This design comes from an exercise in tuning for small area on the open sky130 flow, not from production work. Where RTL was checked, it was by simulation tests only, not by an equivalence proof against the original. The series may have gaps, and a smaller design here may also do less where the tests do not look. Only the layout flow was run in runs 4 to 6; the RTL was not checked for function there. In runs 10 to 13 the design's own scripts or RTL, not TritonCTS, make the clock network. No driver is modelled on the clock port, so clock power and skew are understated where the tree is cut down; a real chip needs a root buffer or a tree. Power figures rest on the tool's default switching activity, not on a simulated workload.

**Run 1: where the registers sit**

Other cells in grey.
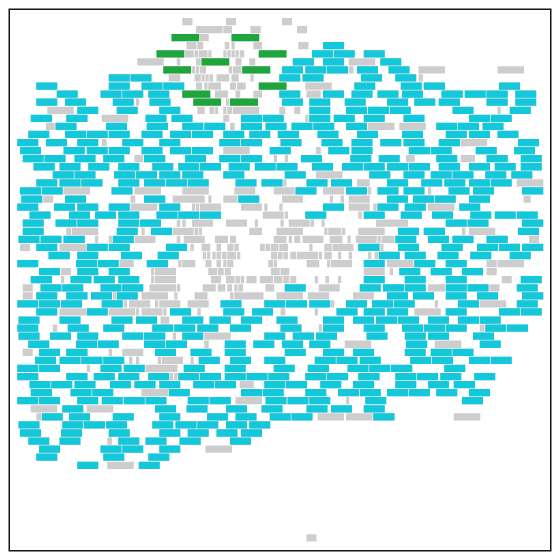
**Run 1: layout detail**

The bar under the picture is 5 um long. Region (127, 127) to (147, 147) um. Cells in grey, sequential cells in the stronger grey; small squares are vias.
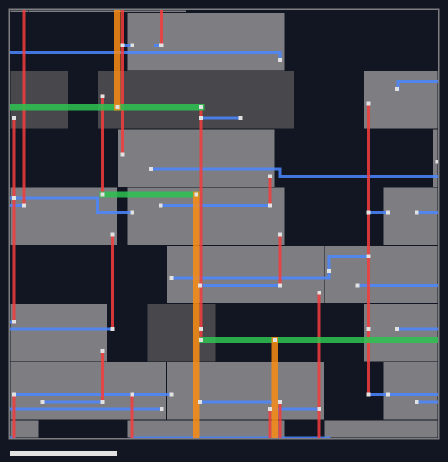
**Run 1: cell sizes after repair**

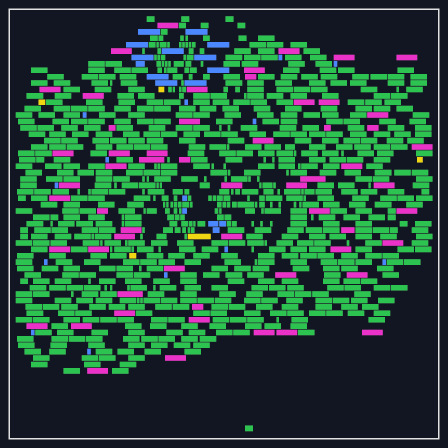
==> flow/design.v <==
module SEDE (input clk,
	     input rst,
	     input [7:0] pix_data,
	     output reg valid,
	     output reg [7:0] edge_out,
	     output reg busy);
	reg [8*67-1:0] sr;
	always @(posedge clk)
		sr <= {sr[8*66-1:0], pix_data};
	wire [7:0] pa = sr[8*66 +: 8];   
	wire [7:0] pb = sr[8*65 +: 8];   
	wire [7:0] pc = sr[8*34 +: 8];   
	wire [7:0] pd = sr[8*32 +: 8];   
	wire [7:0] pe = sr[8*1  +: 8];   
	wire [7:0] pf = sr[8*0  +: 8];   
	reg [10:0] cnt;
	always @(posedge clk or posedge rst)
		if (rst)
			cnt <= 11'h7ff;
		else if (!(cnt[10] & !cnt[9] & cnt[0]))
			cnt <= cnt + 1'b1;
	wire [10:0] s = {3'b000, pa} + {3'b000, pb} + {3'b000, pc}
	              - {3'b000, pd} - {3'b000, pe} - {3'b000, pf};
	wire border = (cnt < 11'd66) || (cnt[4:0] == 5'd1) || (cnt[4:0] == 5'd2) || (cnt[10] & !cnt[9] & cnt[0]);
	always @(*) begin
		busy = cnt[10];
		valid = (cnt >= 11'd34);
		if (border || s[10])
			edge_out = 8'd0;
		else if (s[9:8] != 2'b00)
			edge_out = 8'hff;
		else
			edge_out = s[7:0];
	end
endmodule
==> flow/run.sh <==
#!/bin/bash
# synth_recipe.tcl (not shown) runs the flow's synth.tcl, then flattens the netlist and writes it again
# the make line also repeats each setting of config.mk as NAME=value (left out here)
make -C /OpenROAD-flow-scripts/flow DESIGN_CONFIG=/design/flow/config.mk WORK_HOME=/design/flow/orfs CLKGATE_MAP_FILE= SYNTH_SCRIPT=/design/flow/synth_recipe.tcl finish
==> flow/config.mk <==
export PLATFORM = sky130hd
export DESIGN_NAME = SEDE
export DESIGN_NICKNAME = SEDE
export VERILOG_FILES = /design/flow/design.v
export SDC_FILE = /design/flow/constraint.sdc
export NUM_CORES = 4
export LEC_CHECK = 0
export CAP_MARGIN = 20
export CORE_MARGIN = 2
export CORE_UTILIZATION = 40
export SLEW_MARGIN = 20
==> flow/constraint.sdc <==
create_clock -name core_clock -period 10.0 [get_ports {clk}]
set_input_delay 2.0000 -clock core_clock [delete_from_list [all_inputs] [get_ports {clk}]]
set_output_delay 2.0000 -clock core_clock [all_outputs]
set_load 0.01 [all_outputs]
==> run_results.csv, run 1 <==
group,metric,value,unit
status,status,"no timing/DRC/antenna violations",
sta,hold_viol_final,0,
critical_path,endpoint,"edge_out[5]",
clock_network,htree_levels,2,
critical_path,crit_buf_inv,6,
finish,n_clock_buffer,59,
place,place_ws,3330,ps
sta,whs,317,ps
sta,fin_crit_sh,72.1,%
floorplanning,die_area,33100,um^2
critical_path,critPathSlowestCell,"a2111oi_4",
finish,final_cells,1258,
yosys,synthCells,756,
grt,grt_first_pass_wirelength,24.6,mm
sta,fmax,139,MHz
clock_network,clock_latency,540,ps
drt,dr.first_iter.drc_count,195,
sta,fin_worst_skew,15.7,ps
min_path,hp-class,"register to register",
floorplanning,start_util,40.4,%
critical_path,path_common_cell,"inv_1",
drt,viasPerCell,3.80,
critical_path,cp_max_fo,8,
pwr,p_leak,6.25,nW
place,place.gp.congestion,0.723,
## Picture notes: 'where the registers sit'
| colour | signal | sequential cells |
|---|---|---|
| cyan | sr | 536 |
| green | cnt | 11 |
final core occ: 47.3%
sequential power: 2.29 mW
Reg area: 11000 um^2
fraction of area in registers: 74.3%

## Picture notes: 'layout detail'
| colour | layer |
|---|---|
| red | M2 |
| orange | M4 |
| green | M3 |
| blue | M1 |
cells with their middle in the window: 11
sequential cells in the window: 9
netlist names of flops here include: sr (9)
most frequent: dfxtp_1 (9), clkbuf_16 (1), inv_6 (1)

## Picture notes: 'cell sizes after repair'
| colour | size | cells | share |
|---|---|---|---|
| green | x1 and smaller | 764 | 89% |
| magenta | x6 and larger | 57 | 6.7% |
| blue | x2 | 30 | 3.5% |
| yellow | x3 and x4 | 5 | 0.58% |
Buffers, non-clock: 19
Final WS setup: 2790 ps
Area Overhead vs Synth: 17.0%

[run 1: power breakdown]
group,internal (mW),switching (mW),leakage (nW)
clock,0.967,0.739,0.730
sequential,2.27,0.0214,4.59
combinational,0.0890,0.132,0.931
[run 1: state kept, by name (all words and copies together) (netlist names)]
| register | count |
|---|---|
| sr | 536 |
| cnt | 11 |
[run 1: Yosys cell counts, drive strengths merged]
library cell and count:
clkbuf 1, nand2b 2, nand3 3, o31a 1, a21o 1, xor2 4
nand4b 1, inv 73, or4 1, o221ai 1, fa 32, a21oi 8
or2b 1, or2 1, or3 1, nor2b 2, dfstp 11, mux2 1
dfxtp 536, a2111oi 1, ha 14, a211oi 2, o21bai 1, nor4 1
xnor2 8, a221o 1, nand4 5, o21ai 6, a31oi 8, nor3 3
nand2 13, mux2i 1, nor2 10, o211ai 1
[run 1: cell families after synthesis]
family,Yosys count,synth area share [%]
buf+inv,74,2.19
xor+xnor,12,0.829
compound gates,31,1.75
fa+ha+maj,46,6.43
mux,2,0.168
simple gates,44,1.73
flops,547,86.9
**Run 1: met3 routing**

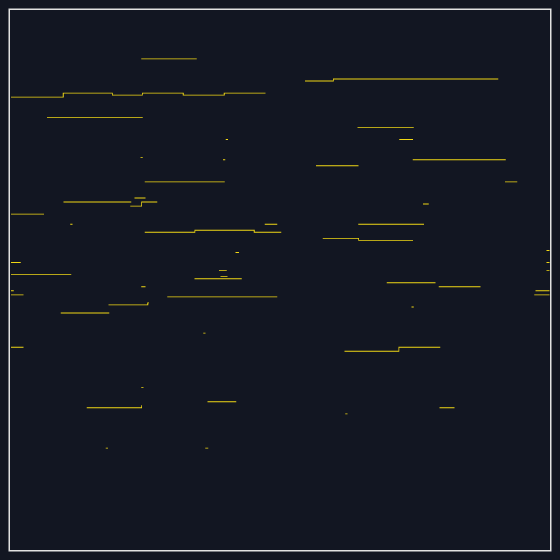

==> run 2, diff against run 1 <==
==> flow/flow/run.sh (new file) <==
#!/bin/bash
# Standard layout, with CTS told not to add dummy balancing loads and the
# port buffers made with the smallest buffer cell.
set -euo pipefail
bash standard.sh finish \
  "CTS_ARGS=-sink_clustering_enable -repair_clock_nets -dont_use_dummy_load -sink_clustering_size 20 -sink_clustering_max_diameter 40 -buf_list {sky130_fd_sc_hd__clkbuf_8}" \
  "BUFFER_PORTS_ARGS=-buffer_cell sky130_fd_sc_hd__buf_1" > standard.log 2>&1
==> flow/standard.sh (new file) <==
#!/bin/bash
# synth_recipe.tcl (not shown) runs the flow's synth.tcl, then flattens the netlist and writes it again
# the make line also repeats each setting of config.mk as NAME=value (left out here)
make -C /OpenROAD-flow-scripts/flow DESIGN_CONFIG=/design/flow/config.mk WORK_HOME=/design/flow/orfs CLKGATE_MAP_FILE= SYNTH_SCRIPT=/design/flow/synth_recipe.tcl "${@:-finish}"
--- a/flow/config.mk
+++ b/flow/config.mk
@@ -7,5 +7,8 @@
 export LEC_CHECK = 0
 export CAP_MARGIN = 20
 export CORE_MARGIN = 2
-export CORE_UTILIZATION = 40
+export CORE_UTILIZATION = 60
+export CTS_BUF_LIST = sky130_fd_sc_hd__clkbuf_4 sky130_fd_sc_hd__clkbuf_8
+export CTS_CLUSTER_DIAMETER = 60
+export CTS_CLUSTER_SIZE = 30
 export SLEW_MARGIN = 20
removed: flow/run.sh
**Run 2: met3 routing**

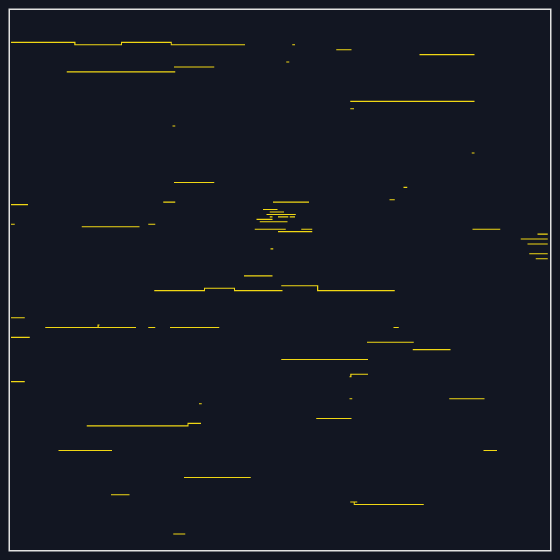
wire length on this layer: 589 um
nets with wire on the layer: 27
main direction: horizontal
share of all routed wire: 4.1%
longest straight run: 34.0 um
vias post-DR: 4843
final WL: 14.2 mm
met3 GRT Util: 3.52%

**Run 2: layout detail**

The bar under the picture is 5 um long. Region (102, 102) to (122, 122) um. Cells in grey, sequential cells in the stronger grey; small squares are vias.
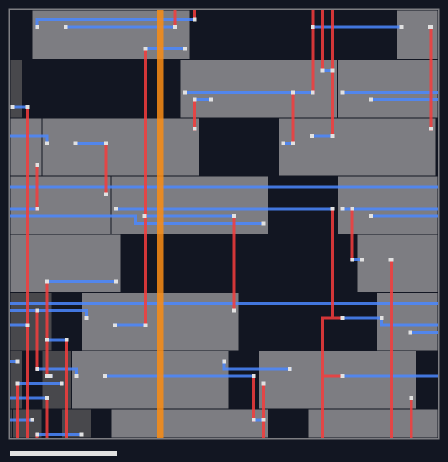
| colour | layer |
|---|---|
| blue | M1 |
| red | M2 |
| orange | M4 |
sequential cells in the window: 15
cells with their middle in the window: 18
most frequent: dfxtp_1 (15), inv_1 (3)
netlist names of flops here include: sr (15)

==> run_results.csv, run 2 <==
group,metric,value,unit
clock_network,clock_latency,560,ps
flow_run,cap_violations,0,
yosys,ys.flop_type,"dfxtp_1",
pwr,clkPwrFrac,27.5,%
yosys,synthCells,756,
yosys,synth_top_family_by_area,"adder cells",
clock_network,htree_levels,2,
place,place.gp.congestion,0.791,
pwr,p_clk,0.962,mW
pwr,finalPower,3.49,mW
floorplanning,start_util,60.7,%
finish,antennaDiodeCount,0,
min_path,hp-class,"register to register",
yosys,synthSimpleGateAreaFrac,1.73,%
critical_path,path_common_cell,"inv_1",
critical_path,endpoint,"edge_out[2]",
yosys,synth_edf_count,0,
sta,fin_crit_sh,68.4,%
pwr,p_seq,2.29,mW
status,status,"no timing/DRC/antenna violations",
grt,grt_first_pass_wirelength,24.7,mm
critical_path,crit_buf_inv,6,
sta,hold_viol_final,0,
finish,top_regs,"sr: 536 flops, cnt: 11 flops",
pwr,power_switching,0.764,mW
pwr,power_frac_seq,65.4,%
critical_path,critPathSlowestCell,"a2111oi_4",
pwr,p_int,2.73,mW
floorplanning,die_area,22300,um^2
pwr,p_leak,5.77,nW
sta,fmax,146,MHz
finish,top_register,"sr",
yosys,postSynth.asyncResetShare,2.01,%
pwr,sw_frac_of_total,21.9,%
sta,worst_slack,3160,ps
yosys,ys_top_cells_by_count,"dfxtp_1, inv_1, fa_1",
critical_path,cp_max_fo,8,
pwr,p_comb_share,7.0,%
finish,synthToLayoutAreaGrowth,7.81,%
yosys,synth.area.mux_share,0.168,%
drt,viasPerCell,4.44,
finish,post-route-util,65.4,%
pwr,power_leader,"registers",
**Run 2: signal routing as the flow saved it**

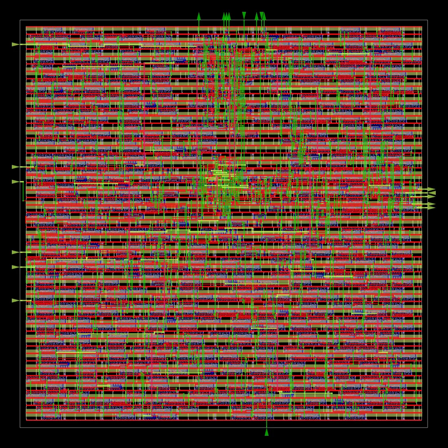
DR top layer: met4
GRT Util Overall: 14.0%
met3 wire length: 588 um
met1 wire length: 7.39 mm
routed len/inst: 13.0 um

[run 2: through the flow]
step / hold slack, ps / cell area (um^2) / std cells
final: 288 / 13700 / 1091
after global routing: 291 / 13700 / 1091
after CTS: 286 / 13700 / 1091
after detailed placement: 312 / 13100 / 1049
after global placement: 312 / 13100 / 1049
after floorplan: 310 / 12700 / 756
[run 2: final cells by class]
cell class / instances / area (um^2) / share of cell area (%)
flip-flops and latches: 547 / 11000 / 80.6
inverters: 73 / 274 / 2.00
repair buffers: 19 / 71.3 / 0.522
well taps: 275 / 344 / 2.52
multi-input cells: 135 / 1380 / 10.1
clock buffers: 42 / 578 / 4.23
[run 2: worst reg2reg max path: cells and delay by family (launching register included)]
kind | cells | cell delay [ps]
simple gates | 4 | 610
flops | 1 | 590
mux | 1 | 340
[run 2: per-layer routing]
| layer | global-route usage [%] | up-vias | wire (um) |
|---|---|---|---|
| li1 | - | 2407 | - |
| met2 | 20.0 | 83 | 5800 |
| met1 | 20.3 | 2311 | 7390 |
| met3 | 3.52 | 42 | 588 |
| met5 | 0 | - | 0 |
| met4 | 6.00 | 0 | 446 |
**Run 2: where the registers sit**

Other cells in grey.
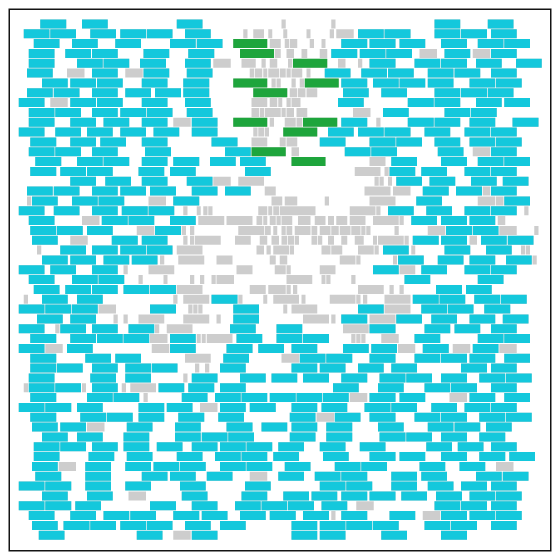

==> run 3, diff against run 2 <==
==> flow/flow/run.sh (replaced) <==
#!/bin/bash
# Standard layout, with CTS told not to add dummy balancing loads and the
# port buffers made with the smallest buffer cell.
set -euo pipefail
bash standard.sh finish \
  "CTS_ARGS=-sink_clustering_enable -repair_clock_nets -dont_use_dummy_load -sink_clustering_size 14 -sink_clustering_max_diameter 40 -buf_list {sky130_fd_sc_hd__clkbuf_4 sky130_fd_sc_hd__clkbuf_8}" \
  "BUFFER_PORTS_ARGS=-buffer_cell sky130_fd_sc_hd__buf_1" > standard.log 2>&1
**Run 3: where the registers sit**

Other cells in grey.
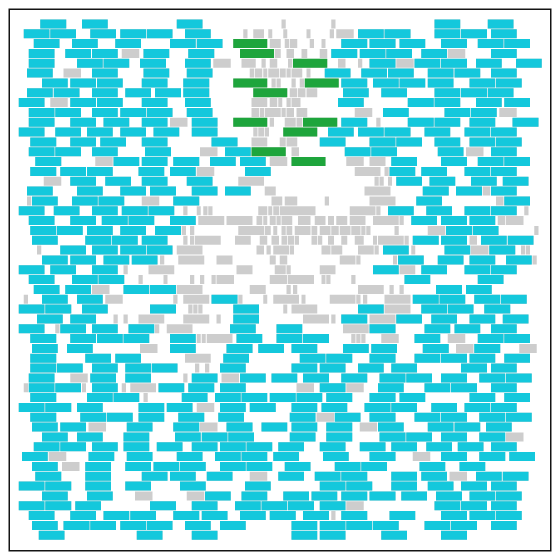
| colour | signal | sequential cells | where |
|---|---|---|---|
| cyan | sr | 536 | widely spread |
| green | cnt | 11 | top middle |
final core occ: 65.8%
fraction of area in registers: 80.1%

**Run 3: track usage over the die**

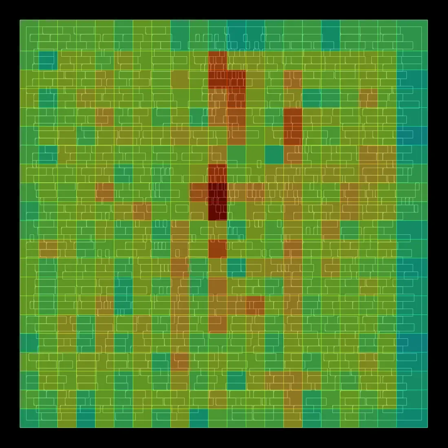
met1 Use GR: 20.5%
routed len/inst: 13.0 um

**Run 3: layout detail**

The bar under the picture is 5 um long. Region (102, 102) to (122, 122) um. Cells in grey, sequential cells in the stronger grey; small squares are vias.
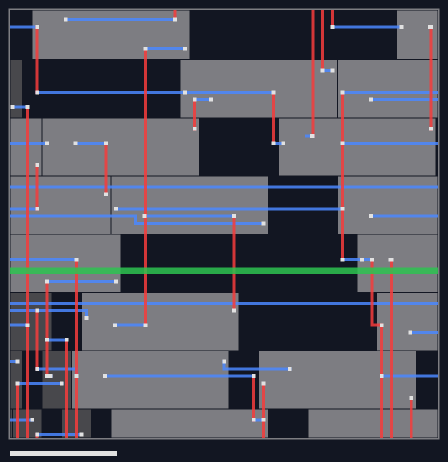
| colour | layer |
|---|---|
| red | M2 |
| blue | M1 |
| green | M3 |
cells with their middle in the window: 18
most frequent: dfxtp_1 (15), inv_1 (3)
netlist names of flops here include: sr (15)
sequential cells in the window: 15

==> run_results.csv, run 3 <==
group,metric,value,unit
yosys,synth.area.mux_share,0.168,%
yosys,ys.flop_type,"dfxtp_1",
place,placed_area,13100,um^2
finish,largest_reg_flops,536,
drt,wl_met1,7.39,mm
finish,top_regs,"sr: 536 flops, cnt: 11 flops",
yosys,synth_xor_area_share,0.829,%
finish,seq_area,11000,um^2
min_path,hp-class,"register to register",
sta,fmax,146,MHz
place,place.gp.congestion,0.791,
sta,whs,285,ps
drt,viasPerCell,4.44,
status,status,"no timing/DRC/antenna violations",
grt,use_met3,3.91,%
pwr,p_leak,5.82,nW
yosys,synth_top_family_by_area,"adder cells",
finish,multiInputGateArea,1380,um^2
critical_path,cp_max_fo,8,
yosys,postSynth.asyncResetShare,2.01,%
drt,wl_met2,5.82,mm
drt,dr_wl_met3,634,um
yosys,synth_edf_count,0,
finish,final_cells,1097,
finish,antennaDiodeCount,0,
drt,vias,4868,
grt,met2_usage,20.2,%
yosys,synth_most_common_cell,"dfxtp_1",
clock_network,clock_latency,550,ps
critical_path,path_common_cell,"inv_1",
sta,worst_slack,3160,ps
floorplanning,start_util,60.7,%
finish,synthToLayoutAreaGrowth,8.46,%
==> run 3: cell counts after synthesis <==
No cell type changed its count.
==> run 3: final cells by class <==
| type | count | area share, % |
|---|---|---|
| Multi-Input combinational cell | 135 | 10.1 |
| Sequential cell | 547 | 80.1 |
| Timing Repair Buffer | 19 | 0.519 |
| Inverter | 73 | 1.99 |
| Clock buffer | 48 | 4.80 |
| Tap cell | 275 | 2.50 |
==> run 3: path summary, 6_finish.rpt <==
kind	start	to	slack [ps]	depth (start not counted)
max	sr[521]	edge_out[5]	3160	16
min	sr[79]	sr[87]	290	0
max reg2reg	cnt[2]	cnt[9]	8390	5
min reg2reg	sr[79]	sr[87]	290	0
max in group asynchronous	rst	cnt[3]	8230	2
min in group asynchronous	rst	cnt[0]	1700	2
==> run 3: report_power, final <==
group	internal [mW]	switching, mW	leakage, nW
clock network	0.428	0.598	0.345
logic	0.0883	0.155	0.883
registers	2.26	0.0224	4.59
**Run 3: met3 routing**

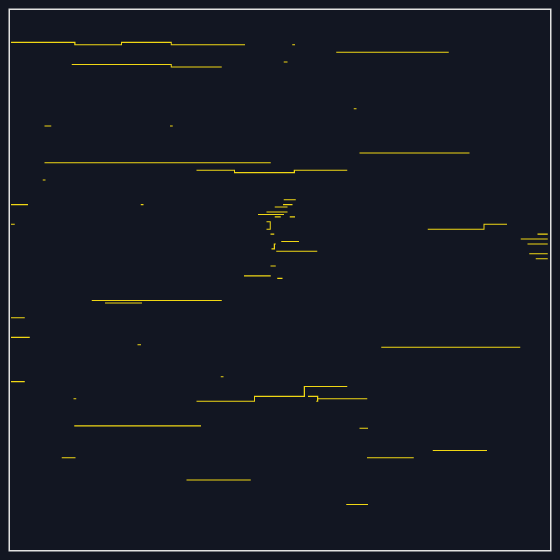

--- run 4 (changed files replaced; the others as in run 3) ---
==> flow/design.v <==
module SEDE (input clk,
	     input rst,
	     input [7:0] pix_data,
	     output reg valid,
	     output reg [7:0] edge_out,
	     output reg busy);
	reg [8*33-1:0] sp;    
	reg [8*34-1:0] sn;    
	always @(posedge clk) begin
		sp <= {sp[8*32-1:0], pix_data};
		sn <= {sn[8*33-1:0], ~sp[8*32 +: 8]};
	end
	wire [7:0] na = sn[8*33 +: 8];   
	wire [7:0] nb = sn[8*32 +: 8];   
	wire [7:0] nc = sn[8*1  +: 8];   
	wire [7:0] pd = sp[8*32 +: 8];   
	wire [7:0] pe = sp[8*1  +: 8];   
	wire [7:0] pf = sp[8*0  +: 8];   
	reg [10:0] cnt;
	always @(posedge clk or posedge rst)
		if (rst)
			cnt <= 11'h7ff;
		else if (!(cnt[10] & !cnt[9] & cnt[0]))
			cnt <= cnt + 1'b1;
	wire [10:0] t;
	wire w1, w2;
	sede_fa u_w1 (.a(na[0]), .b(nb[0]), .c(nc[0]), .s(w1), .co(w2));
	wire w3, w4;
	sede_fa u_w3 (.a(pd[0]), .b(pe[0]), .c(pf[0]), .s(w3), .co(w4));
	wire w5, w6;
	sede_ha u_w5 (.a(w1), .b(w3), .s(w5), .co(w6));
	wire w7, w8;
	sede_fa u_w7 (.a(na[1]), .b(nb[1]), .c(nc[1]), .s(w7), .co(w8));
	wire w9, w10;
	sede_fa u_w9 (.a(pd[1]), .b(pe[1]), .c(pf[1]), .s(w9), .co(w10));
	wire w11, w12;
	sede_fa u_w11 (.a(w2), .b(w4), .c(w6), .s(w11), .co(w12));
	wire w13, w14;
	sede_fa u_w13 (.a(w7), .b(w9), .c(w11), .s(w13), .co(w14));
	wire w15 = ~w13;
	wire w16 = w13;
	wire w17, w18;
	sede_fa u_w17 (.a(na[2]), .b(nb[2]), .c(nc[2]), .s(w17), .co(w18));
	wire w19, w20;
	sede_fa u_w19 (.a(pd[2]), .b(pe[2]), .c(pf[2]), .s(w19), .co(w20));
	wire w21, w22;
	sede_fa u_w21 (.a(w8), .b(w10), .c(w12), .s(w21), .co(w22));
	wire w23, w24;
	sede_fa u_w23 (.a(w14), .b(w16), .c(w17), .s(w23), .co(w24));
	wire w25, w26;
	sede_fa u_w25 (.a(w19), .b(w21), .c(w23), .s(w25), .co(w26));
	wire w27, w28;
	sede_fa u_w27 (.a(na[3]), .b(nb[3]), .c(nc[3]), .s(w27), .co(w28));
	wire w29, w30;
	sede_fa u_w29 (.a(pd[3]), .b(pe[3]), .c(pf[3]), .s(w29), .co(w30));
	wire w31, w32;
	sede_fa u_w31 (.a(w18), .b(w20), .c(w22), .s(w31), .co(w32));
	wire w33, w34;
	sede_fa u_w33 (.a(w24), .b(w26), .c(w27), .s(w33), .co(w34));
	wire w35, w36;
	sede_fa u_w35 (.a(w29), .b(w31), .c(w33), .s(w35), .co(w36));
	wire w37, w38;
	sede_fa u_w37 (.a(na[4]), .b(nb[4]), .c(nc[4]), .s(w37), .co(w38));
	wire w39, w40;
	sede_fa u_w39 (.a(pd[4]), .b(pe[4]), .c(pf[4]), .s(w39), .co(w40));
	wire w41, w42;
	sede_fa u_w41 (.a(w28), .b(w30), .c(w32), .s(w41), .co(w42));
	wire w43, w44;
	sede_fa u_w43 (.a(w34), .b(w36), .c(w37), .s(w43), .co(w44));
	wire w45, w46;
	sede_fa u_w45 (.a(w39), .b(w41), .c(w43), .s(w45), .co(w46));
	wire w47, w48;
	sede_fa u_w47 (.a(na[5]), .b(nb[5]), .c(nc[5]), .s(w47), .co(w48));
	wire w49, w50;
	sede_fa u_w49 (.a(pd[5]), .b(pe[5]), .c(pf[5]), .s(w49), .co(w50));
	wire w51, w52;
	sede_fa u_w51 (.a(w38), .b(w40), .c(w42), .s(w51), .co(w52));
	wire w53, w54;
	sede_fa u_w53 (.a(w44), .b(w46), .c(w47), .s(w53), .co(w54));
	wire w55, w56;
	sede_fa u_w55 (.a(w49), .b(w51), .c(w53), .s(w55), .co(w56));
	wire w57, w58;
	sede_fa u_w57 (.a(na[6]), .b(nb[6]), .c(nc[6]), .s(w57), .co(w58));
	wire w59, w60;
	sede_fa u_w59 (.a(pd[6]), .b(pe[6]), .c(pf[6]), .s(w59), .co(w60));
	wire w61, w62;
	sede_fa u_w61 (.a(w48), .b(w50), .c(w52), .s(w61), .co(w62));
	wire w63, w64;
	sede_fa u_w63 (.a(w54), .b(w56), .c(w57), .s(w63), .co(w64));
	wire w65, w66;
	sede_fa u_w65 (.a(w59), .b(w61), .c(w63), .s(w65), .co(w66));
	wire w67, w68;
	sede_fa u_w67 (.a(na[7]), .b(nb[7]), .c(nc[7]), .s(w67), .co(w68));
	wire w69, w70;
	sede_fa u_w69 (.a(pd[7]), .b(pe[7]), .c(pf[7]), .s(w69), .co(w70));
	wire w71, w72;
	sede_fa u_w71 (.a(w58), .b(w60), .c(w62), .s(w71), .co(w72));
	wire w73, w74;
	sede_fa u_w73 (.a(w64), .b(w66), .c(w67), .s(w73), .co(w74));
	wire w75, w76;
	sede_fa u_w75 (.a(w69), .b(w71), .c(w73), .s(w75), .co(w76));
	wire w77, w78;
	sede_fa u_w77 (.a(w68), .b(w70), .c(w72), .s(w77), .co(w78));
	wire w79, w80;
	sede_fa u_w79 (.a(w74), .b(w76), .c(w77), .s(w79), .co(w80));
	wire w81, w82;
	sede_ha u_w81 (.a(w78), .b(w80), .s(w81), .co(w82));
	assign t = {w82, w81, w79, w75, w65, w55, w45, w35, w25, w15, w5};
	wire border = (cnt < 11'd66) || (cnt[4:0] == 5'd1) || (cnt[4:0] == 5'd2) ||
	              (cnt[10] & !cnt[9] & cnt[0]);
	always @(*) begin
		busy = cnt[10];
		valid = (cnt >= 11'd34);
		if (border || t[10] || (t[9] & t[8]))   
			edge_out = 8'd0;
		else if (!t[9])                         
			edge_out = 8'hff;
		else
			edge_out = ~t[7:0];
	end
endmodule
module sede_fa (input a, input b, input c, output s, output co);
	assign s = a ^ b ^ c;
	assign co = (a & b) | (a & c) | (b & c);
endmodule
module sede_ha (input a, input b, output s, output co);
	assign s = a ^ b;
	assign co = a & b;
endmodule
==> flow/flow/run.sh <==
#!/bin/bash
# Standard layout, with CTS told not to add dummy balancing loads and the
# port buffers made with the smallest buffer cell.
set -euo pipefail
bash standard.sh finish \
  "CTS_ARGS=-sink_clustering_enable -repair_clock_nets -dont_use_dummy_load -sink_clustering_size 30 -sink_clustering_max_diameter 60 -buf_list {sky130_fd_sc_hd__clkbuf_16}" \
  "BUFFER_PORTS_ARGS=-buffer_cell sky130_fd_sc_hd__buf_1" > standard.log 2>&1
==> flow/config.mk <==
export PLATFORM = sky130hd
export DESIGN_NAME = SEDE
export DESIGN_NICKNAME = SEDE
export VERILOG_FILES = /design/flow/design.v
export SDC_FILE = /design/flow/constraint.sdc
export NUM_CORES = 4
export LEC_CHECK = 0
export CAP_MARGIN = 20
export CORE_MARGIN = 2
export CORE_UTILIZATION = 60
export SLEW_MARGIN = 20
export SYNTH_HIERARCHICAL = 1
export SYNTH_MINIMUM_KEEP_SIZE = 0
**Run 4: met3 routing**

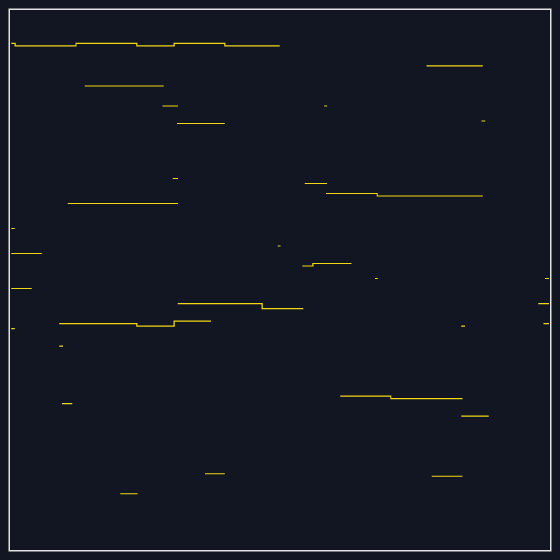
wire length on this layer: 383 um
main direction: horizontal
final WL: 12.9 mm
met3 GRT Util: 2.58%

**Run 4: track usage over the die**

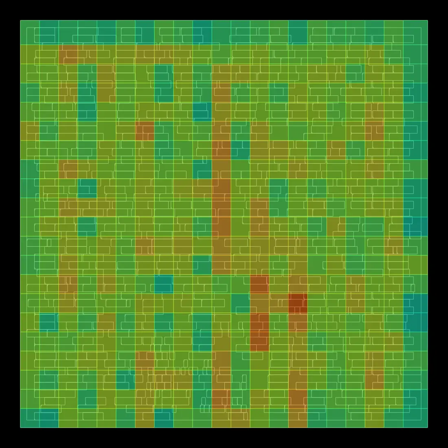
final core occ: 66.5%
busiest layer in global routing: met1

==> run_results.csv, run 4 <==
group,metric,value,unit
drt,wl_met2,5.33,mm
drt,dr.first_iter.drc_count,137,
flow_run,cap_violations,0,
yosys,synth-compound-area-share,1.00,%
clock_network,htree_levels,1,
critical_path,cp_max_fo,2,
critical_path,reg2reg_from,"cnt[1]",
grt,met2_usage,19.0,%
drt,dr_wl_met3,383,um
status,status,"finished with violations",
critical_path,crit_buf_inv,2,
finish,n_clock_buffer,23,
finish,n_all_buffers,24,
pwr,p_leak,5.51,nW
finish,seq_area,11000,um^2
yosys,synth_most_common_cell,"dfxtp_1",
drt,wl_met1,6.81,mm
min_path,hold_path_end,"sn[263]",
finish,clockNetworkAreaShare,4.30,%
drt,drt-wirelength-per-cell,13.3,um
sta,fin_worst_skew,38.8,ps
critical_path,rr_worst_depth,4,
grt,grt_first_pass_wirelength,22.3,mm
critical_path,critPathSlowestCell,"fa_1",
drt,top_layer_used,"met4",
critical_path,ff2ff_setup_slack,8610,ps
finish,buf_share,0.964,%
finish,seq_cells,547,
sta,fin_crit_sh,108,%
sta,worst_slack,-755,ps
clock_network,clock_latency,530,ps
place,place.gp.congestion,0.733,
min_path,hold_path_depth,0,
status,checkFailReasons,"setup timing",
min_path,hp-class,"register to register",
yosys,ys.flop_type,"dfxtp_1",
yosys,synth_xor_area_share,0.573,%
yosys,synth.area.mux_share,0.0921,%
sta,finalSetupViolCount,8,
floorplanning,tapCellCount,270,
yosys,synth_edf_count,0,
sta,hold_viol_final,0,
**Run 4: where the registers sit**

Other cells in grey.
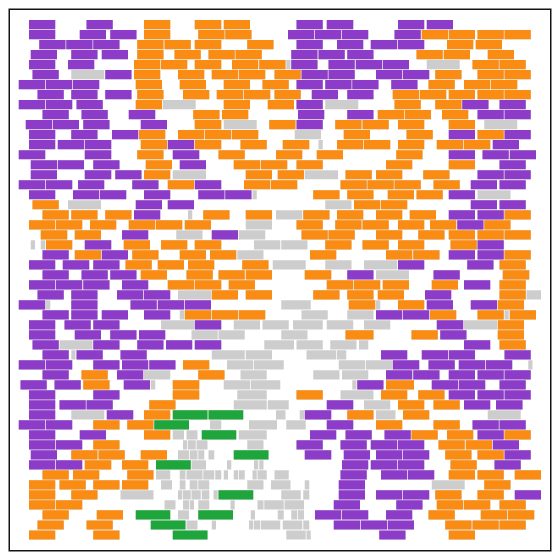
| colour | signal | sequential cells |
|---|---|---|
| orange | sn | 272 |
| purple | sp | 264 |
| green | cnt | 11 |

[run 4: cell types whose count changed after synthesis, sizes merged, moves of 4 or more]
| cell | previous run | this run |
|---|---|---|
| inv | 73 | 12 |
| nand2 | 13 | 4 |
| a21oi | 8 | 2 |
| fa | 32 | 38 |
| a31oi | 8 | 0 |
| a221oi | 0 | 8 |
| xor2 | 4 | 0 |
| ha | 14 | 5 |
| nor2 | 10 | 4 |
| o21ai | 6 | 0 |
[run 4: stage by stage]
stage          std cells  setup TNS (ps)  setup slack [ps]  power [mW]  hold slack, ps
2_1_floorplan        649            -217             -27.1        2.48             310
3_3_place_gp         942           -1870              -255        2.54             310
3_5_place_dp         942           -2400              -315        2.54             312
4_1_cts              965           -6590              -831        3.51             306
5_1_grt              965           -8210             -1050        3.62             304
6_report             965           -5850              -755        3.47             297
[run 4: power by group]
part | switching, mW | total, mW | leakage [nW] | internal, mW
Clock | 0.574 | 0.988 | 0.283 | 0.414
Sequential | 0.0242 | 2.29 | 4.59 | 2.26
Combinational | 0.100 | 0.196 | 0.634 | 0.0955
**Run 4: signal routing as the flow saved it**

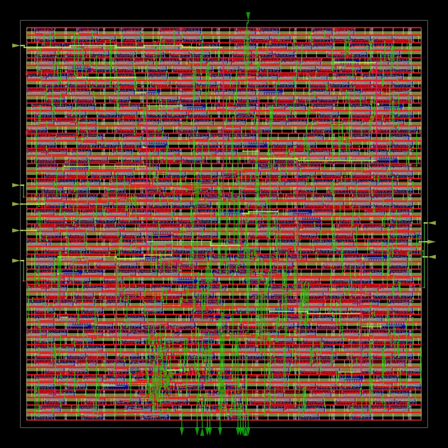

## Run 5: files that changed since run 4, shown whole
==> flow/design.v <==
module SEDE (input clk,
	     input rst,
	     input [7:0] pix_data,
	     output reg valid,
	     output reg [7:0] edge_out,
	     output reg busy);
	reg [8*32-1:0] sp;    
	reg [8*34-1:0] sn;    
	always @(posedge clk) begin
		sp <= {sp[8*31-1:0], pix_data};
		sn <= {sn[8*33-1:0], ~sp[8*31 +: 8]};
	end
	wire [7:0] na = sn[8*33 +: 8];   
	wire [7:0] nb = sn[8*32 +: 8];   
	wire [7:0] nc = sn[8*1  +: 8];   
	wire [7:0] pd = sp[8*31 +: 8];   
	wire [7:0] pe = sp[8*0  +: 8];   
	wire [7:0] pf = pix_data;        
	reg [10:0] cnt;
	always @(posedge clk or posedge rst)
		if (rst)
			cnt <= 11'h7ff;
		else if (!(cnt[10] & !cnt[9]))
			cnt <= cnt + 1'b1;
	wire [10:0] t;
	wire w1, w2;
	sede_fa u_w1 (.a(na[0]), .b(nb[0]), .c(nc[0]), .s(w1), .co(w2));
	wire w3, w4;
	sede_fa u_w3 (.a(pd[0]), .b(pe[0]), .c(w1), .s(w3), .co(w4));
	wire w5, w6;
	sede_ha u_w5 (.a(w3), .b(pf[0]), .s(w5), .co(w6));
	wire w7, w8;
	sede_fa u_w7 (.a(na[1]), .b(nb[1]), .c(nc[1]), .s(w7), .co(w8));
	wire w9, w10;
	sede_fa u_w9 (.a(pd[1]), .b(pe[1]), .c(w2), .s(w9), .co(w10));
	wire w11, w12;
	sede_fa u_w11 (.a(w7), .b(w4), .c(w9), .s(w11), .co(w12));
	wire w13, w14;
	sede_fa u_w13 (.a(w11), .b(pf[1]), .c(w6), .s(w13), .co(w14));
	wire w15 = ~w13;
	wire w16, w17;
	sede_fa u_w16 (.a(na[2]), .b(nb[2]), .c(nc[2]), .s(w16), .co(w17));
	wire w18, w19;
	sede_fa u_w18 (.a(pd[2]), .b(pe[2]), .c(w8), .s(w18), .co(w19));
	wire w20, w21;
	sede_fa u_w20 (.a(w16), .b(w10), .c(w18), .s(w20), .co(w21));
	wire w22, w23;
	sede_fa u_w22 (.a(w12), .b(w20), .c(pf[2]), .s(w22), .co(w23));
	wire w24, w25;
	sede_fa u_w24 (.a(w22), .b(w14), .c(w13), .s(w24), .co(w25));
	wire w26, w27;
	sede_fa u_w26 (.a(na[3]), .b(nb[3]), .c(nc[3]), .s(w26), .co(w27));
	wire w28, w29;
	sede_fa u_w28 (.a(pd[3]), .b(pe[3]), .c(w17), .s(w28), .co(w29));
	wire w30, w31;
	sede_fa u_w30 (.a(w26), .b(w19), .c(w28), .s(w30), .co(w31));
	wire w32, w33;
	sede_fa u_w32 (.a(w21), .b(w30), .c(pf[3]), .s(w32), .co(w33));
	wire w34, w35;
	sede_fa u_w34 (.a(w23), .b(w32), .c(w25), .s(w34), .co(w35));
	wire w36, w37;
	sede_fa u_w36 (.a(na[4]), .b(nb[4]), .c(nc[4]), .s(w36), .co(w37));
	wire w38, w39;
	sede_fa u_w38 (.a(pd[4]), .b(pe[4]), .c(w27), .s(w38), .co(w39));
	wire w40, w41;
	sede_fa u_w40 (.a(w36), .b(w29), .c(w38), .s(w40), .co(w41));
	wire w42, w43;
	sede_fa u_w42 (.a(w31), .b(w40), .c(pf[4]), .s(w42), .co(w43));
	wire w44, w45;
	sede_fa u_w44 (.a(w33), .b(w42), .c(w35), .s(w44), .co(w45));
	wire w46, w47;
	sede_fa u_w46 (.a(na[5]), .b(nb[5]), .c(nc[5]), .s(w46), .co(w47));
	wire w48, w49;
	sede_fa u_w48 (.a(pd[5]), .b(pe[5]), .c(w37), .s(w48), .co(w49));
	wire w50, w51;
	sede_fa u_w50 (.a(w46), .b(w39), .c(w48), .s(w50), .co(w51));
	wire w52, w53;
	sede_fa u_w52 (.a(w41), .b(w50), .c(pf[5]), .s(w52), .co(w53));
	wire w54, w55;
	sede_fa u_w54 (.a(w43), .b(w52), .c(w45), .s(w54), .co(w55));
	wire w56, w57;
	sede_fa u_w56 (.a(na[6]), .b(nb[6]), .c(nc[6]), .s(w56), .co(w57));
	wire w58, w59;
	sede_fa u_w58 (.a(pd[6]), .b(pe[6]), .c(w47), .s(w58), .co(w59));
	wire w60, w61;
	sede_fa u_w60 (.a(w56), .b(w49), .c(w58), .s(w60), .co(w61));
	wire w62, w63;
	sede_fa u_w62 (.a(w51), .b(w60), .c(pf[6]), .s(w62), .co(w63));
	wire w64, w65;
	sede_fa u_w64 (.a(w53), .b(w62), .c(w55), .s(w64), .co(w65));
	wire w66, w67;
	sede_fa u_w66 (.a(na[7]), .b(nb[7]), .c(nc[7]), .s(w66), .co(w67));
	wire w68, w69;
	sede_fa u_w68 (.a(pd[7]), .b(pe[7]), .c(w57), .s(w68), .co(w69));
	wire w70, w71;
	sede_fa u_w70 (.a(w66), .b(w59), .c(w68), .s(w70), .co(w71));
	wire w72, w73;
	sede_fa u_w72 (.a(w61), .b(w70), .c(pf[7]), .s(w72), .co(w73));
	wire w74, w75;
	sede_fa u_w74 (.a(w63), .b(w72), .c(w65), .s(w74), .co(w75));
	wire w76, w77;
	sede_fa u_w76 (.a(w67), .b(w69), .c(w71), .s(w76), .co(w77));
	wire w78, w79;
	sede_fa u_w78 (.a(w76), .b(w73), .c(w75), .s(w78), .co(w79));
	wire w80, w81;
	sede_ha u_w80 (.a(w77), .b(w79), .s(w80), .co(w81));
	assign t = {w81, w80, w78, w74, w64, w54, w44, w34, w24, w15, w5};
	wire border = (cnt[10:6] == 5'd0) || (cnt[4:1] == 4'd0) || cnt[10];
	reg [7:0] res;
	always @(*) begin
		if (border || t[10] || (t[9] & t[8]))   
			res = 8'd0;
		else if (!t[9])                         
			res = 8'hff;
		else
			res = ~t[7:0];
	end
	always @(posedge clk)
		edge_out <= res;
	always @(*) begin
		busy = cnt[10];
		valid = (cnt >= 11'd34);
	end
endmodule
module sede_fa (input a, input b, input c, output s, output co);
	assign s = a ^ b ^ c;
	assign co = (a & b) | (a & c) | (b & c);
endmodule
module sede_ha (input a, input b, output s, output co);
	assign s = a ^ b;
	assign co = a & b;
endmodule
**Run 5: signal routing as the flow saved it**

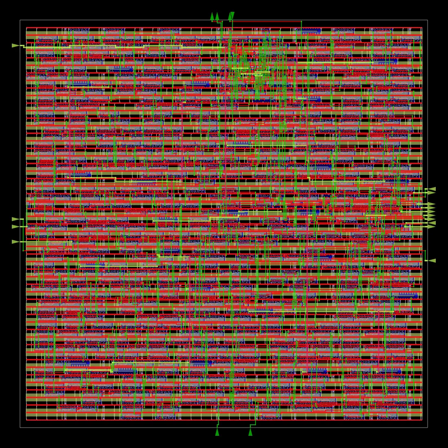
met3 wire length: 502 um
GRT Util Overall: 12.7%
met2 wire length: 5.06 mm
vias post-DR: 4134
final WL: 12.8 mm

**Run 5: layout detail**

The bar under the picture is 5 um long. Region (100, 100) to (120, 120) um. Cells in grey, sequential cells in the stronger grey; small squares are vias.
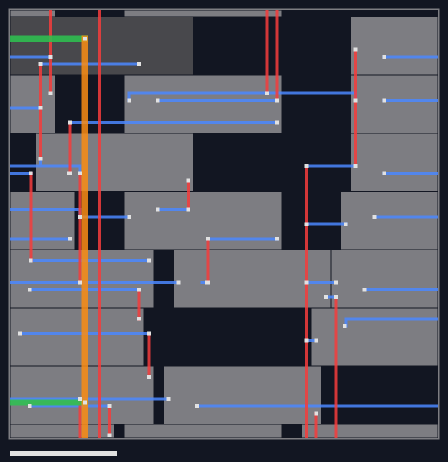
| colour | layer |
|---|---|
| blue | M1 |
| red | M2 |
| green | M3 |
| orange | M4 |
cells with their middle in the window: 15
most frequent: dfxtp_1 (14), clkbuf_16 (1)
netlist names of flops here include: sn (11), sp (3)
sequential cells in the window: 14

==> run_results.csv, run 5 <==
group,metric,value,unit
status,status,"no timing/DRC/antenna violations",
critical_path,ff2ff_setup_slack,3850,ps
yosys,synth-compound-area-share,0.572,%
critical_path,crit_buf_inv,0,
drt,wl_met1,6.98,mm
critical_path,r2r_end,"edge_out[5]",
min_path,hp-class,"register to register",
sta,tns,0,ps
sta,fin_crit_sh,61.5,%
floorplanning,start_util,60.8,%
place,placed_area,12600,um^2
critical_path,reg2reg_from,"sn[264]",
critical_path,rr_worst_depth,15,
yosys,synth_xor_area_share,0.643,%
pwr,power_switching,0.647,mW
sta,fmax,163,MHz
min_path,hold_path_depth,0,
sta,finalSetupViolCount,0,
finish,multiInputGateArea,1170,um^2
finish,design_area,13300,um^2
pwr,p_leak,5.46,nW
yosys,synthAdderAreaFrac,6.62,%
sta,hold_viol_final,0,
critical_path,critPathSlowestCell,"fa_1",
yosys,synthCells,646,
drt,drt-wirelength-per-cell,13.4,um
drt,top_layer_used,"met4",
yosys,synth.area.mux_share,0.0919,%
pwr,sw_frac_of_total,19.0,%
finish,synthToLayoutAreaGrowth,8.26,%
pwr,power_frac_seq,67.3,%
**Run 5: met3 routing**

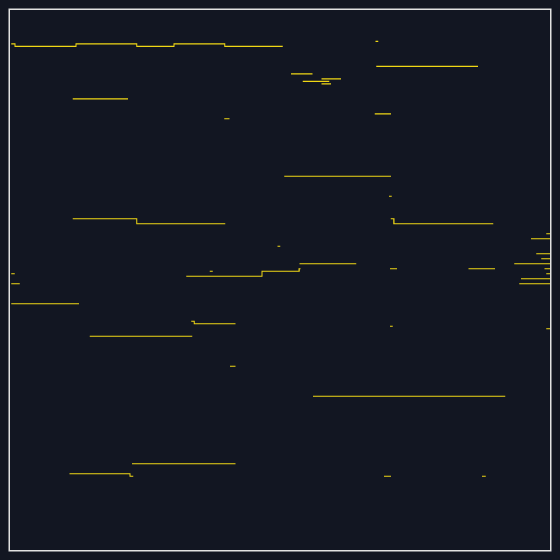
longest straight run: 52.0 um
wire length on this layer: 502 um
main direction: horizontal
met3 GRT Util: 3.01%

## run 5: cell types whose count changed in the layout (fill, tap and decap cells not counted), sizes merged, moves of 4 or more
cell,delta
nor3,+4
a221oi,-8
buf,-5
xor2,+6
xnor2,-5
a211oi,+8
## run 5: logic make-up after synthesis
| family | Yosys count |
|---|---|
| flops | 547 |
| fa+ha+maj | 42 |
| simple gates | 25 |
| buf+inv | 12 |
| compound gates | 10 |
| xor+xnor | 9 |
| mux | 1 |
## run 5: how the worst max path moves through the flow
stage	to	slack, ps	cells after the start
after global placement	edge_out[0]	3430	14
after detailed placement	edge_out[5]	3310	14
after CTS	edge_out[5]	3820	15
final	edge_out[5]	3850	15
after global routing	edge_out[4]	3560	15
after floorplan	edge_out[0]	3690	14
## run 5: through the flow
step                      cells  setup slack (ps)  util, %  power (mW)
after floorplan             646              3690        -        2.40
after global placement      933              3430     62.7        2.43
after detailed placement    933              3310     62.7        2.43
after CTS                   958              3820     65.8        3.44
after global routing        958              3560     65.8        3.54
final                       958              3850     65.8        3.40
## run 5: area by class of cell
cell class	count	area share (%)
clock buffer	25	4.72
sequential	547	83.1
tap	270	2.55
inverter	10	0.283
multi-input combinational	87	8.85
timing repair buffer	19	0.538
**Run 5: track usage over the die**

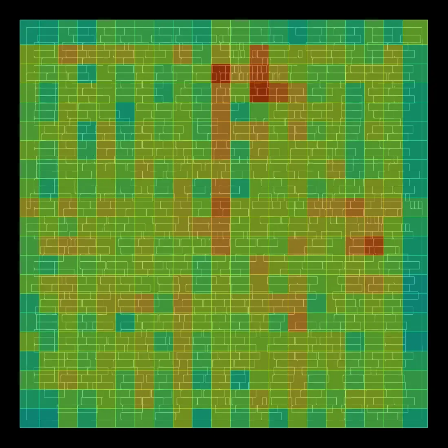

==> run 6, diff against run 5 <==
==> flow/flow/run.sh (replaced) <==
#!/bin/bash
# Standard layout, with CTS told not to add dummy balancing loads and the
# port buffers made with the smallest buffer cell.
set -euo pipefail
bash standard.sh finish \
  "CTS_ARGS=-sink_clustering_enable -repair_clock_nets -dont_use_dummy_load -sink_clustering_size 25 -sink_clustering_max_diameter 50 -buf_list {sky130_fd_sc_hd__clkbuf_8 sky130_fd_sc_hd__clkbuf_16}" \
  "BUFFER_PORTS_ARGS=-buffer_cell sky130_fd_sc_hd__buf_1" > standard.log 2>&1
**Run 6: track usage over the die**

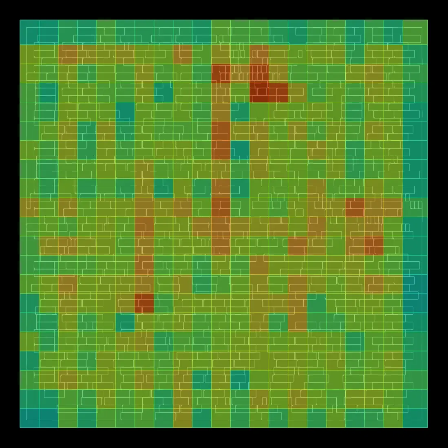
GRT Util Overall: 13.0%
met2 GRT Util: 18.0%
met3 GRT Util: 3.35%
met1 Use GR: 20.0%

**Run 6: cell sizes after repair**

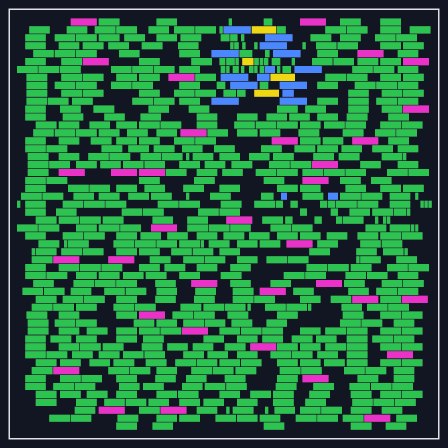
| colour | size | cells | share |
|---|---|---|---|
| yellow | x3 and x4 | 4 | 0.57% |
| magenta | x6 and larger | 34 | 4.9% |
| green | x1 and smaller | 643 | 92% |
| blue | x2 | 16 | 2.3% |
Area Overhead vs Synth: 10.1%
final instance area: 13500 um^2

==> run_results.csv, run 6 <==
group,metric,value,unit
place,place_ws,3310,ps
critical_path,rr_worst_depth,15,
sta,fmax,162,MHz
yosys,synth_edf_count,0,
finish,antennaDiodeCount,0,
critical_path,cp.depth,14,
critical_path,critPathSlowestCell,"fa_1",
sta,fin_worst_skew,41.9,ps
critical_path,path_common_cell,"fa_1",
pwr,clkPwrFrac,33.6,%
pwr,finalPower,3.59,mW
drt,vias,4194,
yosys,synthSimpleGateAreaFrac,1.65,%
pwr,p_leak,5.57,nW
finish,post-route-util,66.9,%
yosys,synthCells,646,
drt,viasPerCell,4.34,
clock_network,clock_latency,510,ps
yosys,synth-compound-area-share,0.572,%
pwr,p_seq,2.29,mW
yosys,synth_most_common_cell,"dfxtp_1",
pwr,sw_frac_of_total,18.8,%
pwr,power_leader,"registers",
yosys,synthAdderAreaFrac,6.62,%
min_path,hp-class,"register to register",
grt,grt_first_pass_wirelength,22.2,mm
status,status,"no timing/DRC/antenna violations",
place,place.gp.congestion,0.766,
floorplanning,die_area,21600,um^2
critical_path,crit_buf_inv,1,
yosys,postSynth.asyncResetShare,2.01,%
sta,finalSetupViolCount,0,
yosys,synth_xor_area_share,0.643,%
sta,tns,0,ps
finish,top_regs,"sn: 272 flops, sp: 256 flops, cnt: 11 flops",
flow_run,cap_violations,0,
finish,top_register,"sn",
floorplanning,start_util,60.8,%
sta,worst_slack,3830,ps
sta,fin_crit_sh,61.7,%
finish,final_cells,967,
yosys,synth_top_family_by_area,"adder cells",
drt,drt-wirelength-per-cell,13.3,um
pwr,power_switching,0.676,mW
yosys,ys.flop_type,"dfxtp_1",
**Run 6: layout detail**

The bar under the picture is 5 um long. Region (100, 100) to (120, 120) um. Cells in grey, sequential cells in the stronger grey; small squares are vias.
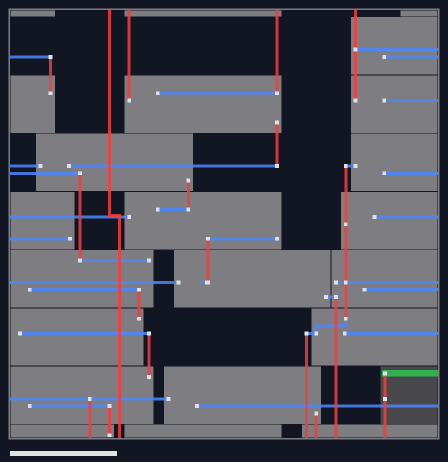
| colour | layer |
|---|---|
| blue | M1 |
| red | M2 |
| green | M3 |
sequential cells in the window: 14
cells with their middle in the window: 14
most frequent: dfxtp_1 (14)
netlist names of flops here include: sn (11), sp (3)

==> run 6: layer usage <==
layer / GRT usage (%) / wire length [um] / vias up
li1: - / - / 2090
met1: 20.0 / 6960 / 2020
met2: 18.0 / 5060 / 61
met3: 3.35 / 531 / 23
met4: 5.05 / 278 / 0
met5: 0 / 0 / -
==> run 6: modules after synthesis (local to each module, per instance) <==
module / flops+latches / cells inside / times used / area, um^2
sede_fa: 0 / 1 / 38 / 20.0
sede_ha: 0 / 1 / 2 / 12.5
SEDE: 547 / 606 / 1 / 11500
==> run 6: cell type report <==
cell class | instances | area (um^2)
clock buffers | 34 | 851
fillers | 1389 | 6680
inverters | 10 | 37.5
multi-input cells | 87 | 1170
flip-flops and latches | 547 | 11000
well taps | 270 | 338
repair buffers | 19 | 71.3
==> run 6: worst paths after layout <==
path                            slack, ps         from           to
worst max register to register       3850      sn[265]  edge_out[5]
worst min register to register        300        sn[1]        sn[9]
max in group asynchronous            8190          rst       cnt[7]
worst min-delay path                  300        sn[1]        sn[9]
min in group asynchronous            1760          rst       cnt[9]
worst max-delay path                 3830  pix_data[0]  edge_out[5]
**Run 6: met3 routing**

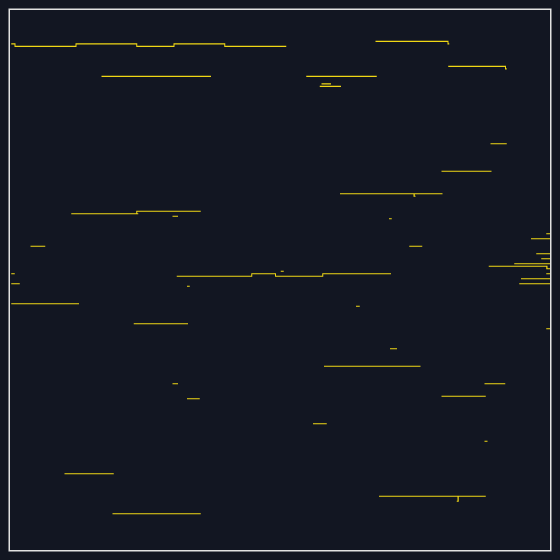

==> run 7, diff against run 6 <==
--- a/flow/design.v
+++ b/flow/design.v
@@ -17,11 +17,23 @@
 	wire [7:0] pe = sp[8*0  +: 8];   
 	wire [7:0] pf = pix_data;        
 	reg [10:0] cnt;
+	wire en = ~cnt[10] | cnt[9];
+	wire [10:0] inc;
+	wire [10:0] cy;
+	sede_ha u_inc0 (.a(cnt[0]), .b(en), .s(inc[0]), .co(cy[0]));
+	genvar gi;
+	generate
+		for (gi = 1; gi < 10; gi = gi + 1) begin : g_inc
+			sede_ha u_inc (.a(cnt[gi]), .b(cy[gi-1]), .s(inc[gi]), .co(cy[gi]));
+		end
+	endgenerate
+	assign inc[10] = cnt[10] ^ cy[9];
+	assign cy[10] = 1'b0;
 	always @(posedge clk or posedge rst)
 		if (rst)
 			cnt <= 11'h7ff;
-		else if (!(cnt[10] & !cnt[9]))
-			cnt <= cnt + 1'b1;
+		else
+			cnt <= inc;
 	wire [10:0] t;
 	wire w1, w2;
 	sede_fa u_w1 (.a(na[0]), .b(nb[0]), .c(nc[0]), .s(w1), .co(w2));
@@ -106,15 +118,8 @@
 	sede_ha u_w80 (.a(w77), .b(w79), .s(w80), .co(w81));
 	assign t = {w81, w80, w78, w74, w64, w54, w44, w34, w24, w15, w5};
 	wire border = (cnt[10:6] == 5'd0) || (cnt[4:1] == 4'd0) || cnt[10];
-	reg [7:0] res;
-	always @(*) begin
-		if (border || t[10] || (t[9] & t[8]))   
-			res = 8'd0;
-		else if (!t[9])                         
-			res = 8'hff;
-		else
-			res = ~t[7:0];
-	end
+	wire zero = border | t[10] | (t[9] & t[8]);
+	wire [7:0] res = ~({8{zero}} | ({8{t[9]}} & t[7:0]));
 	always @(posedge clk)
 		edge_out <= res;
 	always @(*) begin
==> flow/flow/run.sh (replaced) <==
#!/bin/bash
# Standard layout, with CTS told not to add dummy balancing loads and the
# port buffers made with the smallest buffer cell.
set -euo pipefail
bash standard.sh finish \
  "CTS_ARGS=-sink_clustering_enable -repair_clock_nets -dont_use_dummy_load -sink_clustering_size 30 -sink_clustering_max_diameter 60 -buf_list {sky130_fd_sc_hd__clkbuf_16}" \
  "BUFFER_PORTS_ARGS=-buffer_cell sky130_fd_sc_hd__buf_1" > standard.log 2>&1
--- a/flow/config.mk
+++ b/flow/config.mk
@@ -5,6 +5,7 @@
 export SDC_FILE = /design/flow/constraint.sdc
 export NUM_CORES = 4
 export LEC_CHECK = 0
+export ABC_AREA = 1
 export CAP_MARGIN = 20
 export CORE_MARGIN = 2
 export CORE_UTILIZATION = 60
**Run 7: met3 routing**

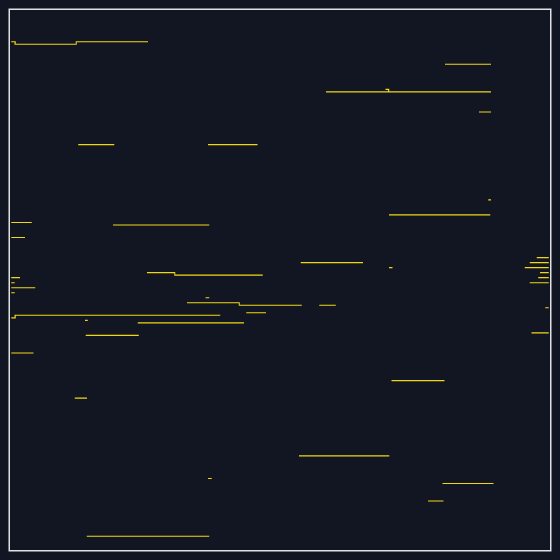
share of all routed wire: 4.0%
wire length on this layer: 510 um
main direction: horizontal
longest straight run: 55.4 um
nets with wire on the layer: 22
final WL: 12.9 mm
met3 GRT Util: 2.94%
vias post-DR: 4062

**Run 7: track usage over the die**

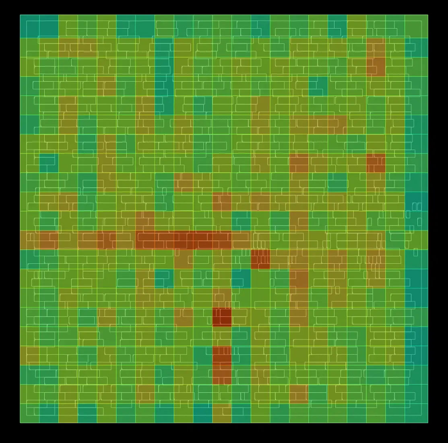
GRT Util Overall: 13.0%
met2 GRT Util: 18.0%
met1 Use GR: 20.5%
routed len/inst: 13.4 um

**Run 7: cell sizes after repair**

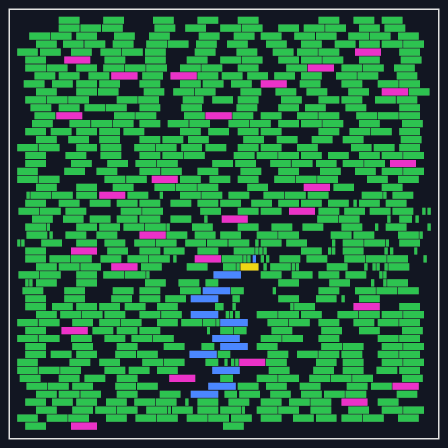
| colour | size | cells | share |
|---|---|---|---|
| blue | x2 | 12 | 1.7% |
| green | x1 and smaller | 652 | 94% |
| magenta | x6 and larger | 26 | 3.8% |
| yellow | x3 and x4 | 1 | 0.14% |

==> run_results.csv, run 7 <==
group,metric,value,unit
finish,clockNetworkAreaShare,4.93,%
sta,fin_crit_sh,60.1,%
critical_path,reg2reg_from,"sn[265]",
place,place_ws,3450,ps
critical_path,setup.worst_path.start,"sn[265]",
floorplanning,die_area,21400,um^2
place,placed_area,12500,um^2
finish,largest_class,"sequential cells",
pwr,finalPower,3.43,mW
critical_path,crit_buf_inv,1,
drt,wl_met2,4.99,mm
finish,post-route-util,65.9,%
min_path,hold_path_end,"sn[239]",
yosys,synthAdderAreaFrac,7.50,%
finish,seq_area,11000,um^2
sta,fmax,167,MHz
finish,buf_share,0.540,%
finish,seq_cells,547,
drt,dr.first_iter.drc_count,138,
critical_path,rr_worst_depth,17,
grt,gr-max-usage-layer,"met1",
finish,largest_reg_flops,272,
critical_path,r2r_end,"edge_out[3]",
pwr,p_leak,5.55,nW
floorplanning,start_util,60.6,%
finish,top_regs,"sn: 272 flops, sp: 256 flops, cnt: 11 flops",
critical_path,critPathSlowestCell,"fa_1",
finish,n_fill_cell,1436,
finish,multi_input_area_share,7.91,%
drt,dr_wl_met3,509,um
yosys,synth_most_common_cell,"dfxtp_1",
yosys,synth_edf_count,0,
yosys,synth_top_family_by_area,"adder cells",
sta,tns,0,ps
drt,viasPerCell,4.23,
finish,design_area,13200,um^2
finish,final_cells,961,
status,status,"no timing/DRC/antenna violations",
critical_path,endpoint,"edge_out[3]",
place,dp.cells,935,
sta,hold_viol_final,0,
finish,n_all_inverters,20,
yosys,synthCells,647,
drt,wl_met1,7.06,mm
critical_path,cp.depth,17,
finish,n_all_buffers,19,
finish,multiInputGateArea,1040,um^2
min_path,hp-class,"register to register",
sta,fin_worst_skew,53.5,ps
sta,finalSetupViolCount,0,
finish,sh_seq_area,83.5,%
finish,comb.multi_input.count,79,
min_path,hold_path_depth,0,
min_path,min_from,"sn[231]",
critical_path,path_common_cell,"fa_1",
sta,worst_slack,3990,ps
-- run 7: cell count changes in the layout (fill, tap and decap cells not counted), moves of 3 or more --
cell	previous run	this run
xnor2_1	3	0
nor2_1	3	14
clkbuf_16	34	26
a211oi_1	8	0
inv_1	10	19
nor4b_4	3	0
xor2_1	6	1
nand2_1	5	11
nor3_1	3	0
ha_1	4	12
-- run 7: power by group --
group / total, mW / leakage [nW] / internal (mW) / switching (mW)
logic: 0.0985 / 0.642 / 0.0436 / 0.0549
clock network: 1.05 / 0.320 / 0.464 / 0.583
registers: 2.29 / 4.59 / 2.26 / 0.0241
total: 3.43 / 5.55 / 2.77 / 0.662
-- run 7: per-module statistics from Yosys, one instance, submodules excluded --
module	times used	cells	area, um^2	flops+latches
SEDE	1	597	11200	547
sede_fa	38	1	20.0	0
sede_ha	12	1	12.5	0
-- run 7: worst reg2reg max path: stages (launching register included) --
cell and delay [ps]:
dfxtp_1 330, fa_1 440, fa_1 510, fa_1 430, fa_1 500, fa_1 450, fa_1 390, fa_1 390
fa_1 410, fa_1 400, fa_1 390, fa_1 370, ha_1 410, nand2_1 110, nand2_1 60, inv_2 60
nand3_4 120, nor2_1 150
==> run 8, diff against run 7 <==
==> flow/flow/run.sh (replaced) <==
#!/bin/bash
# Standard layout, with CTS told not to add dummy balancing loads and the
# port buffers made with the smallest buffer cell.
set -euo pipefail
bash standard.sh finish \
  "CTS_ARGS=-sink_clustering_enable -repair_clock_nets -dont_use_dummy_load -sink_clustering_size 40 -sink_clustering_max_diameter 50 -buf_list {sky130_fd_sc_hd__clkbuf_16}" \
  "BUFFER_PORTS_ARGS=-buffer_cell sky130_fd_sc_hd__buf_1" > standard.log 2>&1
--- a/flow/config.mk
+++ b/flow/config.mk
@@ -8,7 +8,8 @@
 export ABC_AREA = 1
 export CAP_MARGIN = 20
 export CORE_MARGIN = 2
-export CORE_UTILIZATION = 60
+export CORE_UTILIZATION = 75
+export PLACE_DENSITY = 0.85
 export SLEW_MARGIN = 20
 export SYNTH_HIERARCHICAL = 1
 export SYNTH_MINIMUM_KEEP_SIZE = 0
==> run_results.csv, run 8 <==
group,metric,value,unit
status,status,"did not finish",
status,stop_stage,"clock tree synthesis",
status,tool.error,"[ERROR DPL-0033] detailed placement checks failed during check placement.",
yosys,synth_seq_cells,547,
clock_network,clockRootBuffer,"clkbuf_16",
place,io_buffers,19,
yosys,ys.flop_type,"dfxtp_1",
clock_network,htree_levels,1,
floorplanning,start_util,76.5,%
clock_network,cts.sinks,547,
floorplanning,die_h,131,um
yosys,synthCells,647,
clock_network,cts_resized,0,
place,placed_area,12500,um^2
yosys,ys_types,13,
yosys,netlist_top_cells_area,"dfxtp_1, fa_1, dfstp_2",
yosys,yosys.area.top_type,"dfxtp_1",
yosys,synthesis.nets,707,
yosys,synth_most_common_cell,"dfxtp_1",
yosys,synth_area_per_cell,18.8,um^2
yosys,ys_top_cells_by_count,"dfxtp_1, fa_1, inv_1",
place,place.gp.congestion,0.773,
floorplanning,die_width,131,um
clock_network,cts_buffer_depth,3,
place,hpwl,9.08,mm
yosys,postSynth.asyncResetShare,2.01,%
yosys,synth_edf_count,0,
floorplanning,pin_count,20,
run 8: cell counts after synthesis:
No cell type changed its count.
run 8: cells by family after synthesis:
group | Yosys count | synth area share (%)
buf+inv | 21 | 0.711
fa+ha+maj | 50 | 7.50
compound gates | 1 | 0.0618
flops | 547 | 90.7
simple gates | 27 | 0.958
xor+xnor | 1 | 0.0721
run 8: worst min-delay path by stage:
stage,depth (start not counted),start,to,slack [ps]
2_1_floorplan,0,sn[92],sn[100],310
3_3_place_gp,0,sp[246],sp[254],310
3_5_place_dp,0,sn[215],sn[223],310
run 8: metrics by stage:
stage	utilization [%]	setup WS (ps)	hold slack (ps)	cells	total power, mW
after floorplan	-	3900	310	647	2.41
after global placement	78.6	3590	312	881	2.43
after detailed placement	78.6	3370	312	881	2.45
run 8: modules after synthesis, one instance, submodules excluded:
module | copies in the design | cells inside | area (um^2)
sede_fa | 38 | 1 | 20.0
SEDE | 1 | 597 | 11200
sede_ha | 12 | 1 | 12.5
run 8: power by group through the flow:
| stage | combinational (mW) | clock (mW) | sequential [mW] |
|---|---|---|---|
| 2_1_floorplan | 0.0824 | 0 | 2.33 |
| 3_3_place_gp | 0.0952 | 0 | 2.34 |
| 3_5_place_dp | 0.109 | 0 | 2.34 |
==> run 9, diff against run 8 <==
==> flow/flow/run.sh (replaced) <==
#!/bin/bash
# Standard layout, with CTS told not to add dummy balancing loads and the
# port buffers made with the smallest buffer cell.
set -euo pipefail
bash standard.sh finish \
  "CTS_ARGS=-sink_clustering_enable -repair_clock_nets -dont_use_dummy_load -sink_clustering_size 36 -sink_clustering_max_diameter 60 -buf_list {sky130_fd_sc_hd__clkbuf_16}" \
  "BUFFER_PORTS_ARGS=-buffer_cell sky130_fd_sc_hd__buf_1" > standard.log 2>&1
**Run 9: where the registers sit**

Other cells in grey.
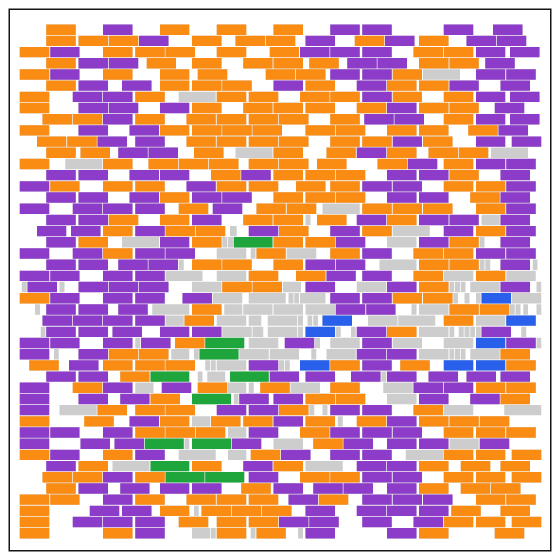
| colour | signal | sequential cells |
|---|---|---|
| orange | sn | 272 |
| blue | edge_out | 8 |
| green | cnt | 11 |
| purple | sp | 256 |
sequential power: 2.30 mW
final core occ: 81.6%
fraction of area in registers: 85.1%

**Run 9: met3 routing**

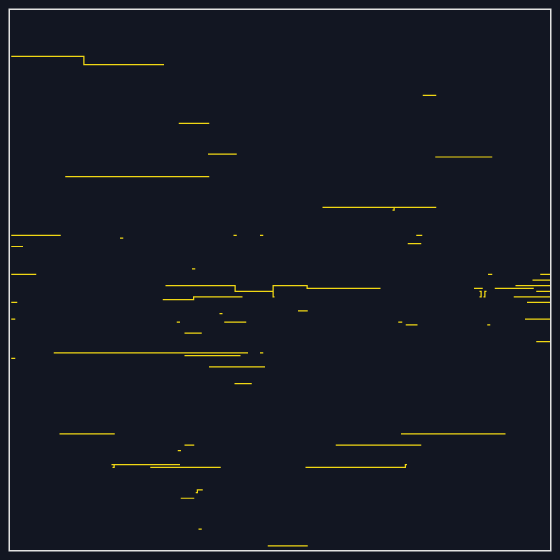
wire length on this layer: 519 um
nets with wire on the layer: 36
share of all routed wire: 2.8%
main direction: horizontal
longest straight run: 46.9 um
vias post-DR: 4229
met3 GRT Util: 3.51%

==> run_results.csv, run 9 <==
group,metric,value,unit
pwr,sw_frac_of_total,20.4,%
clock_network,cts_buffer_depth,3,
finish,top_regs,"sn: 272 flops, sp: 256 flops, cnt: 11 flops",
sta,fmax,156,MHz
flow_run,cap_violations,0,
finish,largest_reg_flops,272,
yosys,ys.flop_type,"dfxtp_1",
finish,seq_area,11000,um^2
drt,viasPerCell,4.70,
finish,antennaDiodeCount,0,
status,status,"no timing/DRC/antenna violations",
critical_path,rr_worst_depth,17,
yosys,synthAdderAreaFrac,7.50,%
clock_network,clockRootBuffer,"clkbuf_16",
clock_network,cts_resized,0,
sta,tns,0,ps
pwr,finalPower,3.34,mW
grt,grt_use_total,22.6,%
place,hpwl,9.08,mm
floorplanning,die_area,17200,um^2
yosys,ys_types,13,
floorplanning,die_h,131,um
critical_path,r2r_end,"edge_out[7]",
floorplanning,start_util,76.5,%
yosys,synth-compound-area-share,0.0618,%
sta,fin_worst_skew,28.6,ps
yosys,synth_xor_area_share,0.0721,%
pwr,p_int,2.66,mW
clock_network,cts.sinks,547,
pwr,clkPwrFrac,27.7,%
pwr,p_leak,5.47,nW
pwr,p_clk,0.926,mW
floorplanning,pin_count,20,
yosys,synth_top_family_by_area,"adder cells",
**Run 9: layout detail**

The bar under the picture is 5 um long. Region (88, 88) to (108, 108) um. Cells in grey, sequential cells in the stronger grey; small squares are vias.
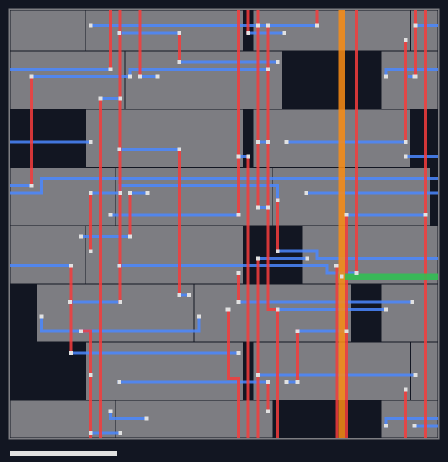
| colour | layer |
|---|---|
| orange | M4 |
| green | M3 |
| blue | M1 |
| red | M2 |
sequential cells in the window: 17
netlist names of flops here include: sp (9), sn (8)
most frequent: dfxtp_1 (17)
cells with their middle in the window: 17

[run 9: worst max-delay path, delay by kind of cell, from the launching register on]
family                     cells  cell delay [ps]
adders and majority gates     12             5280
and+or+nand+nor                4              530
DFF                            1              420
buffers and inverters          1               70
[run 9: per-layer routing]
layer  vias to the layer above  global-route usage, %  wire (um)
met1                      2099                   28.4       7760
met3                        36                   3.51        518
met2                        73                   41.1       9470
met4                         0                   6.40        503
li1                       2021                      -          -
met5                         -                      0          0
[run 9: area by class of cell]
cell class / instances / share of cell area, %
Timing Repair Buffer: 19 / 0.551
Clock buffer: 19 / 3.67
Multi-Input combinational cell: 79 / 8.05
Tap cell: 216 / 2.09
Inverter: 20 / 0.579
Sequential cell: 547 / 85.1
[run 9: metrics by stage]
stage	instances	cell area (um^2)	setup WS (ps)	util (%)
after floorplan	647	12100	3900	-
after detailed placement	881	12500	3370	78.6
after global routing	900	13000	3410	81.6
after global placement	881	12500	3590	78.6
final	900	13000	3600	81.6
after CTS	900	13000	3610	81.6
**Run 9: track usage over the die**

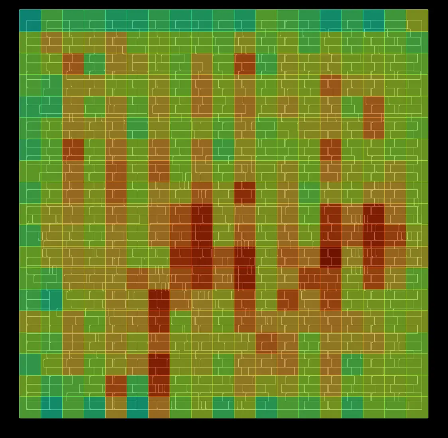

==> run 10, diff against run 9 <==
==> flow/flow/run.sh (replaced) <==
#!/bin/bash
# Standard layout, except that the clock tree is built by flow/mycts.tcl
# (root buffer -> 4 inverters -> 20 inverters -> flip-flops) and the port
# buffers use the smallest buffer cell. Output of the make run goes to
# standard.log; ORFS keeps each step's log under orfs/logs.
set -euo pipefail
export MYCTS_NLEAF=20
export MYCTS_NMID=4
export MYCTS_LEAF=sky130_fd_sc_hd__inv_8
export MYCTS_MID=sky130_fd_sc_hd__inv_8
export MYCTS_ROOT=sky130_fd_sc_hd__clkbuf_8
bash standard.sh finish \
  "PRE_CTS_TCL=$PWD/flow/mycts.tcl" \
  "BUFFER_PORTS_ARGS=-buffer_cell sky130_fd_sc_hd__buf_1" > standard.log 2>&1
==> flow/flow/mycts.tcl (new file) <==
# Clock tree built by hand, in place of TritonCTS. cts.tcl sources this file
# (PRE_CTS_TCL) and then calls clock_tree_synthesis, which this file redefines.
#
# Tree: clk port -> one root buffer -> MID inverters -> LEAF inverters -> flops.
# Two inversions, so every flop still sees the rising edge of clk. The flops
# are split into LEAF groups of (near) equal size by recursive bisection of
# their placement, and each group gets one inverter at its centre; the leaf
# inverters are grouped the same way under the MID inverters.

proc mycts_env { name default } {
  if { [info exists ::env($name)] && $::env($name) ne "" } { return $::env($name) }
  return $default
}

# items: list of {x y payload}; returns a list of n groups (lists of items)
proc mycts_split { items n } {
  if { $n <= 1 || [llength $items] <= 1 } { return [list $items] }
  set xs {}; set ys {}
  foreach it $items { lappend xs [lindex $it 0]; lappend ys [lindex $it 1] }
  set xs [lsort -integer $xs]; set ys [lsort -integer $ys]
  set w [expr {[lindex $xs end] - [lindex $xs 0]}]
  set h [expr {[lindex $ys end] - [lindex $ys 0]}]
  set key [expr {$w >= $h ? 0 : 1}]
  set sorted [lsort -integer -index $key $items]
  set n1 [expr {$n / 2}]
  set n2 [expr {$n - $n1}]
  set k [expr {int(round([llength $sorted] * double($n1) / $n))}]
  set a [lrange $sorted 0 [expr {$k - 1}]]
  set b [lrange $sorted $k end]
  return [concat [mycts_split $a $n1] [mycts_split $b $n2]]
}

proc mycts_centre { group } {
  set sx 0; set sy 0
  foreach it $group { set sx [expr {$sx + [lindex $it 0]}]; set sy [expr {$sy + [lindex $it 1]}] }
  set n [llength $group]
  return [list [expr {$sx / $n}] [expr {$sy / $n}]]
}

proc mycts_place { block inst x y } {
  # snap to the row grid; detailed_placement legalises afterwards
  set rows [$block getRows]
  set row [lindex $rows 0]
  set site [$row getSite]
  set sw [$site getWidth]
  set sh [$site getHeight]
  set core [$block getCoreArea]
  set x0 [$core xMin]; set y0 [$core yMin]
  set mw [[$inst getMaster] getWidth]
  set x [expr {$x - $mw / 2}]
  set x [expr {$x0 + (($x - $x0) / $sw) * $sw}]
  set y [expr {$y0 + (($y - $y0) / $sh) * $sh}]
  if { $x < $x0 } { set x $x0 }
  if { $y < $y0 } { set y $y0 }
  $inst setLocation $x $y
  $inst setPlacementStatus PLACED
}

proc mycts_driver { block master name x y innet } {
  set inst [odb::dbInst_create $block $master $name]
  mycts_place $block $inst $x $y
  set net [odb::dbNet_create $block "${name}_net"]
  $net setSigType CLOCK
  foreach it [$inst getITerms] {
    set mt [$it getMTerm]
    set sig [$mt getSigType]
    if { $sig eq "POWER" || $sig eq "GROUND" } { continue }
    if { [$mt getIoType] eq "OUTPUT" } {
      $it connect $net
    } else {
      $it connect $innet
    }
  }
  return [list $inst $net]
}

rename clock_tree_synthesis mycts_orig_clock_tree_synthesis
proc clock_tree_synthesis { args } {
  set nleaf [mycts_env MYCTS_NLEAF 14]
  set nmid [mycts_env MYCTS_NMID 3]
  set leafcell [mycts_env MYCTS_LEAF sky130_fd_sc_hd__clkinv_8]
  set midcell [mycts_env MYCTS_MID sky130_fd_sc_hd__clkinv_8]
  set rootcell [mycts_env MYCTS_ROOT sky130_fd_sc_hd__clkbuf_8]
  puts "mycts: $nleaf x $leafcell under $nmid x $midcell under $rootcell"

  set db [ord::get_db]
  set block [ord::get_db_block]
  set clknet [$block findNet clk]
  set leafm [$db findMaster $leafcell]
  set midm [$db findMaster $midcell]
  set rootm [$db findMaster $rootcell]

  set sinks {}
  foreach it [$clknet getITerms] {
    set inst [$it getInst]
    set bb [$inst getBBox]
    set x [expr {([$bb xMin] + [$bb xMax]) / 2}]
    set y [expr {([$bb yMin] + [$bb yMax]) / 2}]
    lappend sinks [list $x $y $it]
  }
  puts "mycts: [llength $sinks] sinks"
  foreach s $sinks { [lindex $s 2] disconnect }

  # root buffer at the centre of all sinks, fed by the clk port
  lassign [mycts_centre $sinks] cx cy
  lassign [mycts_driver $block $rootm "mycts_root" $cx $cy $clknet] rinst rnet

  set groups [mycts_split $sinks $nleaf]
  set leaves {}
  set i 0
  foreach g $groups {
    lassign [mycts_centre $g] x y
    lappend leaves [list $x $y $g $i]
    incr i
  }
  if { $nmid > 0 } {
    set mids [mycts_split $leaves $nmid]
  } else {
    set mids [list $leaves]
  }
  set j 0
  foreach mg $mids {
    if { $nmid > 0 } {
      lassign [mycts_centre $mg] x y
      lassign [mycts_driver $block $midm "mycts_mid_$j" $x $y $rnet] minst mnet
    } else {
      set mnet $rnet
    }
    foreach lf $mg {
      lassign $lf x y g i
      lassign [mycts_driver $block $leafm "mycts_leaf_$i" $x $y $mnet] linst lnet
      foreach s $g { [lindex $s 2] connect $lnet }
      puts "mycts: leaf $i under mid $j drives [llength $g] flops"
    }
    incr j
  }
  set_propagated_clock [all_clocks]
}
**Run 10: track usage over the die**

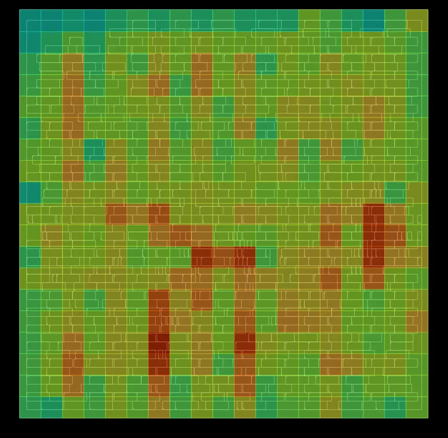
met1 Use GR: 24.9%
routed len/inst: 15.8 um
met3 GRT Util: 1.93%
GRT Util Overall: 16.9%
met2 GRT Util: 27.7%

**Run 10: layout detail**

The bar under the picture is 5 um long. Region (88, 88) to (108, 108) um. Cells in grey, sequential cells in the stronger grey; small squares are vias.
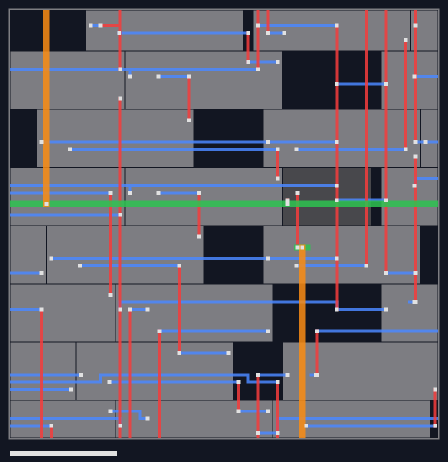
| colour | layer |
|---|---|
| red | M2 |
| orange | M4 |
| green | M3 |
| blue | M1 |
cells with their middle in the window: 18
netlist names of flops here include: sp (9), sn (8)
most frequent: dfxtp_1 (17), inv_8 (1)
sequential cells in the window: 17

==> run_results.csv, run 10 <==
group,metric,value,unit
finish,antennaDiodeCount,0,
pwr,p_leak,5.38,nW
yosys,synth_most_common_cell,"dfxtp_1",
critical_path,endpoint,"edge_out[2]",
floorplanning,die_width,131,um
min_path,min_from,"sp[167]",
yosys,synth.area.mux_share,0,%
place,placed_area,12500,um^2
place,place.gp.congestion,0.773,
sta,finalSetupViolCount,0,
clock_network,cts_resized,0,
critical_path,cp_max_fo,9,
yosys,synth_top_family_by_area,"adder cells",
grt,grt_first_pass_wirelength,23.4,mm
yosys,synth_xor_area_share,0.0721,%
yosys,synth_seq_cells,547,
place,dp.cells,881,
floorplanning,die_h,131,um
finish,final_cells,906,
critical_path,ff2ff_setup_slack,3870,ps
floorplanning,pin_count,20,
finish,post-route-util,80.3,%
yosys,synthAdderAreaFrac,7.50,%
grt,gr-max-usage-layer,"met2",
yosys,synth_edf_count,0,
drt,vias,4075,
drt,dr.first_iter.drc_count,183,
sta,fmax,163,MHz
drt,wl_met2,6.48,mm
yosys,synthCells,647,
place,io_buffers,19,
drt,top_layer_used,"met4",
floorplanning,die_area,17200,um^2
yosys,postSynth.asyncResetShare,2.01,%
finish,n_fill_cell,823,
place,place_ws,3370,ps
sta,hold_viol_final,0,
yosys,yosys.area.top_type,"dfxtp_1",
critical_path,r2r_end,"edge_out[2]",
sta,worst_slack,3860,ps
status,status,"no timing/DRC/antenna violations",
clock_network,clock_latency,470,ps
finish,design_area,12800,um^2
yosys,ys.flop_type,"dfxtp_1",
yosys,synth_area_per_cell,18.8,um^2
yosys,synthSimpleGateAreaFrac,0.958,%
yosys,netlist_top_cells_area,"dfxtp_1, fa_1, dfstp_2",
finish,synthToLayoutAreaGrowth,5.06,%
pwr,finalPower,3.16,mW
critical_path,setup.worst_path.start,"pix_data[0]",
critical_path,reg2reg_from,"sn[264]",
min_path,hold_path_end,"sp[175]",
**Run 10: where the registers sit**

Other cells in grey.
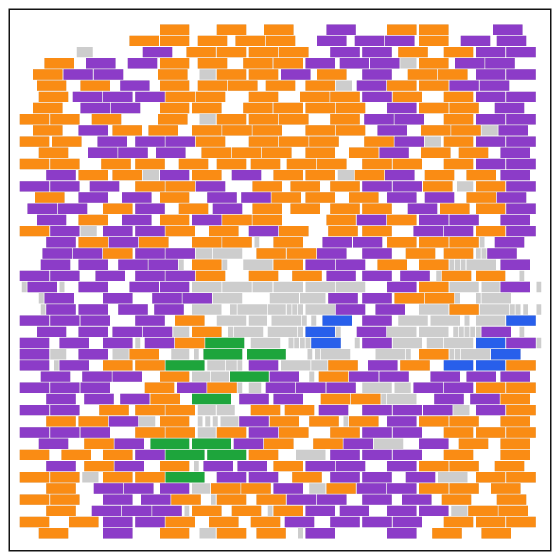
| colour | signal | sequential cells |
|---|---|---|
| blue | edge_out | 8 |
| purple | sp | 256 |
| orange | sn | 272 |
| green | cnt | 11 |

[run 10: cell counts after synthesis]
No cell type changed its count.
[run 10: per-module statistics from Yosys, one instance, submodules excluded]
module | cells | copies in the design
SEDE | 597 | 1
sede_fa | 1 | 38
sede_ha | 1 | 12
[run 10: report_power, final]
| part | switching, mW | leakage (nW) | internal [mW] | total [mW] |
|---|---|---|---|---|
| Sequential | 0.0267 | 4.59 | 2.26 | 2.29 |
| Combinational | 0.0616 | 0.642 | 0.0457 | 0.107 |
| Clock | 0.659 | 0.152 | 0.0974 | 0.756 |
| Total | 0.747 | 5.38 | 2.41 | 3.16 |
[run 10: layout make-up]
type / instances / area, um^2 / share of cell area (%)
Sequential cell: 547 / 11000 / 86.3
Buffer: 1 / 13.8 / 0.108
Timing Repair Buffer: 19 / 71.3 / 0.559
Inverter: 44 / 345 / 2.71
Tap cell: 216 / 270 / 2.12
Multi-Input combinational cell: 79 / 1040 / 8.18
[run 10: worst max-delay path, stage by stage]
cell	delay [ps]
buf_1	90
ha_1	190
fa_1	490
fa_1	410
fa_1	390
fa_1	400
fa_1	420
fa_1	400
fa_1	390
fa_1	380
ha_1	430
nand2_1	130
nand2_1	70
inv_2	70
nand3_4	130
nor2_1	170
**Run 10: signal routing as the flow saved it**

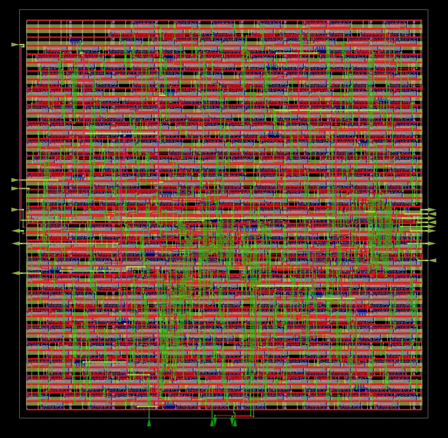

==> run 11, diff against run 10 <==
--- a/flow/flow/run.sh
+++ b/flow/flow/run.sh
@@ -1,10 +1,10 @@
 #!/bin/bash
 # Standard layout, except that the clock tree is built by flow/mycts.tcl
-# (root buffer -> 4 inverters -> 20 inverters -> flip-flops) and the port
+# (root buffer -> 4 inverters -> 21 inverters -> flip-flops) and the port
 # buffers use the smallest buffer cell. Output of the make run goes to
 # standard.log; ORFS keeps each step's log under orfs/logs.
 set -euo pipefail
-export MYCTS_NLEAF=20
+export MYCTS_NLEAF=21
 export MYCTS_NMID=4
 export MYCTS_LEAF=sky130_fd_sc_hd__inv_8
 export MYCTS_MID=sky130_fd_sc_hd__inv_8
**Run 11: signal routing as the flow saved it**

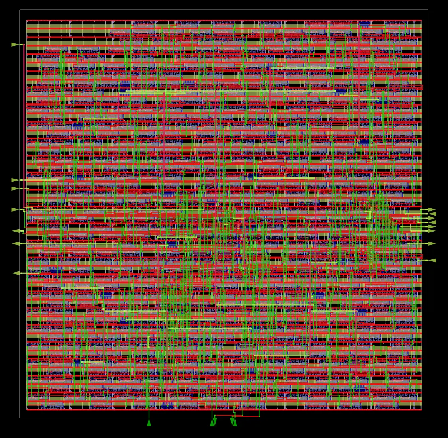
routed len/inst: 16.0 um
met2 wire length: 6.55 mm

**Run 11: layout detail**

The bar under the picture is 5 um long. Region (88, 88) to (108, 108) um. Cells in grey, sequential cells in the stronger grey; small squares are vias.
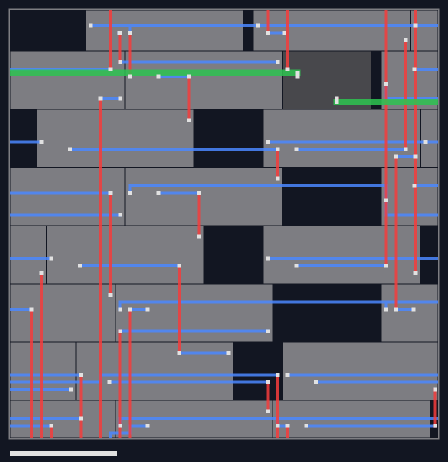
| colour | layer |
|---|---|
| blue | M1 |
| green | M3 |
| red | M2 |
sequential cells in the window: 17
most frequent: dfxtp_1 (17), inv_8 (1)
cells with their middle in the window: 18
netlist names of flops here include: sp (9), sn (8)

==> run_results.csv, run 11 <==
group,metric,value,unit
grt,grt_first_pass_wirelength,23.6,mm
place,io_buffers,19,
status,status,"no timing/DRC/antenna violations",
pwr,p_clk,0.771,mW
pwr,p_int,2.41,mW
place,placed_area,12500,um^2
yosys,synthesis.nets,707,
finish,sh_seq_area,86.3,%
sta,hold_viol_final,0,
sta,fmax,163,MHz
yosys,synth_area_per_cell,18.8,um^2
floorplanning,tapCellCount,216,
floorplanning,start_util,76.5,%
finish,synthToLayoutAreaGrowth,5.15,%
drt,drt_wl_total,14.5,mm
yosys,synth.area.mux_share,0,%
clock_network,clock_latency,490,ps
yosys,synthAdderAreaFrac,7.50,%
sta,fin_crit_sh,61.5,%
finish,antennaDiodeCount,0,
pwr,p_leak,5.39,nW
floorplanning,die_width,131,um
pwr,comb_power,0.108,mW
finish,largest_reg_flops,272,
finish,n_all_inverters,45,
sta,whs,326,ps
yosys,netlist_top_cells_area,"dfxtp_1, fa_1, dfstp_2",
drt,dr.first_iter.drc_count,209,
finish,n_fill_cell,817,
finish,top_regs,"sn: 272 flops, sp: 256 flops, cnt: 11 flops",
yosys,synth_edf_count,0,
sta,tns,0,ps
pwr,sw_frac_of_total,24.0,%
pwr,p_seq,2.29,mW
sta,fin_worst_skew,23.9,ps
**Run 11: cell sizes after repair**

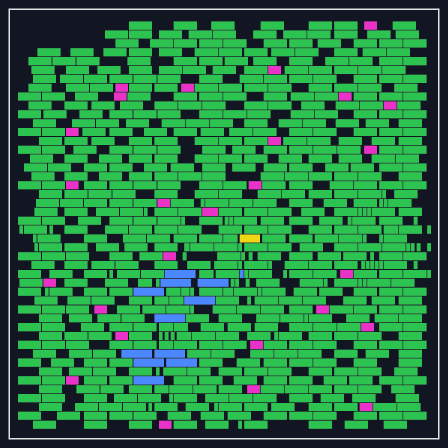
| colour | size | cells | share |
|---|---|---|---|
| blue | x2 | 12 | 1.7% |
| yellow | x3 and x4 | 1 | 0.14% |
| green | x1 and smaller | 652 | 94% |
| magenta | x6 and larger | 26 | 3.8% |

==> run 11: changes by cell type in the layout (fill, tap and decap cells not counted), sizes merged <==
cell	before	now
inv	44	45
==> run 11: layer usage <==
layer	track usage, %	routed length [um]
met5	0	0
met4	3.86	377
met3	2.55	510
met2	28.1	6550
met1	25.1	7040
==> run 11: worst max-delay path, stage by stage <==
cell	delay [ps]
buf_1	90
ha_1	190
fa_1	490
fa_1	410
fa_1	390
fa_1	400
fa_1	410
fa_1	400
fa_1	390
fa_1	380
ha_1	430
nand2_1	130
nand2_1	70
inv_2	70
nand3_4	130
nor2_1	170
==> run 11: final timing paths <==
kind / startpoint / endpoint / slack, ps / cells past startpoint
hold / removal: sp[222] / sp[230] / 330 / 0
setup reg to reg: sn[264] / edge_out[2] / 3870 / 17
min in group asynchronous: rst / cnt[2] / 1750 / 2
max in group asynchronous: rst / cnt[1] / 8220 / 2
hold reg to reg: sp[222] / sp[230] / 330 / 0
setup / recovery: pix_data[0] / edge_out[2] / 3850 / 16
==> run 11: stage by stage <==
step           setup WS [ps]  instances
3_3_place_gp            3590        881
3_5_place_dp            3370        881
5_1_grt                 3650        907
2_1_floorplan           3900        647
6_report                3850        907
4_1_cts                 3840        907
**Run 11: track usage over the die**

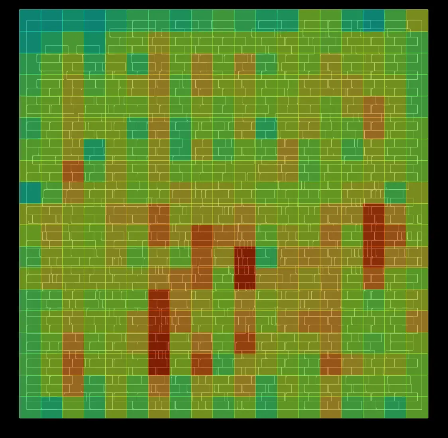

==> run 12, diff against run 11 <==
--- a/flow/design.v
+++ b/flow/design.v
@@ -117,14 +117,23 @@
 	wire w80, w81;
 	sede_ha u_w80 (.a(w77), .b(w79), .s(w80), .co(w81));
 	assign t = {w81, w80, w78, w74, w64, w54, w44, w34, w24, w15, w5};
-	wire border = (cnt[10:6] == 5'd0) || (cnt[4:1] == 4'd0) || cnt[10];
-	wire zero = border | t[10] | (t[9] & t[8]);
-	wire [7:0] res = ~({8{zero}} | ({8{t[9]}} & t[7:0]));
+	wire hi_nz, lo_nz, not_edge, zero;
+	sede_or4 u_hi (.a(cnt[9]), .b(cnt[8]), .c(cnt[7]), .d(cnt[6]), .y(hi_nz));
+	sede_or4 u_lo (.a(cnt[4]), .b(cnt[3]), .c(cnt[2]), .d(cnt[1]), .y(lo_nz));
+	sede_nand2 u_ne (.a(hi_nz), .b(lo_nz), .y(not_edge));
+	sede_a2111o u_zero (.a1(t[9]), .a2(t[8]), .b1(t[10]), .c1(cnt[10]), .d1(not_edge), .x(zero));
+	wire [7:0] res;
+	genvar gr;
+	generate
+		for (gr = 0; gr < 8; gr = gr + 1) begin : g_res
+			sede_a21oi u_res (.a1(t[9]), .a2(t[gr]), .b1(zero), .y(res[gr]));
+		end
+	endgenerate
 	always @(posedge clk)
 		edge_out <= res;
 	always @(*) begin
 		busy = cnt[10];
-		valid = (cnt >= 11'd34);
+		valid = cnt[10] | hi_nz | (cnt[5] & lo_nz);   
 	end
 endmodule
 module sede_fa (input a, input b, input c, output s, output co);
@@ -135,3 +144,15 @@
 	assign s = a ^ b;
 	assign co = a & b;
 endmodule
+module sede_or4 (input a, input b, input c, input d, output y);
+	assign y = a | b | c | d;
+endmodule
+module sede_nand2 (input a, input b, output y);
+	assign y = ~(a & b);
+endmodule
+module sede_a2111o (input a1, input a2, input b1, input c1, input d1, output x);
+	assign x = (a1 & a2) | b1 | c1 | d1;
+endmodule
+module sede_a21oi (input a1, input a2, input b1, output y);
+	assign y = ~((a1 & a2) | b1);
+endmodule
--- a/flow/flow/run.sh
+++ b/flow/flow/run.sh
@@ -11,4 +11,5 @@
 export MYCTS_ROOT=sky130_fd_sc_hd__clkbuf_8
 bash standard.sh finish \
   "PRE_CTS_TCL=$PWD/flow/mycts.tcl" \
-  "BUFFER_PORTS_ARGS=-buffer_cell sky130_fd_sc_hd__buf_1" > standard.log 2>&1
+  "BUFFER_PORTS_ARGS=-buffer_cell sky130_fd_sc_hd__buf_1" \
+  RECOVER_POWER=100 > standard.log 2>&1
--- a/flow/config.mk
+++ b/flow/config.mk
@@ -5,7 +5,6 @@
 export SDC_FILE = /design/flow/constraint.sdc
 export NUM_CORES = 4
 export LEC_CHECK = 0
-export ABC_AREA = 1
 export CAP_MARGIN = 20
 export CORE_MARGIN = 2
 export CORE_UTILIZATION = 75
**Run 12: track usage over the die**

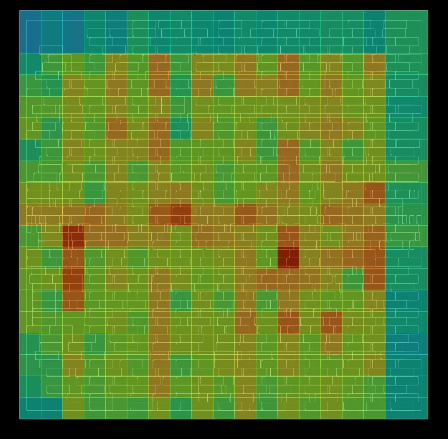
final core occ: 80.3%
routed len/inst: 15.4 um
met2 GRT Util: 24.2%
met1 Use GR: 24.6%
GRT Util Overall: 16.1%

**Run 12: layout detail**

The bar under the picture is 5 um long. Region (88, 88) to (108, 108) um. Cells in grey, sequential cells in the stronger grey; small squares are vias.
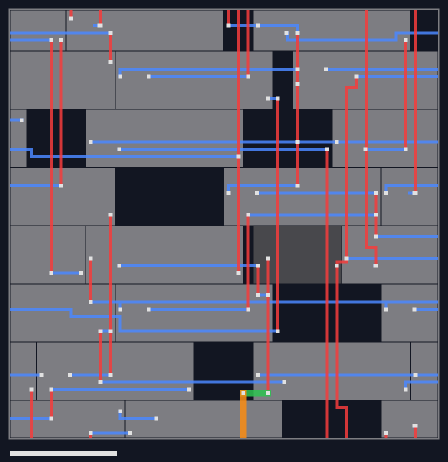
| colour | layer |
|---|---|
| blue | M1 |
| red | M2 |
| orange | M4 |
| green | M3 |
cells with their middle in the window: 18
most frequent: dfxtp_1 (17), inv_8 (1)
netlist names of flops here include: sn (13), sp (4)
sequential cells in the window: 17

**Run 12: met3 routing**

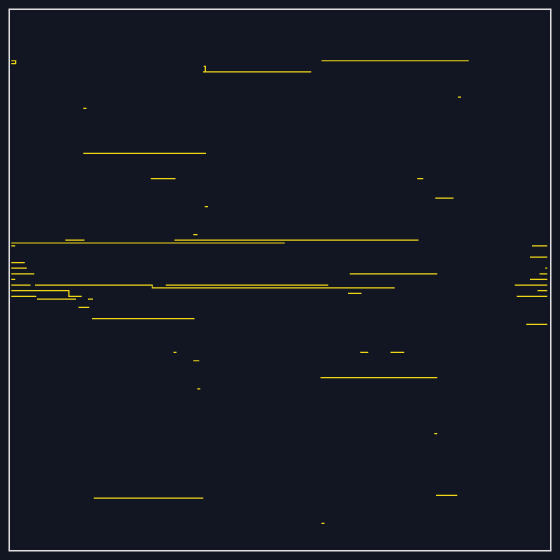
nets with wire on the layer: 28
main direction: horizontal
final WL: 13.6 mm
vias post-DR: 3943
met3 GRT Util: 3.05%

==> run_results.csv, run 12 <==
group,metric,value,unit
floorplanning,die_h,131,um
yosys,synthSimpleGateAreaFrac,0.207,%
floorplanning,start_util,76.4,%
yosys,yosys.area.top_type,"dfxtp_1",
sta,fin_crit_sh,64.0,%
floorplanning,die_width,131,um
finish,multiInputGateArea,1010,um^2
finish,synthToLayoutAreaGrowth,5.05,%
yosys,synth.area.mux_share,0,%
finish,comb.multi_input.count,65,
pwr,p_int,2.41,mW
pwr,p_seq,2.29,mW
finish,antennaDiodeCount,0,
sta,hold_viol_final,0,
floorplanning,die_area,17200,um^2
yosys,postSynth.asyncResetShare,2.01,%
pwr,power_leader,"registers",
yosys,synth_xor_area_share,0.0724,%
finish,n_fill_cell,773,
yosys,synthesis.nets,682,
finish,n_all_inverters,35,
pwr,comb_power,0.0875,mW
yosys,ys_top_cells_by_count,"dfxtp_1, fa_1, ha_1",
yosys,synthCells,622,
pwr,p_comb_share,2.8,%
clock_network,cts_resized,0,
floorplanning,pin_count,20,
place,io_buffers,19,
min_path,min_from,"sp[198]",
critical_path,setup.worst_path.start,"pix_data[0]",
finish,design_area,12700,um^2
critical_path,cp_max_fo,9,
yosys,synth_most_common_cell,"dfxtp_1",
finish,seq_cells,547,
sta,fmax,156,MHz
finish,final_cells,883,
yosys,synth_edf_count,0,
pwr,p_clk,0.769,mW
yosys,synth_seq_cells,547,
yosys,synth_top_family_by_area,"adder cells",
floorplanning,tapCellCount,216,
place,place.gp.congestion,0.829,
critical_path,critPathSlowestCell,"a2111o_1",
place,placed_area,12400,um^2
place,hpwl,8.40,mm
yosys,ys.flop_type,"dfxtp_1",
drt,dr.first_iter.drc_count,175,
status,status,"no timing/DRC/antenna violations",
sta,tns,0,ps
pwr,clkPwrFrac,24.4,%
finish,seq_area,11000,um^2
yosys,synth_area_per_cell,19.4,um^2
finish,largest_class,"sequential cells",
pwr,power_frac_seq,72.8,%
grt,gr-max-usage-layer,"met1",
critical_path,ff2ff_setup_slack,3630,ps
[run 12: cell types whose count changed after synthesis, sizes merged, moves of 2 or more]
cell	before	now
nand2	11	1
nand3	2	0
or4	0	2
inv	20	10
nor2	14	0
a21oi	0	8
[run 12: worst paths after layout]
| check | endpoint | cells after the start |
|---|---|---|
| worst max-delay path | edge_out[7] | 13 |
| worst min-delay path | sp[206] | 0 |
| worst max register to register | edge_out[7] | 14 |
| worst min register to register | sp[206] | 0 |
| max in group asynchronous | cnt[7] | 2 |
| min in group asynchronous | cnt[6] | 2 |
[run 12: metal layers]
layer | vias to the layer above | routed length (um)
met4 | 0 | 354
met3 | 31 | 565
met5 | - | 0
met1 | 1857 | 7160
li1 | 1997 | -
met2 | 58 | 5500
[run 12: cell families (layout without fill, tap and decap cells)]
group,Yosys count,in the layout
compound gates,10,10
buf+inv,10,55
simple gates,4,4
fa+ha+maj,50,50
xor+xnor,1,1
flops,547,547
[run 12: per-stage QoR]
step	util [%]	power (mW)	setup slack [ps]
after floorplan	-	2.40	3470
after detailed placement	78.6	2.44	3050
after global placement	78.6	2.43	3260
after CTS	80.4	3.17	3520
final	80.3	3.15	3600
after global routing	80.3	3.25	3480
**Run 12: signal routing as the flow saved it**

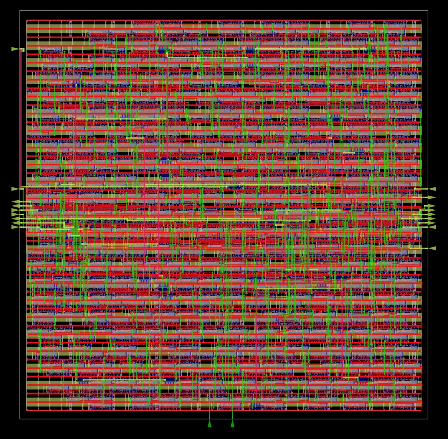

==> run 13, diff against run 12 <==
--- a/flow/flow/run.sh
+++ b/flow/flow/run.sh
@@ -8,7 +8,7 @@
 export MYCTS_NMID=4
 export MYCTS_LEAF=sky130_fd_sc_hd__inv_8
 export MYCTS_MID=sky130_fd_sc_hd__inv_8
-export MYCTS_ROOT=sky130_fd_sc_hd__clkbuf_8
+export MYCTS_ROOT=sky130_fd_sc_hd__clkbuf_4
 bash standard.sh finish \
   "PRE_CTS_TCL=$PWD/flow/mycts.tcl" \
   "BUFFER_PORTS_ARGS=-buffer_cell sky130_fd_sc_hd__buf_1" \
**Run 13: signal routing as the flow saved it**

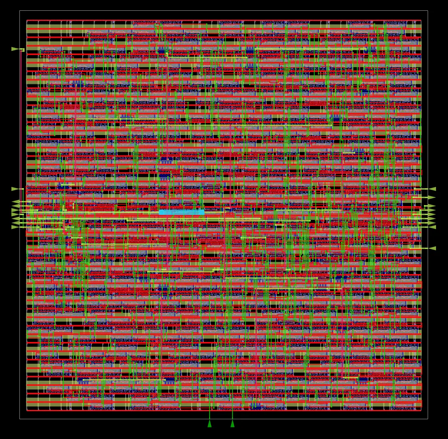
vias post-DR: 3953
DR top layer: met5

**Run 13: where the registers sit**

Other cells in grey.
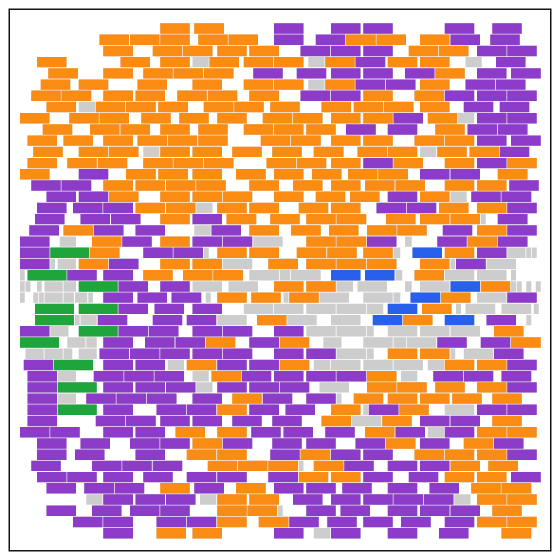
| colour | signal | sequential cells | where |
|---|---|---|---|
| orange | sn | 272 | widely spread |
| blue | edge_out | 8 | right middle |
| green | cnt | 11 | left middle |
| purple | sp | 256 | widely spread |

==> run_results.csv, run 13 <==
group,metric,value,unit
status,status,"no timing/DRC/antenna violations",
place,place_ws,3050,ps
grt,grt_util_met1,24.6,%
yosys,ys_types,12,
drt,viasPerCell,4.48,
floorplanning,die_width,131,um
pwr,finalPower,3.14,mW
critical_path,critPathSlowestCell,"a2111o_1",
yosys,netlist_top_cells_area,"dfxtp_1, fa_1, dfstp_2",
drt,wl_met2,5.45,mm
yosys,ys.flop_type,"dfxtp_1",
finish,final_cells,883,
critical_path,path_cells,"fa_1 -> fa_1 -> fa_1 -> fa_1 -> fa_1 -> fa_1 -> fa_1 -> fa_1 -> fa_1 -> fa_1 -> fa_1 -> ha_1 -> a2111o_1 -> a21oi_1",
floorplanning,start_util,76.4,%
place,placed_area,12400,um^2
flow_run,cap_violations,0,
finish,largest_reg_flops,272,
finish,seq_area,11000,um^2
drt,dr.first_iter.drc_count,160,
min_path,hold_path_depth,0,
drt,wl_met1,7.18,mm
place,dp.cells,857,
sta,whs,318,ps
sta,fmax,157,MHz
min_path,hp-class,"register to register",
sta,hold_viol_final,0,
critical_path,cp.depth,14,
critical_path,crit_buf_inv,0,
sta,fin_worst_skew,20.6,ps
place,io_buffers,19,
finish,post-route-util,80.2,%
pwr,p_leak,5.29,nW
drt,dr_wl_met3,619,um
finish,top_regs,"sn: 272 flops, sp: 256 flops, cnt: 11 flops",
**Run 13: met3 routing**

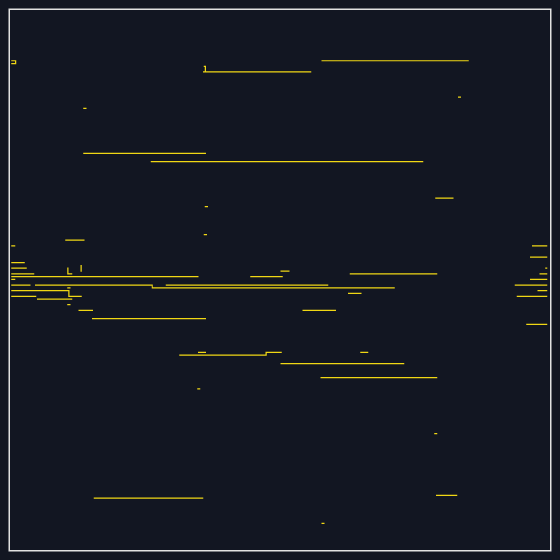
nets with wire on the layer: 32
share of all routed wire: 4.6%
longest straight run: 65.8 um
main direction: horizontal
final WL: 13.6 mm
met3 GRT Util: 3.38%

run 13: where the power goes:
part           switching [mW]  internal [mW]
clock network           0.669         0.0929
registers              0.0256           2.26
logic                  0.0472         0.0402
run 13: kinds of logic after synthesis:
family	count (synthesis)	synth area share, %
flops	547	91.1
compound gates	10	0.745
fa+ha+maj	50	7.53
buf+inv	10	0.310
simple gates	4	0.207
xor+xnor	1	0.0724
run 13: layout make-up:
cell class                 instances  share of cell area, %
multi-input combinational         65                   7.94
sequential                       547                   86.8
tap                              216                   2.13
buffer                             1                 0.0591
inverter                          35                   2.51
timing repair buffer              19                  0.562
run 13: path summary, 6_finish.rpt:
kind / startpoint / endpoint / slack (ps)
max: sn[264] / edge_out[7] / 3630
min: sp[198] / sp[206] / 320
max reg2reg: sn[264] / edge_out[7] / 3630
min reg2reg: sp[198] / sp[206] / 320
max in group asynchronous: rst / cnt[7] / 8330
min in group asynchronous: rst / cnt[6] / 1630
run 13: modules after synthesis (local to each module, per instance):
module       area, um^2  copies in the design  flops+latches
SEDE              11100                     1            547
sede_a2111o        11.3                     1              0
sede_a21oi         8.76                     8              0
sede_fa            20.0                    38              0
sede_ha            12.5                    12              0
sede_nand2         3.75                     1              0
sede_or4           7.51                     2              0

static timing again, ports no longer ideal:
No port has a modelled driver above. Below, the same layouts with a new extraction and two added sets of constraints.
Step 1, drivers: a clkbuf_16 drives clk and a buf_2 each remaining input, both assumed.
Step 2, shift: input delay + t, output delay - t, t = (earliest + latest rising clock arrival at the registers) / 2. This alone moves slack from input paths to output paths.
Three values: ideal, step 1, step 2; two values: the first two.
| run | t (ns) | setup slack, ns | worst setup path after step 2 |
|---|---|---|---|
| run 1 | 0.581 | 2.793 / 2.748 / 3.329 | register to output |
| run 2 | 0.569 | 3.159 / 3.118 / 3.687 | register to output |
| run 3 | 0.579 | 3.164 / 3.123 / 3.702 | register to output |
| run 4 | 0.555 | -0.755 / -0.800 / -0.245 | register to output |
| run 5 | 0.557 | 3.851 / 3.851 / 3.340 | input to register |
| run 6 | 0.538 | 3.832 / 3.852 / 3.316 | input to register |
| run 7 | 0.575 | 3.995 / 3.995 / 3.460 | input to register |
| run 9 | 0.548 | 3.598 / 3.598 / 3.116 | input to register |
| run 10 | 0.499 | 3.860 / 3.867 / 3.374 | input to register |
| run 11 | 0.506 | 3.853 / 3.864 / 3.358 | input to register |
| run 12 | 0.498 | 3.605 / 3.620 / 3.122 | input to register |
| run 13 | 0.626 | 3.627 / 3.627 / 3.121 | input to register |
For run 7, which loses most, drivers alone change the setup slack by 0.000 ns; drivers and shift together by -0.535 ns.
